What follows belongs to an exercise in optimizing a design on an open flow for small area, a short achievable clock period and few clock cycles per item; a production flow would make more cautious choices. Where RTL was checked, it was by simulation tests only, not by an equivalence proof against the original. Not every run is shown, and edits may drop behaviour that the tests do not exercise. Function not checked in runs 2 to 5: the RTL went through the layout flow alone.

Fig. 1: run 1, M2 wires
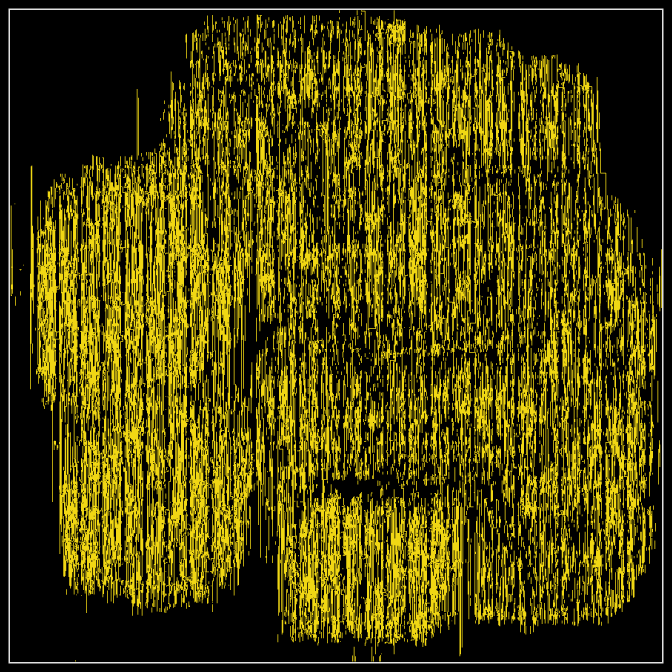
Fig. 2: run 1, met3 routing
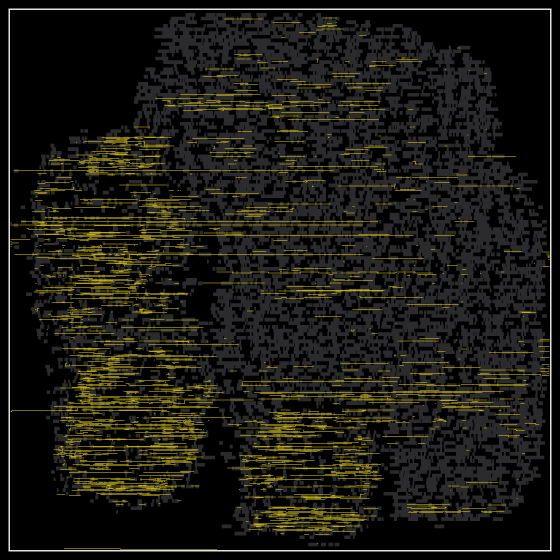
Fig. 3: run 1, supply voltage drop heat map
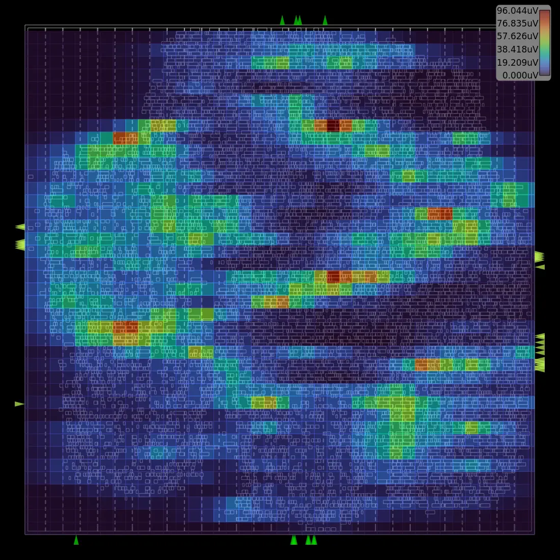
==> flow/coefficients.hex <==
0000
0000
ffff
fffd
fffb
fff8
fff4
fff0
ffeb
ffe5
ffdf
ffd7
ffcf
ffc7
ffbd
ffb3
ffa8
ff9c
ff90
ff82
ff74
ff66
ff56
ff46
ff34
ff22
ff10
fefc
fee8
fed3
febd
fea7
fe8f
fe77
fe5f
fe45
fe2b
fe10
fdf4
fdd8
fdbb
fd9d
fd7f
fd60
fd40
fd20
fd00
fcde
fcbc
fc9a
fc77
fc53
fc30
fc0b
fbe6
fbc1
fb9c
fb76
fb4f
fb29
fb02
fadb
fab3
fa8c
fa64
fa3c
fa14
f9ec
f9c4
f99c
f974
f94c
f924
f8fd
f8d5
f8ae
f887
f860
f839
f813
f7ed
f7c8
f7a3
f77f
f75b
f738
f716
f6f4
f6d3
f6b3
f693
f675
f657
f63b
f61f
f604
f5eb
f5d2
f5bb
f5a5
f590
f57d
f56b
f55a
f54b
f53d
f531
f527
f51e
f516
f511
f50d
f50b
f50b
f50d
f511
f517
f51f
f528
f535
f543
f553
f566
f57b
f592
f5ac
f5c8
f5e6
f607
f62b
f651
f67a
f6a5
f6d3
f704
f737
f76d
f7a6
f7e2
f820
f862
f8a6
f8ee
f938
f985
f9d6
fa29
fa7f
fad9
fb35
fb95
fbf8
fc5e
fcc7
fd33
fda3
fe15
fe8b
ff04
ff81
0000
0083
0109
0192
021e
02ae
0341
03d7
0470
050d
05ad
064f
06f6
079f
084b
08fb
09ae
0a64
0b1c
0bd8
0c98
0d5a
0e1f
0ee7
0fb2
1080
1150
1224
12fa
13d4
14b0
158e
1670
1754
183a
1923
1a0f
1afd
1bed
1ce0
1dd5
1ecc
1fc6
20c1
21bf
22bf
23c0
24c4
25c9
26d1
27da
28e4
29f0
2afe
2c0d
2d1e
2e30
2f43
3057
316d
3283
339b
34b3
35cc
36e6
3800
391c
3a37
3b53
3c70
3d8c
3ea9
3fc6
40e3
4200
431c
4439
4555
4671
478c
48a7
49c1
4ada
4bf2
4d0a
4e21
4f36
504a
515d
526f
537f
548e
559b
56a7
57b0
58b8
59be
5ac2
5bc4
5cc4
5dc1
5ebc
5fb4
60ab
619e
628f
637d
6468
6550
6636
6718
67f7
68d3
69ab
6a81
6b52
6c21
6ceb
6db3
6e76
6f36
6ff1
70a9
715d
720d
72b9
7360
7404
74a3
753e
75d5
7667
76f4
777d
7802
7882
78fd
7974
79e6
7a53
7abb
7b1e
7b7d
7bd6
7c2b
7c7b
7cc5
7d0b
7d4c
7d87
7dbd
7def
7e1b
7e42
7e64
7e80
7e98
7eaa
7eb7
7ebf
7ec1
==> flow/config.mk <==
export PLATFORM = sky130hd
export DESIGN_NAME = filter
export DESIGN_NICKNAME = filter
export VERILOG_FILES = /design/flow/design.v
export SDC_FILE = /design/flow/constraint.sdc
export NUM_CORES = 4
export LEC_CHECK = 0
export CAP_MARGIN = 20
export CORE_MARGIN = 2
export CORE_UTILIZATION = 40
export SLEW_MARGIN = 20
export SYNTH_MEMORY_MAX_BITS = 16384
==> flow/design.v <==
`timescale 1ns / 1ps
module filter
	#(parameter DWIDTH = 16,
		parameter DDWIDTH = 2*DWIDTH,
		parameter L = 160,
		parameter L_LOG = 8,
		parameter M = 147,
		parameter M_LOG = 8,
		parameter CWIDTH = 4*L)
	(input clk,
		input rst,
		output req_in,
		input ack_in,
		input [0:DWIDTH-1] data_in,
		output req_out,
		input ack_out,
		output [0:DWIDTH-1] data_out);
	reg req_out_buf;
	assign req_out = req_out_buf;
	reg req_in_buf;
	assign req_in = req_in_buf;
	reg [0:L_LOG-1] l;
	reg signed [0:DWIDTH-1] in [0:3];
	reg signed [0:DWIDTH-1] h [0:2*L];
	reg signed [0:DDWIDTH-1] partial1;
	reg signed [0:DDWIDTH-1] partial2;
	reg signed [0:DDWIDTH-1] partial3;
	reg signed [0:DDWIDTH-1] partial4;
	reg signed [0:DDWIDTH-1] sum;
	assign data_out = sum >> 15;
	initial
	begin
		$readmemh("coefficients.hex", h);
	end
	always @(posedge clk)
	begin
		if (rst)
		begin
			req_in_buf <= 0;
			req_out_buf <= 0;
			sum <= 0;
			l <= 0;
			in[0] <= 0;
			in[1] <= 0;
			in[2] <= 0;
			in[3] <= 0;
			partial1 <= 0;
			partial2 <= 0;
			partial3 <= 0;
			partial4 <= 0;
		end
		else
		begin
			if (req_in && ack_in)
			begin
				in[0] <= data_in;
				in[1] <= in[0];
				in[2] <= in[1];
				in[3] <= in[2];
				req_in_buf <= 0;
			end
			if (req_out && ack_out)
			begin
				req_out_buf <= 0;
			end
			if (!req_in && !req_out && !ack_in && !ack_out)
			begin
				if( l < L - M )
				begin
					l <= l + M;
				end
				else
				begin
					l <= l - (L - M);
					req_in_buf <= 1;
				end
				req_out_buf <= 1;
				partial1 <= in[0] * h[l];       
				partial2 <= in[1] * h[l+L];     
				partial3 <= in[2] * h[L*2-l];   
				partial4 <= in[3] * h[L-l];     
				sum <= partial1 + partial2 + partial3 + partial4;
			end
		end
	end
endmodule
==> flow/constraint.sdc <==
create_clock -name core_clock -period 11.0 [get_ports {clk}]
set_input_delay 2.2000 -clock core_clock [delete_from_list [all_inputs] [get_ports {clk}]]
set_output_delay 2.2000 -clock core_clock [all_outputs]
set_load 0.01 [all_outputs]
==> flow/run.sh <==
#!/bin/bash
# synth_recipe.tcl (not shown) runs the flow's synth.tcl, then flattens the netlist and writes it again
# the make line also repeats each setting of config.mk as NAME=value (left out here)
make -C /OpenROAD-flow-scripts/flow DESIGN_CONFIG=/design/flow/config.mk WORK_HOME=/design/flow/orfs CLKGATE_MAP_FILE= SYNTH_SCRIPT=/design/flow/synth_recipe.tcl finish
==> run summary, run 1 <==
status no timing/DRC/antenna violations; fin crit share between 90% and 100%; Post-synth ARST share 0%; Least-Margin Pin Slew about 1.2 ns; Seq/Total Area, Yosys under 10%; Max Cap Viol 0; CTS root buf clkbuf_16; # DRC 0; CTS tree yes; initial antenna violation count 9; Overall Global Routing Usage 30.34%; Layout Skew ~0.024 ns; Die Ht 404.9 microns; number of global-route vias before repair about 60000; YS warnings 2; CP max stage delay ~0.72 ns; total negative setup slack 0 ns; synthesized flop and latch total 230; main flop type after synthesis dfxtp_1; DR pass1 iterations 9; post-CTS setup buffer count 0; fin util a little over two fifths; number of synthesized flops with an enable pin 0; worst flop-to-flop path startpoint l[7]; H-tree lvl count 2; largest cells by area after synthesis fa_1 (34%), ha_1 (7.8%), inv_1 (7.2%); Antenna Nets Post-Route 0; Top cell by count, worst path fa_1; Tightest Hold Check Type register to register; Max clock buf depth 3; Tmin final approximately 10 ns; post-synthesis cell count ~8000; slowest CP cell ha_1; RSZ-0062 raised after global routing false; critical path class register to register; Synth Net Count around 9500; drt via density between 5 and 6; WP data arrival 10.89 ns; Final Wtd Congestion a little over 1; final hold viol count 0; area leader, netlist fa_1; layout cell share with drive strength beyond 1 under 10%; nets@finish between 9000 and 10000; fin. max-slew vios 0; clock slew at reported path FFs ~0.060 ns; largest net degree at the start of global routing 127; top cell type's share of synthesized area between 30% and 40%; FP Rows between 100 and 150; first-pass GRT wire length around 380 mm; post-DP HPWL 188.3 mm; Die X 404.9 microns; CP required 11.45 ns; Skew-Pair Late Insertion Delay ~0.59 ns; gr ovfl total 0; Placeable Area about 160000 sq um; CP Launch Type register; initial core utilization between 40 and 50%; Syn Std Cell Area between 60000 and 70000 sq um; worst setup path start l[7]; cts bufs inserted 34; Top Ports 38; Crit Path Max Fanout 37; Hold Path Origin sum[17]; fmax between 0.09 and 0.1 GHz; Die ar. about 160000 sq um; Routed wire per std cell approximately 25 microns; Netlist cell types between 100 and 150; Worst Setup End Kind register; Mean Syn Cell Area between 8 and 9 sq um; # setup viols final 0; max_slew headroom 20.24%; PortBufs 37; CTS Sinks 230; Area Growth Syn to Fin 5.763%; DR iter-0 viols between 6000 and 7000
Testbench counts for the RTL of run 1, summed over its fixed seeds: cycles 63,992, items 32,000.
Back to the opening pictures, Fig. 1:
The layer carries 113 mm of wire. 7698 nets have wire on it. The wires run mostly vertical. The layer holds 46% of the routed length. The longest straight run is 99.8 microns.

Back to the opening pictures, Fig. 2:
756 nets have wire on it. The longest straight run is 267 microns. The layer carries 19900 microns of wire. The layer holds 8.1% of the routed length.
DRT Wirelength: 246.5 mm
Via Count: 58190
GR Util met3: 5.286%

Back to the opening pictures, Fig. 3:

-- run 1: stage by stage --
stage	worst slack, ns	instances	hold slack [ns]	area [sq um]
2_1_floorplan	0.1320	7977	0.4319	64290
3_3_place_gp	0.4558	9737	0.4401	66740
3_5_place_dp	0.4104	9737	0.4479	66750
4_1_cts	0.3598	9799	0.4556	67960
5_1_grt	0.08839	9800	0.4747	67990
6_report	0.5627	9802	0.4503	67990
-- run 1: metal layers --
metal	GRT usage [%]	wire length, microns	vias up
li1	-	-	25390
met1	40.01	101000	29490
met2	48.54	112600	2662
met3	5.286	19900	636
met4	13.82	12840	12
met5	0	77	-
-- run 1: cell families after synthesis --
family / after synthesis / synth area share, %
mux: 94 / 2.316
flops: 230 / 7.162
buf+inv: 1811 / 11.04
xor+xnor: 187 / 2.651
simple gates: 2457 / 17.94
fa+ha+maj: 1492 / 41.70
compound gates: 1706 / 17.20
-- run 1: worst paths after layout --
path                  endpoint  slack, ns  cells past startpoint
setup reg to reg  partial2[23]       0.56                     33
hold reg to reg        sum[17]       0.45                      2
hold / removal         sum[17]       0.45                      2
setup / recovery  partial2[23]       0.56                     33
-- run 1: cell usage after synthesis, types with 30 or more instances --
cell type,number
nand2_1,1111
xor2_1,58
or2_2,34
nor3_1,91
a221oi_1,30
nand2b_1,85
and2_1,384
o311ai_0,44
mux2i_1,43
o211ai_1,106
mux4_2,43
ha_1,401
and3_1,39
dfxtp_1,230
clkbuf_1,357
a311oi_1,38
a21oi_1,485
nand3_1,111
o221ai_1,32
a21o_1,72
a31oi_1,94
nor2_1,368
o22ai_1,42
xnor2_1,124
o21ai_0,341
buf_2,140
a211oi_1,137
inv_1,1233
fa_1,1086
o31ai_1,36
nor2b_1,148
buf_1,43
-- run 1: worst max-delay path: cells and delay by family, from the launching register on --
family	cells	cell delay, ns
AND/OR/NAND/NOR	3	1.06
adder cells (fa/ha/maj)	8	3.93
XOR/XNOR	1	0.15
flip-flops	1	0.38
AO/OA/AOI/OAI	14	3.36
buffers and inverters	7	1.34
-- run 1: flip-flops by register name, summed over array words and instances, names as in the netlist, named ones only --
name         flops
partial1        31
sum             16
l                8
req_out_buf      1
partial4        31
in              64
partial3        31
req_in_buf       1
partial2        31
-- run 1: final cells by class --
cell class / instances / area, sq um
Timing Repair Buffer: 243 / 2110
Sequential cell: 230 / 4622
Clock inverter: 18 / 241.5
Clock buffer: 44 / 969.7
Antenna cell: 3 / 7.507
Fill cell: 16240 / 92020
Multi-Input combinational cell: 5936 / 52770
Inverter: 1242 / 4662
Tap cell: 2086 / 2610
-- run 1: cell usage in the layout, fill, tap and decap left out, types with 36 or more instances in the layout --
| cell | netlist | layout |
|---|---|---|
| a311oi_1 | 38 | 38 |
| ha_1 | 401 | 397 |
| and3_1 | 39 | 39 |
| nand2_1 | 1111 | 1108 |
| a211oi_1 | 137 | 134 |
| a21o_1 | 72 | 71 |
| mux4_2 | 43 | 43 |
| nand3_1 | 111 | 111 |
| dfxtp_1 | 230 | 224 |
| buf_4 | 24 | 190 |
| a21oi_1 | 485 | 483 |
| a31oi_1 | 94 | 94 |
| o22ai_1 | 42 | 42 |
| nor2b_1 | 148 | 147 |
| nor3_1 | 91 | 91 |
| xor2_1 | 58 | 58 |
| nand2b_1 | 85 | 85 |
| o311ai_0 | 44 | 44 |
| fa_1 | 1086 | 1086 |
| o21ai_0 | 341 | 338 |
| xnor2_1 | 124 | 121 |
| o211ai_1 | 106 | 106 |
| mux2i_1 | 43 | 43 |
| and2_1 | 384 | 383 |
| nor2_1 | 368 | 367 |
| clkdlybuf4s50_1 | 0 | 36 |
| inv_1 | 1233 | 1232 |
-- run 1: timing repair --
| item | 4_1_cts | 5_1_grt |
|---|---|---|
| endpoints found under the setup margin | 0 | 6 |
| gates resized for setup | 0 | 4 |
| endpoints found under the hold margin | 0 | 0 |
| hold buffers | 0 | 0 |
Fig. 4: run 1, signal metal coverage by tile
20 x 20 tiles, from black (low) to pale yellow (high), scaled to the fullest tile. Values are wire area over tile area, all layers added.
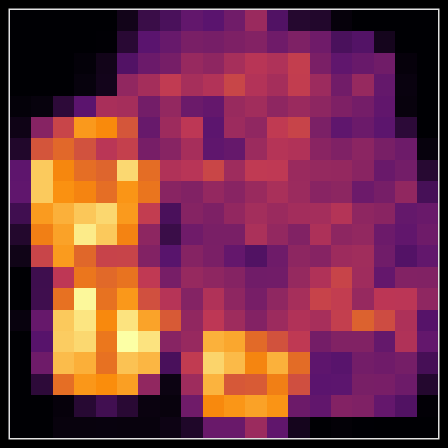

## Run 2: files that changed since run 1, shown whole
removed: flow/coefficients.hex
==> flow/design.v <==
`timescale 1ns / 1ps
module filter
	#(parameter DWIDTH = 16)
	(input clk,
		input rst,
		output req_in,
		input ack_in,
		input [0:DWIDTH-1] data_in,
		output req_out,
		input ack_out,
		output [0:DWIDTH-1] data_out);
	function [11:0] rom1;
		input [7:0] a;
		case (a)
			8'd0: rom1 = 12'd0;
			8'd1: rom1 = 12'd0;
			8'd2: rom1 = 12'd1;
			8'd3: rom1 = 12'd3;
			8'd4: rom1 = 12'd5;
			8'd5: rom1 = 12'd8;
			8'd6: rom1 = 12'd12;
			8'd7: rom1 = 12'd16;
			8'd8: rom1 = 12'd21;
			8'd9: rom1 = 12'd27;
			8'd10: rom1 = 12'd33;
			8'd11: rom1 = 12'd41;
			8'd12: rom1 = 12'd49;
			8'd13: rom1 = 12'd57;
			8'd14: rom1 = 12'd67;
			8'd15: rom1 = 12'd77;
			8'd16: rom1 = 12'd88;
			8'd17: rom1 = 12'd100;
			8'd18: rom1 = 12'd112;
			8'd19: rom1 = 12'd126;
			8'd20: rom1 = 12'd140;
			8'd21: rom1 = 12'd154;
			8'd22: rom1 = 12'd170;
			8'd23: rom1 = 12'd186;
			8'd24: rom1 = 12'd204;
			8'd25: rom1 = 12'd222;
			8'd26: rom1 = 12'd240;
			8'd27: rom1 = 12'd260;
			8'd28: rom1 = 12'd280;
			8'd29: rom1 = 12'd301;
			8'd30: rom1 = 12'd323;
			8'd31: rom1 = 12'd345;
			8'd32: rom1 = 12'd369;
			8'd33: rom1 = 12'd393;
			8'd34: rom1 = 12'd417;
			8'd35: rom1 = 12'd443;
			8'd36: rom1 = 12'd469;
			8'd37: rom1 = 12'd496;
			8'd38: rom1 = 12'd524;
			8'd39: rom1 = 12'd552;
			8'd40: rom1 = 12'd581;
			8'd41: rom1 = 12'd611;
			8'd42: rom1 = 12'd641;
			8'd43: rom1 = 12'd672;
			8'd44: rom1 = 12'd704;
			8'd45: rom1 = 12'd736;
			8'd46: rom1 = 12'd768;
			8'd47: rom1 = 12'd802;
			8'd48: rom1 = 12'd836;
			8'd49: rom1 = 12'd870;
			8'd50: rom1 = 12'd905;
			8'd51: rom1 = 12'd941;
			8'd52: rom1 = 12'd976;
			8'd53: rom1 = 12'd1013;
			8'd54: rom1 = 12'd1050;
			8'd55: rom1 = 12'd1087;
			8'd56: rom1 = 12'd1124;
			8'd57: rom1 = 12'd1162;
			8'd58: rom1 = 12'd1201;
			8'd59: rom1 = 12'd1239;
			8'd60: rom1 = 12'd1278;
			8'd61: rom1 = 12'd1317;
			8'd62: rom1 = 12'd1357;
			8'd63: rom1 = 12'd1396;
			8'd64: rom1 = 12'd1436;
			8'd65: rom1 = 12'd1476;
			8'd66: rom1 = 12'd1516;
			8'd67: rom1 = 12'd1556;
			8'd68: rom1 = 12'd1596;
			8'd69: rom1 = 12'd1636;
			8'd70: rom1 = 12'd1676;
			8'd71: rom1 = 12'd1716;
			8'd72: rom1 = 12'd1756;
			8'd73: rom1 = 12'd1795;
			8'd74: rom1 = 12'd1835;
			8'd75: rom1 = 12'd1874;
			8'd76: rom1 = 12'd1913;
			8'd77: rom1 = 12'd1952;
			8'd78: rom1 = 12'd1991;
			8'd79: rom1 = 12'd2029;
			8'd80: rom1 = 12'd2067;
			8'd81: rom1 = 12'd2104;
			8'd82: rom1 = 12'd2141;
			8'd83: rom1 = 12'd2177;
			8'd84: rom1 = 12'd2213;
			8'd85: rom1 = 12'd2248;
			8'd86: rom1 = 12'd2282;
			8'd87: rom1 = 12'd2316;
			8'd88: rom1 = 12'd2349;
			8'd89: rom1 = 12'd2381;
			8'd90: rom1 = 12'd2413;
			8'd91: rom1 = 12'd2443;
			8'd92: rom1 = 12'd2473;
			8'd93: rom1 = 12'd2501;
			8'd94: rom1 = 12'd2529;
			8'd95: rom1 = 12'd2556;
			8'd96: rom1 = 12'd2581;
			8'd97: rom1 = 12'd2606;
			8'd98: rom1 = 12'd2629;
			8'd99: rom1 = 12'd2651;
			8'd100: rom1 = 12'd2672;
			8'd101: rom1 = 12'd2691;
			8'd102: rom1 = 12'd2709;
			8'd103: rom1 = 12'd2726;
			8'd104: rom1 = 12'd2741;
			8'd105: rom1 = 12'd2755;
			8'd106: rom1 = 12'd2767;
			8'd107: rom1 = 12'd2777;
			8'd108: rom1 = 12'd2786;
			8'd109: rom1 = 12'd2794;
			8'd110: rom1 = 12'd2799;
			8'd111: rom1 = 12'd2803;
			8'd112: rom1 = 12'd2805;
			8'd113: rom1 = 12'd2805;
			8'd114: rom1 = 12'd2803;
			8'd115: rom1 = 12'd2799;
			8'd116: rom1 = 12'd2793;
			8'd117: rom1 = 12'd2785;
			8'd118: rom1 = 12'd2776;
			8'd119: rom1 = 12'd2763;
			8'd120: rom1 = 12'd2749;
			8'd121: rom1 = 12'd2733;
			8'd122: rom1 = 12'd2714;
			8'd123: rom1 = 12'd2693;
			8'd124: rom1 = 12'd2670;
			8'd125: rom1 = 12'd2644;
			8'd126: rom1 = 12'd2616;
			8'd127: rom1 = 12'd2586;
			8'd128: rom1 = 12'd2553;
			8'd129: rom1 = 12'd2517;
			8'd130: rom1 = 12'd2479;
			8'd131: rom1 = 12'd2438;
			8'd132: rom1 = 12'd2395;
			8'd133: rom1 = 12'd2349;
			8'd134: rom1 = 12'd2300;
			8'd135: rom1 = 12'd2249;
			8'd136: rom1 = 12'd2195;
			8'd137: rom1 = 12'd2138;
			8'd138: rom1 = 12'd2078;
			8'd139: rom1 = 12'd2016;
			8'd140: rom1 = 12'd1950;
			8'd141: rom1 = 12'd1882;
			8'd142: rom1 = 12'd1810;
			8'd143: rom1 = 12'd1736;
			8'd144: rom1 = 12'd1659;
			8'd145: rom1 = 12'd1578;
			8'd146: rom1 = 12'd1495;
			8'd147: rom1 = 12'd1409;
			8'd148: rom1 = 12'd1319;
			8'd149: rom1 = 12'd1227;
			8'd150: rom1 = 12'd1131;
			8'd151: rom1 = 12'd1032;
			8'd152: rom1 = 12'd930;
			8'd153: rom1 = 12'd825;
			8'd154: rom1 = 12'd717;
			8'd155: rom1 = 12'd605;
			8'd156: rom1 = 12'd491;
			8'd157: rom1 = 12'd373;
			8'd158: rom1 = 12'd252;
			8'd159: rom1 = 12'd127;
			8'd160: rom1 = 12'd0;
			default: rom1 = 12'd0;
		endcase
	endfunction
	function [14:0] rom2;
		input [7:0] a;
		case (a)
			8'd0: rom2 = 15'd0;
			8'd1: rom2 = 15'd131;
			8'd2: rom2 = 15'd265;
			8'd3: rom2 = 15'd402;
			8'd4: rom2 = 15'd542;
			8'd5: rom2 = 15'd686;
			8'd6: rom2 = 15'd833;
			8'd7: rom2 = 15'd983;
			8'd8: rom2 = 15'd1136;
			8'd9: rom2 = 15'd1293;
			8'd10: rom2 = 15'd1453;
			8'd11: rom2 = 15'd1615;
			8'd12: rom2 = 15'd1782;
			8'd13: rom2 = 15'd1951;
			8'd14: rom2 = 15'd2123;
			8'd15: rom2 = 15'd2299;
			8'd16: rom2 = 15'd2478;
			8'd17: rom2 = 15'd2660;
			8'd18: rom2 = 15'd2844;
			8'd19: rom2 = 15'd3032;
			8'd20: rom2 = 15'd3224;
			8'd21: rom2 = 15'd3418;
			8'd22: rom2 = 15'd3615;
			8'd23: rom2 = 15'd3815;
			8'd24: rom2 = 15'd4018;
			8'd25: rom2 = 15'd4224;
			8'd26: rom2 = 15'd4432;
			8'd27: rom2 = 15'd4644;
			8'd28: rom2 = 15'd4858;
			8'd29: rom2 = 15'd5076;
			8'd30: rom2 = 15'd5296;
			8'd31: rom2 = 15'd5518;
			8'd32: rom2 = 15'd5744;
			8'd33: rom2 = 15'd5972;
			8'd34: rom2 = 15'd6202;
			8'd35: rom2 = 15'd6435;
			8'd36: rom2 = 15'd6671;
			8'd37: rom2 = 15'd6909;
			8'd38: rom2 = 15'd7149;
			8'd39: rom2 = 15'd7392;
			8'd40: rom2 = 15'd7637;
			8'd41: rom2 = 15'd7884;
			8'd42: rom2 = 15'd8134;
			8'd43: rom2 = 15'd8385;
			8'd44: rom2 = 15'd8639;
			8'd45: rom2 = 15'd8895;
			8'd46: rom2 = 15'd9152;
			8'd47: rom2 = 15'd9412;
			8'd48: rom2 = 15'd9673;
			8'd49: rom2 = 15'd9937;
			8'd50: rom2 = 15'd10202;
			8'd51: rom2 = 15'd10468;
			8'd52: rom2 = 15'd10736;
			8'd53: rom2 = 15'd11006;
			8'd54: rom2 = 15'd11277;
			8'd55: rom2 = 15'd11550;
			8'd56: rom2 = 15'd11824;
			8'd57: rom2 = 15'd12099;
			8'd58: rom2 = 15'd12375;
			8'd59: rom2 = 15'd12653;
			8'd60: rom2 = 15'd12931;
			8'd61: rom2 = 15'd13211;
			8'd62: rom2 = 15'd13491;
			8'd63: rom2 = 15'd13772;
			8'd64: rom2 = 15'd14054;
			8'd65: rom2 = 15'd14336;
			8'd66: rom2 = 15'd14620;
			8'd67: rom2 = 15'd14903;
			8'd68: rom2 = 15'd15187;
			8'd69: rom2 = 15'd15472;
			8'd70: rom2 = 15'd15756;
			8'd71: rom2 = 15'd16041;
			8'd72: rom2 = 15'd16326;
			8'd73: rom2 = 15'd16611;
			8'd74: rom2 = 15'd16896;
			8'd75: rom2 = 15'd17180;
			8'd76: rom2 = 15'd17465;
			8'd77: rom2 = 15'd17749;
			8'd78: rom2 = 15'd18033;
			8'd79: rom2 = 15'd18316;
			8'd80: rom2 = 15'd18599;
			8'd81: rom2 = 15'd18881;
			8'd82: rom2 = 15'd19162;
			8'd83: rom2 = 15'd19442;
			8'd84: rom2 = 15'd19722;
			8'd85: rom2 = 15'd20001;
			8'd86: rom2 = 15'd20278;
			8'd87: rom2 = 15'd20554;
			8'd88: rom2 = 15'd20829;
			8'd89: rom2 = 15'd21103;
			8'd90: rom2 = 15'd21375;
			8'd91: rom2 = 15'd21646;
			8'd92: rom2 = 15'd21915;
			8'd93: rom2 = 15'd22183;
			8'd94: rom2 = 15'd22448;
			8'd95: rom2 = 15'd22712;
			8'd96: rom2 = 15'd22974;
			8'd97: rom2 = 15'd23234;
			8'd98: rom2 = 15'd23492;
			8'd99: rom2 = 15'd23748;
			8'd100: rom2 = 15'd24001;
			8'd101: rom2 = 15'd24252;
			8'd102: rom2 = 15'd24500;
			8'd103: rom2 = 15'd24747;
			8'd104: rom2 = 15'd24990;
			8'd105: rom2 = 15'd25231;
			8'd106: rom2 = 15'd25469;
			8'd107: rom2 = 15'd25704;
			8'd108: rom2 = 15'd25936;
			8'd109: rom2 = 15'd26166;
			8'd110: rom2 = 15'd26392;
			8'd111: rom2 = 15'd26615;
			8'd112: rom2 = 15'd26835;
			8'd113: rom2 = 15'd27051;
			8'd114: rom2 = 15'd27265;
			8'd115: rom2 = 15'd27474;
			8'd116: rom2 = 15'd27681;
			8'd117: rom2 = 15'd27883;
			8'd118: rom2 = 15'd28083;
			8'd119: rom2 = 15'd28278;
			8'd120: rom2 = 15'd28470;
			8'd121: rom2 = 15'd28657;
			8'd122: rom2 = 15'd28841;
			8'd123: rom2 = 15'd29021;
			8'd124: rom2 = 15'd29197;
			8'd125: rom2 = 15'd29369;
			8'd126: rom2 = 15'd29536;
			8'd127: rom2 = 15'd29700;
			8'd128: rom2 = 15'd29859;
			8'd129: rom2 = 15'd30014;
			8'd130: rom2 = 15'd30165;
			8'd131: rom2 = 15'd30311;
			8'd132: rom2 = 15'd30452;
			8'd133: rom2 = 15'd30589;
			8'd134: rom2 = 15'd30722;
			8'd135: rom2 = 15'd30850;
			8'd136: rom2 = 15'd30973;
			8'd137: rom2 = 15'd31092;
			8'd138: rom2 = 15'd31206;
			8'd139: rom2 = 15'd31315;
			8'd140: rom2 = 15'd31419;
			8'd141: rom2 = 15'd31518;
			8'd142: rom2 = 15'd31613;
			8'd143: rom2 = 15'd31702;
			8'd144: rom2 = 15'd31787;
			8'd145: rom2 = 15'd31867;
			8'd146: rom2 = 15'd31941;
			8'd147: rom2 = 15'd32011;
			8'd148: rom2 = 15'd32076;
			8'd149: rom2 = 15'd32135;
			8'd150: rom2 = 15'd32189;
			8'd151: rom2 = 15'd32239;
			8'd152: rom2 = 15'd32283;
			8'd153: rom2 = 15'd32322;
			8'd154: rom2 = 15'd32356;
			8'd155: rom2 = 15'd32384;
			8'd156: rom2 = 15'd32408;
			8'd157: rom2 = 15'd32426;
			8'd158: rom2 = 15'd32439;
			8'd159: rom2 = 15'd32447;
			8'd160: rom2 = 15'd32449;
			default: rom2 = 15'd0;
		endcase
	endfunction
	reg ph;                  
	reg [7:0] l;             
	reg shm;                 
	reg [11:0] c1;           
	reg [14:0] c2;           
	reg signed [30:0] m;     
	reg signed [15:0] x0, x1, x2, x3;
	reg [15:0] din;          
	reg dv;                  
	reg rqi, rqo, occ;       
	reg [15:0] out;
	assign req_in = rqi;
	assign req_out = rqo;
	assign data_out = out;
	wire mac_b = ~ph;
	wire en = ~(mac_b & (occ | (shm & ~dv)));
	wire consume = en & mac_b & shm;
	wire load = en & mac_b;
	wire [7:0] addr = ph ? (8'd160 - l) : l;
	wire signed [15:0] xa = ph ? x0 : x3;
	wire signed [15:0] xb = ph ? x1 : x2;
	wire signed [30:0] acc = mac_b ? m : 31'sd0;
	wire signed [30:0] res = acc + xb * $signed({1'b0, c2}) - xa * $signed({1'b0, c1});
	always @(posedge clk) begin
		if (rst | en) begin
			c1 <= rom1(addr);
			c2 <= rom2(addr);
		end
		if (rqi)
			din <= data_in;
		if (rst) begin
			ph <= 1'b0;
			l <= 8'd0;
			shm <= 1'b0;
			m <= 31'sd0;
			x0 <= 16'sd0;
			x1 <= 16'sd0;
			x2 <= 16'sd0;
			x3 <= 16'sd0;
			dv <= 1'b0;
			rqi <= 1'b0;
			rqo <= 1'b0;
			occ <= 1'b0;
			out <= 16'd0;
		end else begin
			if (en) begin
				ph <= ~ph;
				m <= res;
				if (ph) begin
					shm <= (l >= 8'd13);
					l <= (l < 8'd13) ? l + 8'd147 : l - 8'd13;
				end
			end
			if (load)
				out <= res[30:15];
			if (consume) begin
				x0 <= din;
				x1 <= x0;
				x2 <= x1;
				x3 <= x2;
			end
			if (rqi & ack_in)
				dv <= 1'b1;
			else if (consume)
				dv <= 1'b0;
			if (rqi)
				rqi <= ~ack_in;
			else
				rqi <= ~ack_in & (~dv | consume);
			if (load)
				occ <= 1'b1;
			else if (rqo & ack_out)
				occ <= 1'b0;
			if (rqo)
				rqo <= ~ack_out;
			else
				rqo <= ~ack_out & (occ | load);
		end
	end
endmodule
Fig. 5: run 2, signal metal coverage by tile
27 x 27 tiles, from black (low) to pale yellow (high), scaled to the fullest tile. Values are wire area over tile area, all layers added.
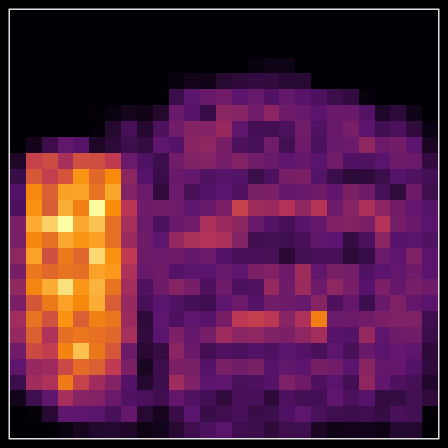
The fullest tile reaches 0.84. The emptiest ninth of the die: upper left. The densest ninth of the die: middle left. The mean over all tiles is 0.21.

Fig. 6: run 2, supply voltage drop heat map
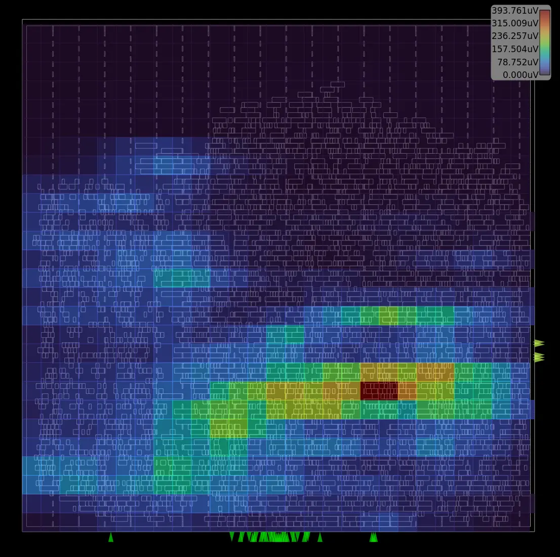

Fig. 7: run 2, met3 routing
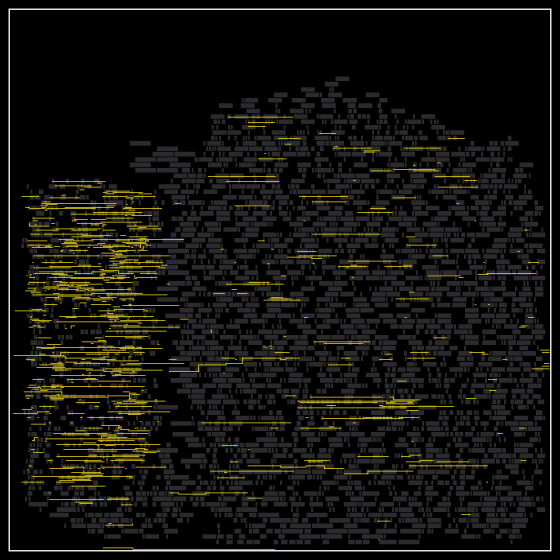
The layer carries 5700 microns of wire. 259 nets have wire on it. The wires run mostly horizontal. The layer holds 6.1% of the routed length.

Fig. 8: run 2, cell classes on the final placement
Fill, decap, tap and diode cells in gray.
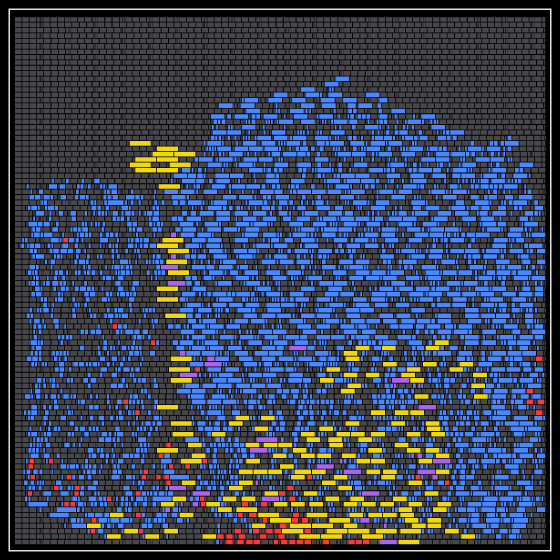
Key: clock drivers and dummy loads = purple [cells 32, share of their area 1.9%]; remaining buffers and delay cells = red [cells 78, share of their area 2.3%]; sequential cells = yellow [cells 168, share of their area 13%]; remaining logic cells = blue [cells 3023, share of their area 83%]

==> run summary, run 2 <==
# DRC 0; CTS Sinks ~170; Reg area 3797 sq um; Area Growth Syn to Fin 5.602%; CTS tree yes; Simple-Gate Fraction of Synth Area between 10% and 20%; Crit Path Max Fanout 37; post-DP HPWL slightly above 70 mm; number of synthesized flops with an enable pin 43; Netlist cell types about 80; Overall Global Routing Usage approximately a quarter; compound-gate portion of the synthesized area between 10% and 20%; Syn Std Cell Area between 20000 and 30000 sq um; Die X roughly 270 microns; nets@finish slightly below 4000; Post-synth ARST share 0%; fin. max-slew vios 0; Largest delay share family, worst path adder cells; top cell type's share of synthesized area a little over a third; main combinational cell family by area after synthesis adder cells; most common library cell in the layout ignoring fill and taps inv_1; final hold viol count 0; initial core utilization between 40% and 50%; Mean Syn Cell Area roughly 8.5 sq um; fin crit share between 70 and 80%; DP Cell Count roughly 4200; main flop type after synthesis dfxtp_1; post-synthesis cell count 3407; Multi-input gate area about 22000 sq um; FP Rows roughly 100; initial antenna violation count 0; layout cell share with drive strength beyond 1 3.878%; top cells by count, synth inv_1 (565), nand2_1 (539), fa_1 (515); Largest Register m; area leader, netlist fa_1; CP required around 11 ns; worst hold margin between 0.4 and 0.5 ns; slowest CP cell fa_1; DR iter-0 viols 2209; Die ar. between 70000 and 80000 sq um; H-tree lvl count 4; Placeable Area 71490 sq um; CTS root buf clkbuf_16; post-CTS sizing 0; largest net degree at the start of global routing ~110; # hold bufs at CTS 0; Tightest Hold Check Type register to register; XOR/XNOR Fraction of Synth Area around 1.8%; Skew-Pair Late Insertion Delay ~0.46 ns; status no timing/DRC/antenna violations; total negative setup slack 0 ns; Die Ht approximately 270 microns; most common cell in the synthesized netlist inv_1; gr ovfl total 0; critical path class register to register; Via Count approximately 24000; Seq/Total Area, Yosys a little over an eighth; Top cell by count, worst path fa_1; worst path bufs/invs 4; drt via density 5.620; clock slew at reported path FFs 0.07 ns; mux contribution to synthesized area 1.646%; DRT Wirelength 93.95 mm; Routed wire per std cell between 20 and 25 microns; # setup viols final 0; number of global-route vias before repair between 20000 and 25000; fillers between 7000 and 8000; post-CTS setup buffer count 0; PortBufs 37; Final Wtd Congestion slightly above 1; DR pass1 iterations 7; Worst Setup End Kind register; first-pass GRT wire length approximately 150 mm; CP Launch Type register; Least-Margin Pin Slew ~1.3 ns; Antenna Nets Post-Route 0; Top Ports 38; max_slew headroom 16.36%; synthesized flop and latch total around 170; Synth Area in Adders between 40% and 50%; commonest cells after routing, fill and taps aside inv_1 (565), nand2_1 (537), fa_1 (515); ANT cells 0; Post-Layout Cell Count approximately 4300; largest cells by area after synthesis fa_1 (36%), dfxtp_1 (8.7%), inv_1 (7.3%); Max Cap Viol 0; fmax ~0.12 GHz; Layout Skew 0.01812 ns; WP data arrival 8.88 ns; max FFs per register 31; cts bufs inserted 17; Max clock buf depth 2; RSZ-0062 raised after global routing false; crit-path cells mux2_2 > and2_1 > fa_1 > inv_1 > fa_1 > inv_1 > fa_1 > fa_1 > fa_1 > fa_1 > fa_1 > inv_1 > fa_1 > inv_1 > ha_1 > nand4_1 > nor2_1 > a21o_1 > a221oi_1 > a21boi_1 > o41ai_1 > or3_1 > a31oi_1; YS warnings 1; Tmin final roughly 8.6 ns; CP max stage delay around 0.75 ns; Synth Net Count about 4100
## run 2: changes by cell type in the layout (fill, tap and decap cells not counted), moves of 100 or more
cell	previous run	this run
ha_1	397	157
buf_4	190	41
fa_1	1086	515
nor2_1	367	143
inv_1	1232	565
dfxtp_1	224	124
a21oi_1	483	212
and2_1	383	196
a211oi_1	134	26
nand2_1	1108	537
o21ai_0	338	132
nor2b_1	147	40
## run 2: cells by family (layout without fill, tap and decap cells)
group	count (synthesis)	count (layout)
AOI/OAI and AO/OA	609	609
xor gates and xnor gates	53	53
adders and majority gates	672	672
buffers and inverters	781	675
DFF	168	168
muxes	42	42
and+or+nand+nor	1082	1082
## run 2: final timing paths
check / start / end / slack [ns] / cells after the start
max reg2reg: ph / m[29] / 2.44 / 23
min reg2reg: m[26] / m[26] / 0.45 / 2
min: m[26] / m[26] / 0.45 / 2
max: ph / m[29] / 2.44 / 23
## run 2: worst register-to-register path: stages (launching register included)
cell	delay, ns
dfxtp_4	0.69
mux2_2	0.55
and2_1	0.28
fa_1	0.75
inv_1	0.15
fa_1	0.49
inv_1	0.35
fa_1	0.53
fa_1	0.64
fa_1	0.45
fa_1	0.46
fa_1	0.49
inv_1	0.05
fa_1	0.47
inv_1	0.04
ha_1	0.38
nand4_1	0.14
nor2_1	0.08
a21o_1	0.18
a221oi_1	0.33
a21boi_1	0.17
o41ai_1	0.52
or3_1	0.20
a31oi_1	0.07
## run 2: through the flow
stage	utilization, %	setup slack [ns]	area [sq um]
after floorplan	-	2.900	28880
after global placement	41.88	2.507	29940
after detailed placement	41.88	2.404	29940
after CTS	42.66	2.396	30500
after global routing	42.66	1.980	30500
final	42.66	2.440	30500
## run 2: routing by layer
| layer | wire length (microns) | track usage (%) |
|---|---|---|
| met3 | 5704 | 2.838 |
| met1 | 35670 | 31.57 |
| met2 | 46930 | 44.71 |
| met4 | 5640 | 13.71 |
| met5 | 0 | 0 |
## run 2: area by class of cell
cell class	instances	share of cell area, %
Multi-Input combinational cell	2458	72.63
Sequential cell	168	12.45
Inverter	565	6.954
Tap cell	950	3.897
Timing Repair Buffer	78	2.228
Clock buffer	20	1.465
Clock inverter	12	0.3733
Fig. 9: run 2, M2 wires
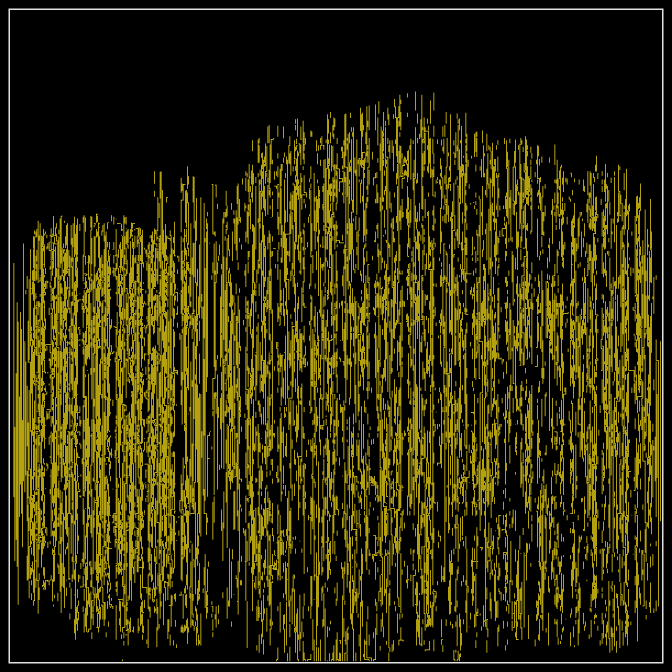

--- run 3: outline of the changes from run 2 ---
flow/design.v: 425 -> 1760 lines; modules unchanged: 0
  filter: edited, 424 -> 1751 lines
  filter_fa: new, 4 lines
  filter_ha: new, 4 lines
==> module filter_fa as of run 3 <==
module filter_fa(input a, input b, input ci, output s, output co);
	assign s = a ^ b ^ ci;
	assign co = (a & b) | (a & ci) | (b & ci);
endmodule
==> module filter_ha as of run 3 <==
module filter_ha(input a, input b, output s, output c);
	assign s = a ^ b;
	assign c = a & b;
endmodule
--- a/flow/config.mk
+++ b/flow/config.mk
@@ -10,3 +10,4 @@
 export CORE_UTILIZATION = 40
 export SLEW_MARGIN = 20
-export SYNTH_MEMORY_MAX_BITS = 16384
+export SYNTH_HIERARCHICAL = 1
+export SYNTH_MINIMUM_KEEP_SIZE = 0
Fig. 10: run 3, M2 wires
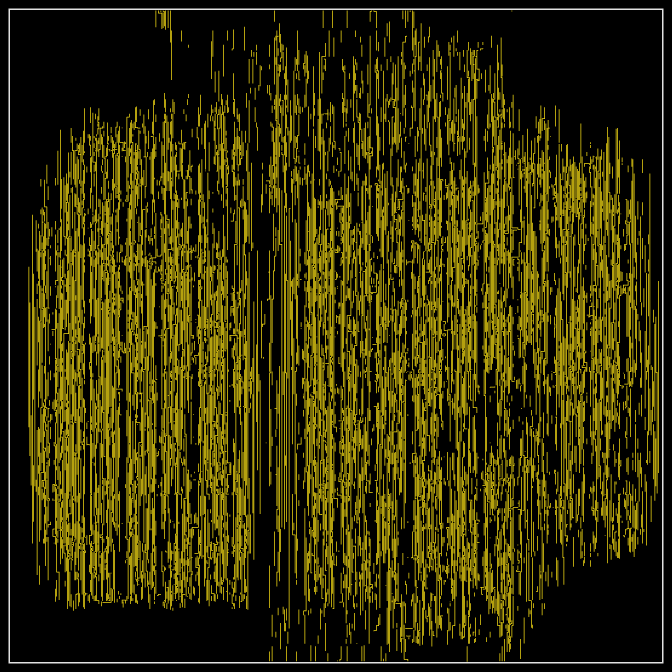
The layer carries 47.4 mm of wire. The wires run mostly vertical. 2649 nets have wire on it.

Fig. 11: run 3, met3 routing
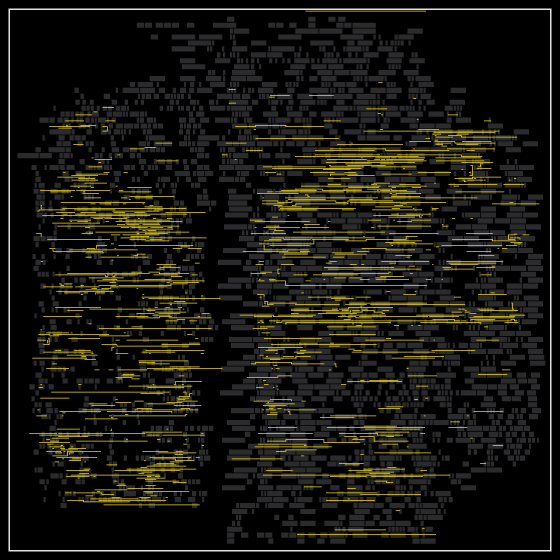
The layer holds 9.0% of the routed length. The wires run mostly horizontal. 387 nets have wire on it. The layer carries 9010 microns of wire.
GR Util met3: 6.088%
Via Count: 22080
DRT Wirelength: 100.3 mm

==> run summary, run 3 <==
status no timing/DRC/antenna violations; main flop type after synthesis dfxtp_1; largest net degree at the start of global routing 85; YS warnings 7; cts bufs inserted 17; Syn Std Cell Area approximately 24000 sq um; RSZ-0062 raised after global routing false; Skew-Pair Late Insertion Delay 0.47 ns; Cell Area, Placed 24730 sq um; gr ovfl total 0; initial antenna violation count 1; Die ar. ~60000 sq um; DR pass1 iterations 7; area leader, netlist fa_1; CP Launch Type register; worst hold margin about 0.46 ns; largest cells by area after synthesis fa_1 (35%), nand2_1 (11%), dfxtp_1 (11%); Max Cap Viol 0; most common cell in the synthesized netlist nand2_1; Antenna Nets Post-Route 0; fillers approximately 5700; Top Ports 38; Crit Path Max Fanout just under 70; top sig layer met4; Synth Net Count 3213; Mean Syn Cell Area 8.749 sq um; post-synthesis cell count about 2700; Seq/Total Area, Yosys 15.97%; Netlist cell types 98; Worst Setup End Kind register; # setup viols final 0; commonest cells after routing, fill and taps aside nand2_1 (685), fa_1 (419), a21oi_1 (208); nets@finish 3105; WL met2 ~47 mm; top cells by count, synth nand2_1 (686), fa_1 (419), a21oi_1 (208); number of global-route vias before repair 22770; Layout Skew about 0.015 ns; fin crit share between 70% and 80%; DR iter-0 viols approximately 2400; total negative setup slack 0 ns; post-CTS sizing 0; post-DP HPWL approximately 74 mm; fmax between 0.1 and 0.15 GHz; # DRC 0; fin. max-slew vios 0; # hold bufs at CTS 0; critical path class register to register; most common library cell in the layout ignoring fill and taps nand2_1; Post-synth ARST share 0%; PortBufs 37; CTS root buf clkbuf_16; Die Ht around 250 microns; Metal-1 WL approximately 36 mm; Hold Crit Depth 2; max_slew headroom about 25%; Multi-input gate area between 15000 and 20000 sq um; Tmin final 8.134 ns; H-tree lvl count 4; FF-to-FF path depth 20; max FFs per register 31; Area Growth Syn to Fin 6.810%; clock slew at reported path FFs around 0.08 ns; post-CTS setup buffer count 0; Routed wire per std cell 29.55 microns; number of synthesized flops with an enable pin between 40 and 50; CP required between 10 and 15 ns; first-pass GRT wire length approximately 150 mm
Fig. 12: run 3, cell classes on the final placement
Fill, decap, tap and diode cells in gray.
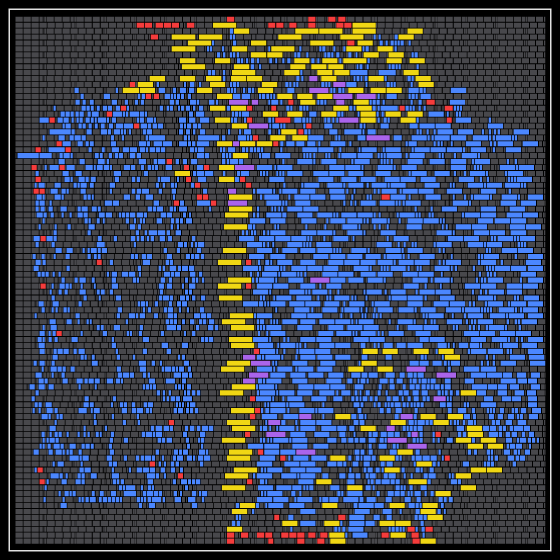
Key: clock drivers and dummy loads = purple [cells 32, share of their area 2.6%]; remaining buffers and delay cells = red [cells 99, share of their area 3.5%]; remaining logic cells = blue [cells 2321, share of their area 78%]; sequential cells = yellow [cells 168, share of their area 16%]
FP Rows: 89
final instance area: 25370 sq um
Placeable Area: 58910 sq um
fin util: 43.07%
Seq/total area: 14.97%

Fig. 13: run 3, supply voltage drop heat map
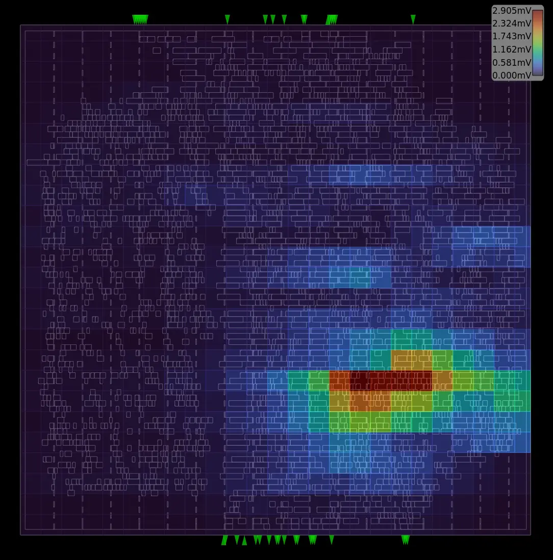

[run 3: cell types whose count changed after synthesis, moves of 22 or more]
cell and delta:
inv_1 -532, ha_1 -98, and2_1 -189, fa_1 -96, nand2_1 +147, or2_2 +22
nor2b_1 -29
[run 3: stage by stage]
| stage | cells | worst slack [ns] |
|---|---|---|
| floorplan | 2715 | 3.491 |
| global placement | 3356 | 2.744 |
| detailed placement | 3361 | 3.000 |
| CTS | 3393 | 2.945 |
| global route | 3393 | 2.529 |
| finish | 3393 | 2.866 |
[run 3: critical path, stage by stage, from the launching register on]
cell and delay, ns:
dfxtp_4 0.67, buf_4 0.71, mux2i_1 0.27, buf_4 0.23, inv_1 0.23, fa_1 0.45
fa_1 0.56, fa_1 0.46, fa_1 0.47, fa_1 0.54, fa_1 0.43, fa_1 0.40
fa_1 0.53, ha_1 0.45, nand2_1 0.14, nor3_1 0.28, nand3_1 0.11, a21oi_1 0.29
o21ai_0 0.23, a31o_2 0.28, a32o_1 0.23
[run 3: cells by family (layout without fill, tap and decap cells)]
logic type	Yosys count	after routing	share of synthesized area (%)
DFF	168	168	15.97
buffers and inverters	265	170	4.656
and+or+nand+nor	1038	1038	18.65
adders and majority gates	478	478	38.42
muxes	47	47	2.081
AOI/OAI and AO/OA	682	682	18.64
xor gates and xnor gates	37	37	1.585
[run 3: path summary, 6_finish.rpt]
path / from / endpoint / slack (ns)
hold reg to reg: out[3] / out[3] / 0.46
setup / recovery: ph / out[13] / 2.87
setup reg to reg: ph / out[13] / 2.87
hold / removal: out[3] / out[3] / 0.46
[run 3: routing by layer]
metal	vias up	track usage [%]
met3	412	6.088
met5	-	0
li1	9162	-
met4	0	21.96
met1	11000	40.07
met2	1506	53.31
[run 3: layout make-up]
| type | count | area share [%] |
|---|---|---|
| Multi-Input combinational cell | 2282 | 74.74 |
| Timing Repair Buffer | 99 | 3.378 |
| Clock inverter | 15 | 0.8482 |
| Clock buffer | 17 | 1.677 |
| Sequential cell | 168 | 14.97 |
| Tap cell | 773 | 3.812 |
| Inverter | 39 | 0.5770 |
[run 3: modules after synthesis, one instance, submodules excluded]
| module | times used | flip-flops and latches | cells | area, sq um |
|---|---|---|---|---|
| filter | 1 | 168 | 2279 | 15160 |
| filter_fa | 418 | 0 | 1 | 20.02 |
| filter_ha | 18 | 0 | 1 | 12.51 |
Fig. 14: run 3, signal metal coverage by tile
25 x 25 tiles, from black (low) to pale yellow (high), scaled to the fullest tile. Values are wire area over tile area, all layers added.
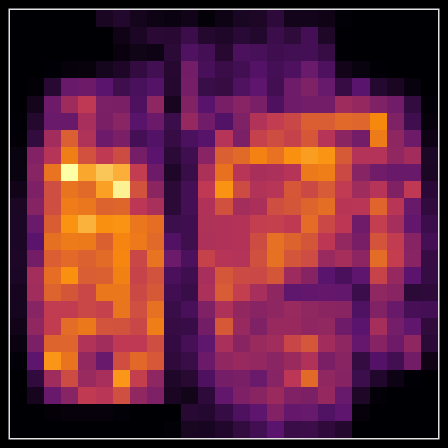

--- run 4: outline of the changes from run 3 ---
flow/design.v: 1760 -> 1282 lines; modules unchanged: 2
  filter: edited, 1751 -> 1273 lines
==> flow/flow/run.sh (new file) <==
#!/bin/bash
# The standard layout (standard.sh: the standard flow's synthesis and ORFS flow, unchanged
# settings from config.mk), with repair_timing asked to leave more setup slack
# than config.mk's SETUP_SLACK_MARGIN may ask for.
set -euo pipefail
bash standard.sh SETUP_SLACK_MARGIN=${MARGIN:-7} finish > standard_flow.log 2>&1
==> flow/standard.sh (new file) <==
#!/bin/bash
# synth_recipe.tcl (not shown) runs the flow's synth.tcl, then flattens the netlist and writes it again
# the make line also repeats each setting of config.mk as NAME=value (left out here)
make -C /OpenROAD-flow-scripts/flow DESIGN_CONFIG=/design/flow/config.mk WORK_HOME=/design/flow/orfs CLKGATE_MAP_FILE= SYNTH_SCRIPT=/design/flow/synth_recipe.tcl "${@:-finish}"
--- a/flow/config.mk
+++ b/flow/config.mk
@@ -11,3 +11,4 @@
 export SLEW_MARGIN = 20
 export SYNTH_HIERARCHICAL = 1
+export SYNTH_MEMORY_MAX_BITS = 16384
 export SYNTH_MINIMUM_KEEP_SIZE = 0
removed: flow/run.sh
Fig. 15: run 4, signal metal coverage by tile
26 x 26 tiles, from black (low) to pale yellow (high), scaled to the fullest tile. Values are wire area over tile area, all layers added.
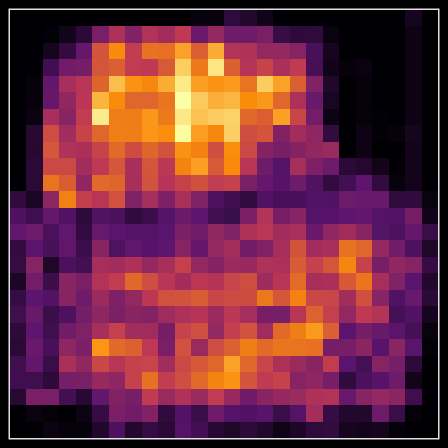
27% of the tiles are over half the peak. The mean over all tiles is 0.28. The densest ninth of the die: top center. The emptiest ninth of the die: upper right. 14% of the tiles are nearly empty.

Fig. 16: run 4, supply voltage drop heat map
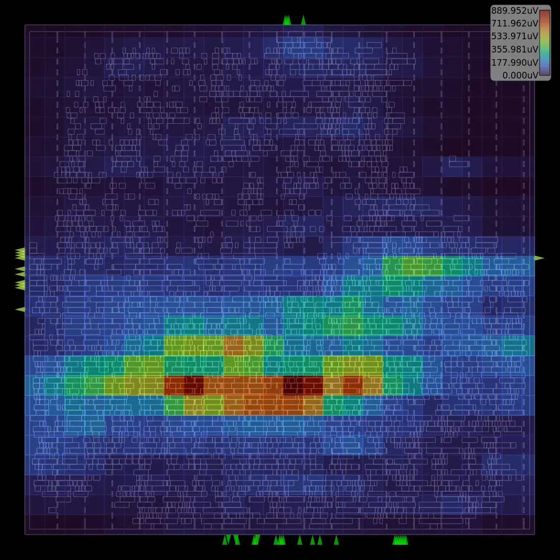

Fig. 17: run 4, cell classes on the final placement
Fill, decap, tap and diode cells in gray.
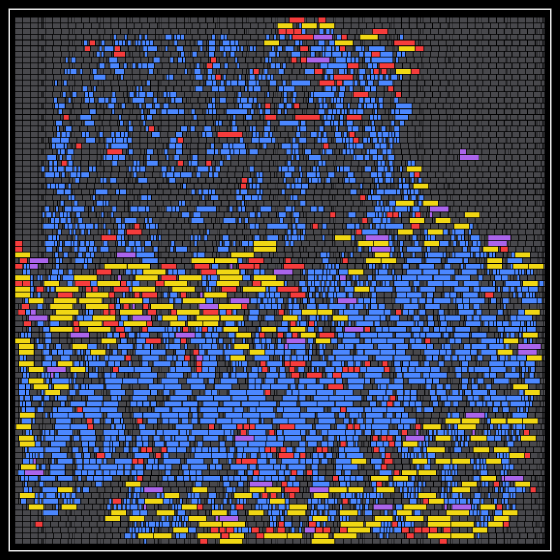
Key: sequential cells = yellow [cells 215, share of their area 17%]; remaining buffers and delay cells = red [cells 247, share of their area 9.0%]; remaining logic cells = blue [cells 2426, share of their area 70%]; clock drivers and dummy loads = purple [cells 54, share of their area 3.4%]
final instance area: 29840 sq um
fin util: 47.38%
Placeable Area: 62970 sq um
FP Rows: 92

Fig. 18: run 4, met3 routing
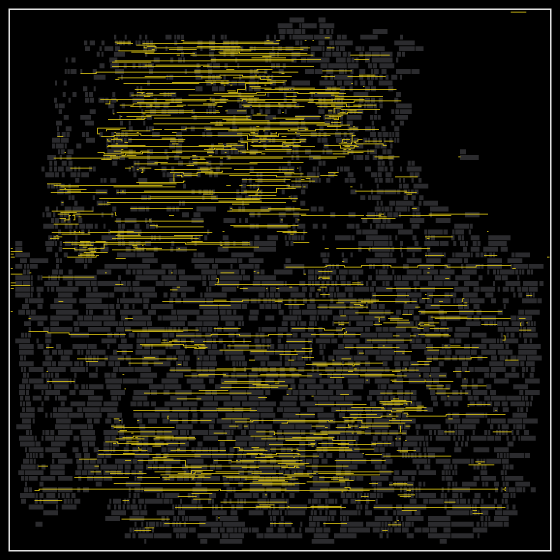
The layer carries 11100 microns of wire. The longest straight run is 111 microns. The wires run mostly horizontal. 398 nets have wire on it.
Via Count: 24530
DRT Wirelength: 106.7 mm
GR Util met3: 6.860%

==> run summary, run 4 <==
fillers ~5900; first-pass GRT wire length 159.1 mm; Final Worst Setup Slack just under 7 ns; Layout Skew between 0.05 and 0.06 ns; Post-synth ARST share 0%; Top cell by count, worst path fa_2; Overall Global Routing Usage 31.66%; clock slew at reported path FFs 0.07 ns; Least-Margin Pin Slew roughly 1.1 ns; most common cell in the synthesized netlist nand2_1; Crit Path Max Fanout 6; fmax 0.2364 GHz; initial core utilization roughly two fifths; DR iter-0 viols 3152; area leader, netlist fa_1; status no timing/DRC/antenna violations; dpl ws approximately 5.0 ns; CTS tree yes; Seq/Total Area, Yosys between 10% and 20%; Syn Std Cell Area between 20000 and 30000 sq um; nets@finish between 3000 and 4000; # DRC 0; Mean Syn Cell Area about 8.6 sq um; Area Growth Syn to Fin 17.16%; main flop type after synthesis dfxtp_1; most common library cell in the layout ignoring fill and taps nand2_1; fin crit share 38.45%; CTS root buf clkbuf_16; synthesized flop and latch total roughly 220; commonest cells after routing, fill and taps aside nand2_1 (415), xnor2_1 (234), a21oi_1 (198); Max Cap Viol 0; top cells by count, synth nand2_1 (424), fa_1 (268), xnor2_1 (243); Post-Layout Cell Count 3788; post-synthesis cell count between 2000 and 3000; number of synthesized flops with an enable pin between 50 and 60; total negative setup slack 0 ns; RSZ-0062 raised after global routing true; # setup viols final 0; Synth Net Count between 3000 and 4000; Netlist cell types around 110; PortBufs 37; CP Launch Type register; Skew-Pair Late Insertion Delay ~0.62 ns; initial antenna violation count 0; post-DP HPWL 70.57 mm; Max clock buf depth 3; H-tree lvl count 1; WP data arrival between 4 and 5 ns; Die ar. roughly 66000 sq um; gr ovfl total 0; Tightest Hold Check Type register to register; final hold viol count 0; Die X between 200 and 300 microns; Final Wtd Congestion about 1.0; Top Registers cs_c: 31 flops, cs_s: 31 flops, e2: 23 flops; max_slew headroom a little under 30%; layout cell share with drive strength beyond 1 just under 20%; critical path class register to register; top cell type's share of synthesized area between 20% and 30%; largest cells by area after synthesis fa_1 (21%), dfxtp_1 (12%), xnor2_1 (8.4%); drt via density approximately 6.5; CTS Sinks between 200 and 250; number of global-route vias before repair 24180; Top Ports 38; ANT cells 0; CP required roughly 11 ns; Die Ht 256.3 microns; slowest CP cell fa_1; DR pass1 iterations 6; crit-path cells buf_12 > a22oi_2 > xnor2_2 > fa_2 > fa_1 > fa_2 > fa_2 > fa_1 > fa_2 > fa_1 > nand2_1 > a21oi_1; YS warnings 7; # hold bufs at CTS 0; Routed wire per std cell ~28 microns; CP max stage delay approximately 0.53 ns
run 4: cell types whose count changed after synthesis, sizes merged, moves of 58 or more:
cell / delta
nand2: -261
xnor2: +217
a22oi: +194
fa: -151
clkbuf: +84
nor2b: +58
run 4: final cells by class:
type | count | area [sq um] | share of cell area, %
multi-input cells | 2408 | 20120 | 67.45
clock inverters | 16 | 220.2 | 0.7381
well taps | 846 | 1059 | 3.548
repair buffers | 247 | 2587 | 8.672
inverters | 18 | 86.33 | 0.2894
flip-flops and latches | 215 | 4990 | 16.72
clock buffers | 38 | 769.5 | 2.579
run 4: metal layers:
| layer | wire length [microns] | GRT usage (%) | vias to the layer above |
|---|---|---|---|
| met5 | 0 | 0 | - |
| met4 | 6306 | 15.50 | 0 |
| met3 | 11110 | 6.860 | 322 |
| met2 | 46310 | 47.49 | 1536 |
| met1 | 42960 | 43.14 | 12250 |
| li1 | - | - | 10420 |
run 4: per-module statistics from Yosys (local to each module, per instance):
module,copies in the design,area [sq um]
filter,1,20010
filter_fa,268,20.02
filter_ha,7,12.51
run 4: path summary, 6_finish.rpt:
check             startpoint       end  slack (ns)  cells after the start
setup / recovery      e1[12]  cs_c[20]        6.77                     12
hold / removal        out[1]    out[1]        0.46                      2
setup reg to reg      e1[12]  cs_c[20]        6.77                     12
hold reg to reg       out[1]    out[1]        0.46                      2
run 4: logic make-up after synthesis:
group           after synthesis  synth area share (%)
compound gates              917                 24.39
fa+ha+maj                   320                 23.62
other cells                   1               0.01472
flops                       215                 19.22
mux                          47                 1.906
simple gates                843                 15.17
buf+inv                     345                 5.989
xor+xnor                    278                 9.693
run 4: per-stage QoR:
step	util, %	hold slack, ns	cell area [sq um]
after detailed placement	41.52	0.4463	26140
final	47.38	0.4576	29840
after global routing	47.38	0.4891	29840
after global placement	41.47	0.4397	26110
after floorplan	-	0.4450	25640
after CTS	46.18	0.4563	29080
run 4: what timing repair did:
action,CTS,global route
setup endpoints to repair,107,54
resized for setup,210,144
hold endpoints to repair,0,0
pin swaps,64,52
gates cloned,5,1
buffers inserted,117,18
run 4: worst max-delay path: cells and delay by family, from the launching register on:
kind            cells  cell delay [ns]
xor+xnor            1             0.10
simple gates        1             0.06
compound gates      2             0.39
flops               1             0.42
buf+inv             1             0.16
fa+ha+maj           7             3.02
Fig. 19: run 4, M2 wires
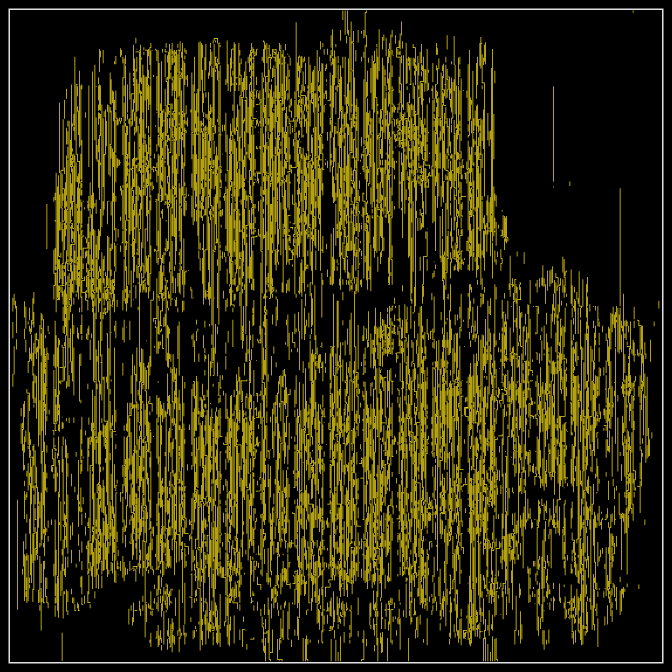

==> run 5, diff against run 4 <==
==> flow/run.sh (new file) <==
#!/bin/bash
# synth_recipe.tcl (not shown) runs the flow's synth.tcl, then flattens the netlist and writes it again
# the make line also repeats each setting of config.mk as NAME=value (left out here)
make -C /OpenROAD-flow-scripts/flow DESIGN_CONFIG=/design/flow/config.mk WORK_HOME=/design/flow/orfs CLKGATE_MAP_FILE= SYNTH_SCRIPT=/design/flow/synth_recipe.tcl finish
removed: flow/flow/run.sh
removed: flow/standard.sh
Fig. 20: run 5, M2 wires
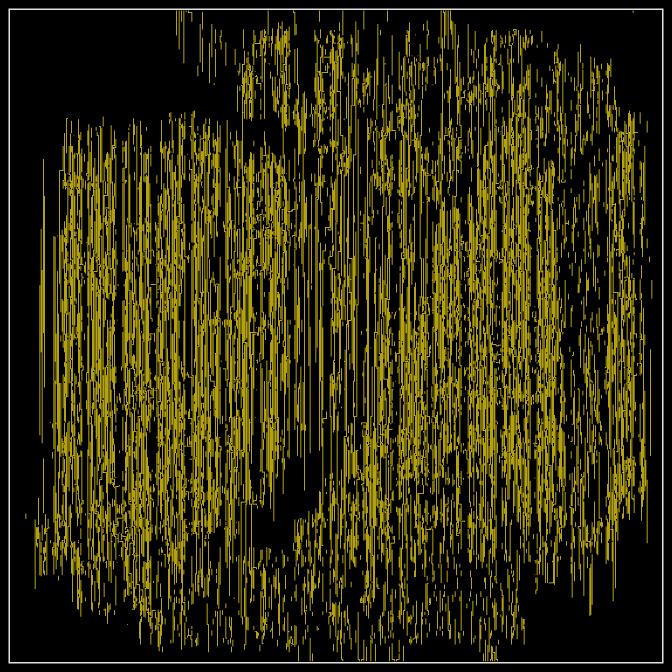
The layer carries 47.1 mm of wire. The longest straight run is 123 microns. The wires run mostly vertical.

Fig. 21: run 5, met3 routing
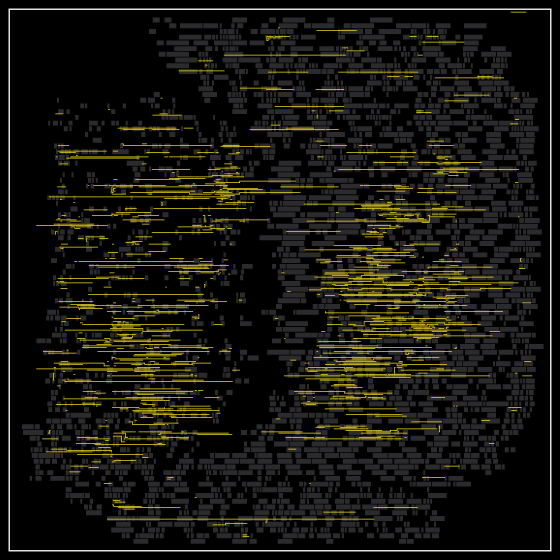
322 nets have wire on it. The wires run mostly horizontal. The longest straight run is 127 microns. The layer holds 8.1% of the routed length. The layer carries 8230 microns of wire.

Fig. 22: run 5, cell classes on the final placement
Fill, decap, tap and diode cells in gray.
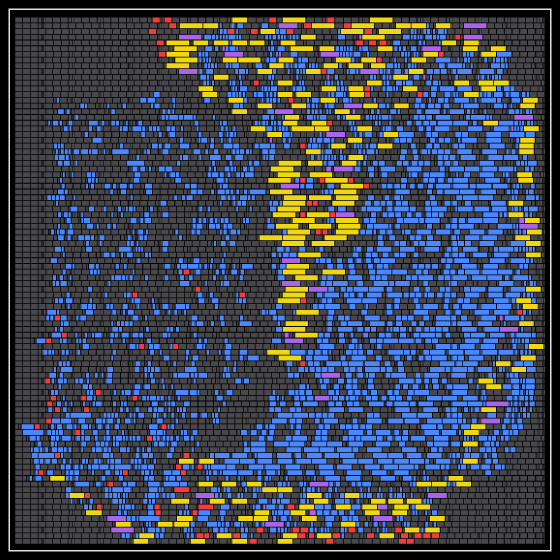
Key: remaining logic cells = blue [cells 2424, share of their area 74%]; sequential cells = yellow [cells 215, share of their area 19%]; clock drivers and dummy loads = purple [cells 49, share of their area 3.6%]; remaining buffers and delay cells = red [cells 99, share of their area 3.3%]
fin util: 42.79%
final instance area: 26940 sq um
Seq/total area: 18.19%

Fig. 23: run 5, signal metal coverage by tile
26 x 26 tiles, from black (low) to pale yellow (high), scaled to the fullest tile. Values are wire area over tile area, all layers added.
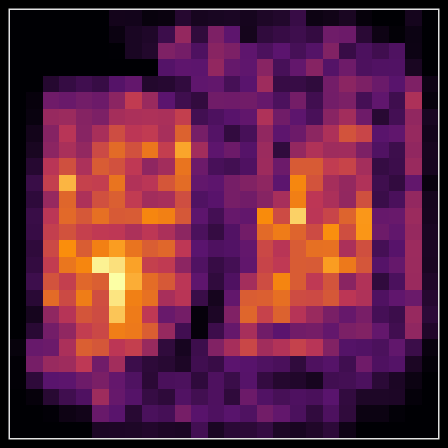
The densest ninth of the die: middle left. The mean over all tiles is 0.26. The fullest tile reaches 0.88. 12% of the tiles are nearly empty. 20% of the tiles are over half the peak.
Overall Global Routing Usage: 30.16%
DRT Wirelength: 101.6 mm
Via Count: 23400

==> run summary, run 5 <==
CTS tree yes; max_slew headroom ~20%; Layout Skew 0.02357 ns; Reg area approximately 5000 sq um; Tightest Hold Check Type register to register; # DRC 0; Multi-input gate area between 15000 and 20000 sq um; Least-Margin Pin Slew approximately 1.2 ns; largest net degree at the start of global routing ~170; Final Wtd Congestion approximately 1.0; fin. max-slew vios 0; # setup viols final 0; Die ar. approximately 66000 sq um; number of synthesized flops with an enable pin between 50 and 60; post-CTS setup buffer count 0; post-synthesis cell count roughly 3000; DR pass1 iterations 6; Antenna Nets Post-Route 0; Tmin final 6.308 ns; critical path class register to register; number of global-route vias before repair approximately 23000; Die Ht approximately 260 microns; Post-synth ARST share 0%; nets@finish a little over 3000; gr ovfl total 0; Routed wire per std cell roughly 28 microns; initial antenna violation count 1; most common library cell in the layout ignoring fill and taps nand2_1; Top Ports 38; layout cell share with drive strength beyond 1 6.243%; synthesized flop and latch total about 220; Skew-Pair Late Insertion Delay between 0.5 and 0.6 ns; FP Rows approximately 90; total negative setup slack 0 ns; initial core utilization between 40% and 50%; top cell type's share of synthesized area around a fifth; Crit Path Max Fanout between 50 and 60; top cells by count, synth nand2_1 (424), fa_1 (268), xnor2_1 (243); Top Registers cs_c: 31 flops, cs_s: 31 flops, e2: 23 flops; fmax ~0.16 GHz; CP required 11.32 ns; final hold viol count 0; Placeable Area around 63000 sq um; commonest cells after routing, fill and taps aside nand2_1 (424), fa_1 (268), xnor2_1 (241); Max clock buf depth 3; Die X 256.3 microns; post-DP HPWL just over 70 mm; fillers 6163; Seq/Total Area, Yosys between 10% and 20%; PortBufs 37; most common cell in the synthesized netlist nand2_1; CTS Sinks 215; clock slew at reported path FFs approximately 0.060 ns; CTS root buf clkbuf_16; H-tree lvl count 1; Netlist cell types around 110; area leader, netlist fa_1; cts bufs inserted 27; Worst Setup End Kind register; Syn Std Cell Area about 25000 sq um; YS warnings 7; RSZ-0062 raised after global routing false; drt via density ~6.4; WP data arrival about 6.6 ns; DR iter-0 viols around 3000; CP Launch Type register; worst hold margin 0.4530 ns; Max Cap Viol 0; main flop type after synthesis dfxtp_1; Area Growth Syn to Fin 5.797%; fin crit share between 50% and 60%; Synth Net Count 3306; largest cells by area after synthesis fa_1 (21%), dfxtp_1 (12%), xnor2_1 (8.4%); # hold bufs at CTS 0; post-CTS sizing 0; status no timing/DRC/antenna violations; Mean Syn Cell Area ~8.6 sq um; first-pass GRT wire length 151.4 mm
## run 5: cell counts after synthesis
Identical to the previous run, type by type.
## run 5: worst paths after layout
check / from / endpoint / slack [ns] / cells after the start
min: out[7] / out[7] / 0.45 / 2
max reg2reg: l[0] / e2[16] / 4.69 / 14
min reg2reg: out[7] / out[7] / 0.45 / 2
max: l[0] / e2[16] / 4.69 / 14
## run 5: cells by family after synthesis
family	Yosys count	synth area share, %
XOR/XNOR	278	9.693
AO/OA/AOI/OAI	917	24.39
flip-flops	215	19.22
buffers and inverters	345	5.989
other	1	0.01472
AND/OR/NAND/NOR	843	15.17
multiplexers	47	1.906
adder cells (fa/ha/maj)	320	23.62
## run 5: final cells by class
type / instances / area share, %
repair buffers: 99 / 3.186
flip-flops and latches: 215 / 18.19
clock buffers: 32 / 2.693
clock inverters: 17 / 0.7523
well taps: 846 / 3.929
diodes: 1 / 0.009288
inverters: 18 / 0.2508
multi-input cells: 2406 / 70.99
## run 5: per-layer routing
layer	routed length, microns	track usage (%)	vias to the layer above
met3	8227	4.893	322
met1	40240	38.92	11660
met2	47090	48.81	1308
met4	6013	15.43	0
li1	-	-	10110
met5	0	0	-
## run 5: worst max-delay path: stages (launching register included)
cell      delay [ns]
dfxtp_1         0.31
buf_4           0.48
clkinv_1        0.47
ha_1            0.33
nor2b_1         0.60
xnor2_4         0.17
buf_4           0.54
inv_2           0.28
nor2_2          0.67
nand2_1         0.34
and3_1          0.28
o311ai_0        0.65
o311ai_1        0.43
nor2b_1         0.25
a21o_1          0.20
## run 5: Yosys stat by module, one instance, submodules excluded
module / times used / flops+latches / cells / area (sq um)
filter: 1 / 215 / 2691 / 20010
filter_fa: 268 / 0 / 1 / 20.02
filter_ha: 7 / 0 / 1 / 12.51
## run 5: through the flow
| step | setup slack, ns | area, sq um | utilization, % | cells |
|---|---|---|---|---|
| final | 4.692 | 26940 | 42.79 | 3634 |
| after global routing | 4.678 | 26940 | 42.79 | 3633 |
| after CTS | 5.029 | 26940 | 42.78 | 3633 |
| after detailed placement | 5.063 | 26010 | 41.30 | 3584 |
| after global placement | 4.977 | 26000 | 41.30 | 3584 |
| after floorplan | 5.670 | 25470 | - | 2966 |

-- afterwards: timing with drivers on the ports --
The results above use ideal ports. As a check the final layouts listed here were re-extracted and re-timed, cells and wires unchanged.
Step 1, drivers: a clkbuf_16 drives clk and a buf_2 each remaining input, both assumed.
Step 2 times the ports against the registers' clock, not the clock port: input delays grow and output delays shrink by t, the midpoint of the rising clock arrivals with the driver on.
Slacks: ideal / step 1 / step 2; pairs: ideal / step 1.
run	t (ns)	setup WS [ns]	pins driven straight from the clock port
run 1	0.666	0.563 / 0.563 / 0.563	1
run 2	0.500	2.440 / 2.440 / 2.440	1
run 3	0.510	2.866 / 2.866 / 2.866	1
run 4	0.647	6.771 / 6.771 / 6.760	1
run 5	0.642	4.692 / 4.692 / 4.692	1
After both steps setup and hold are still met in every run listed. The setup slack of run 4, which loses most, moves by 0.000 ns with the drivers and by -0.011 ns with both steps.
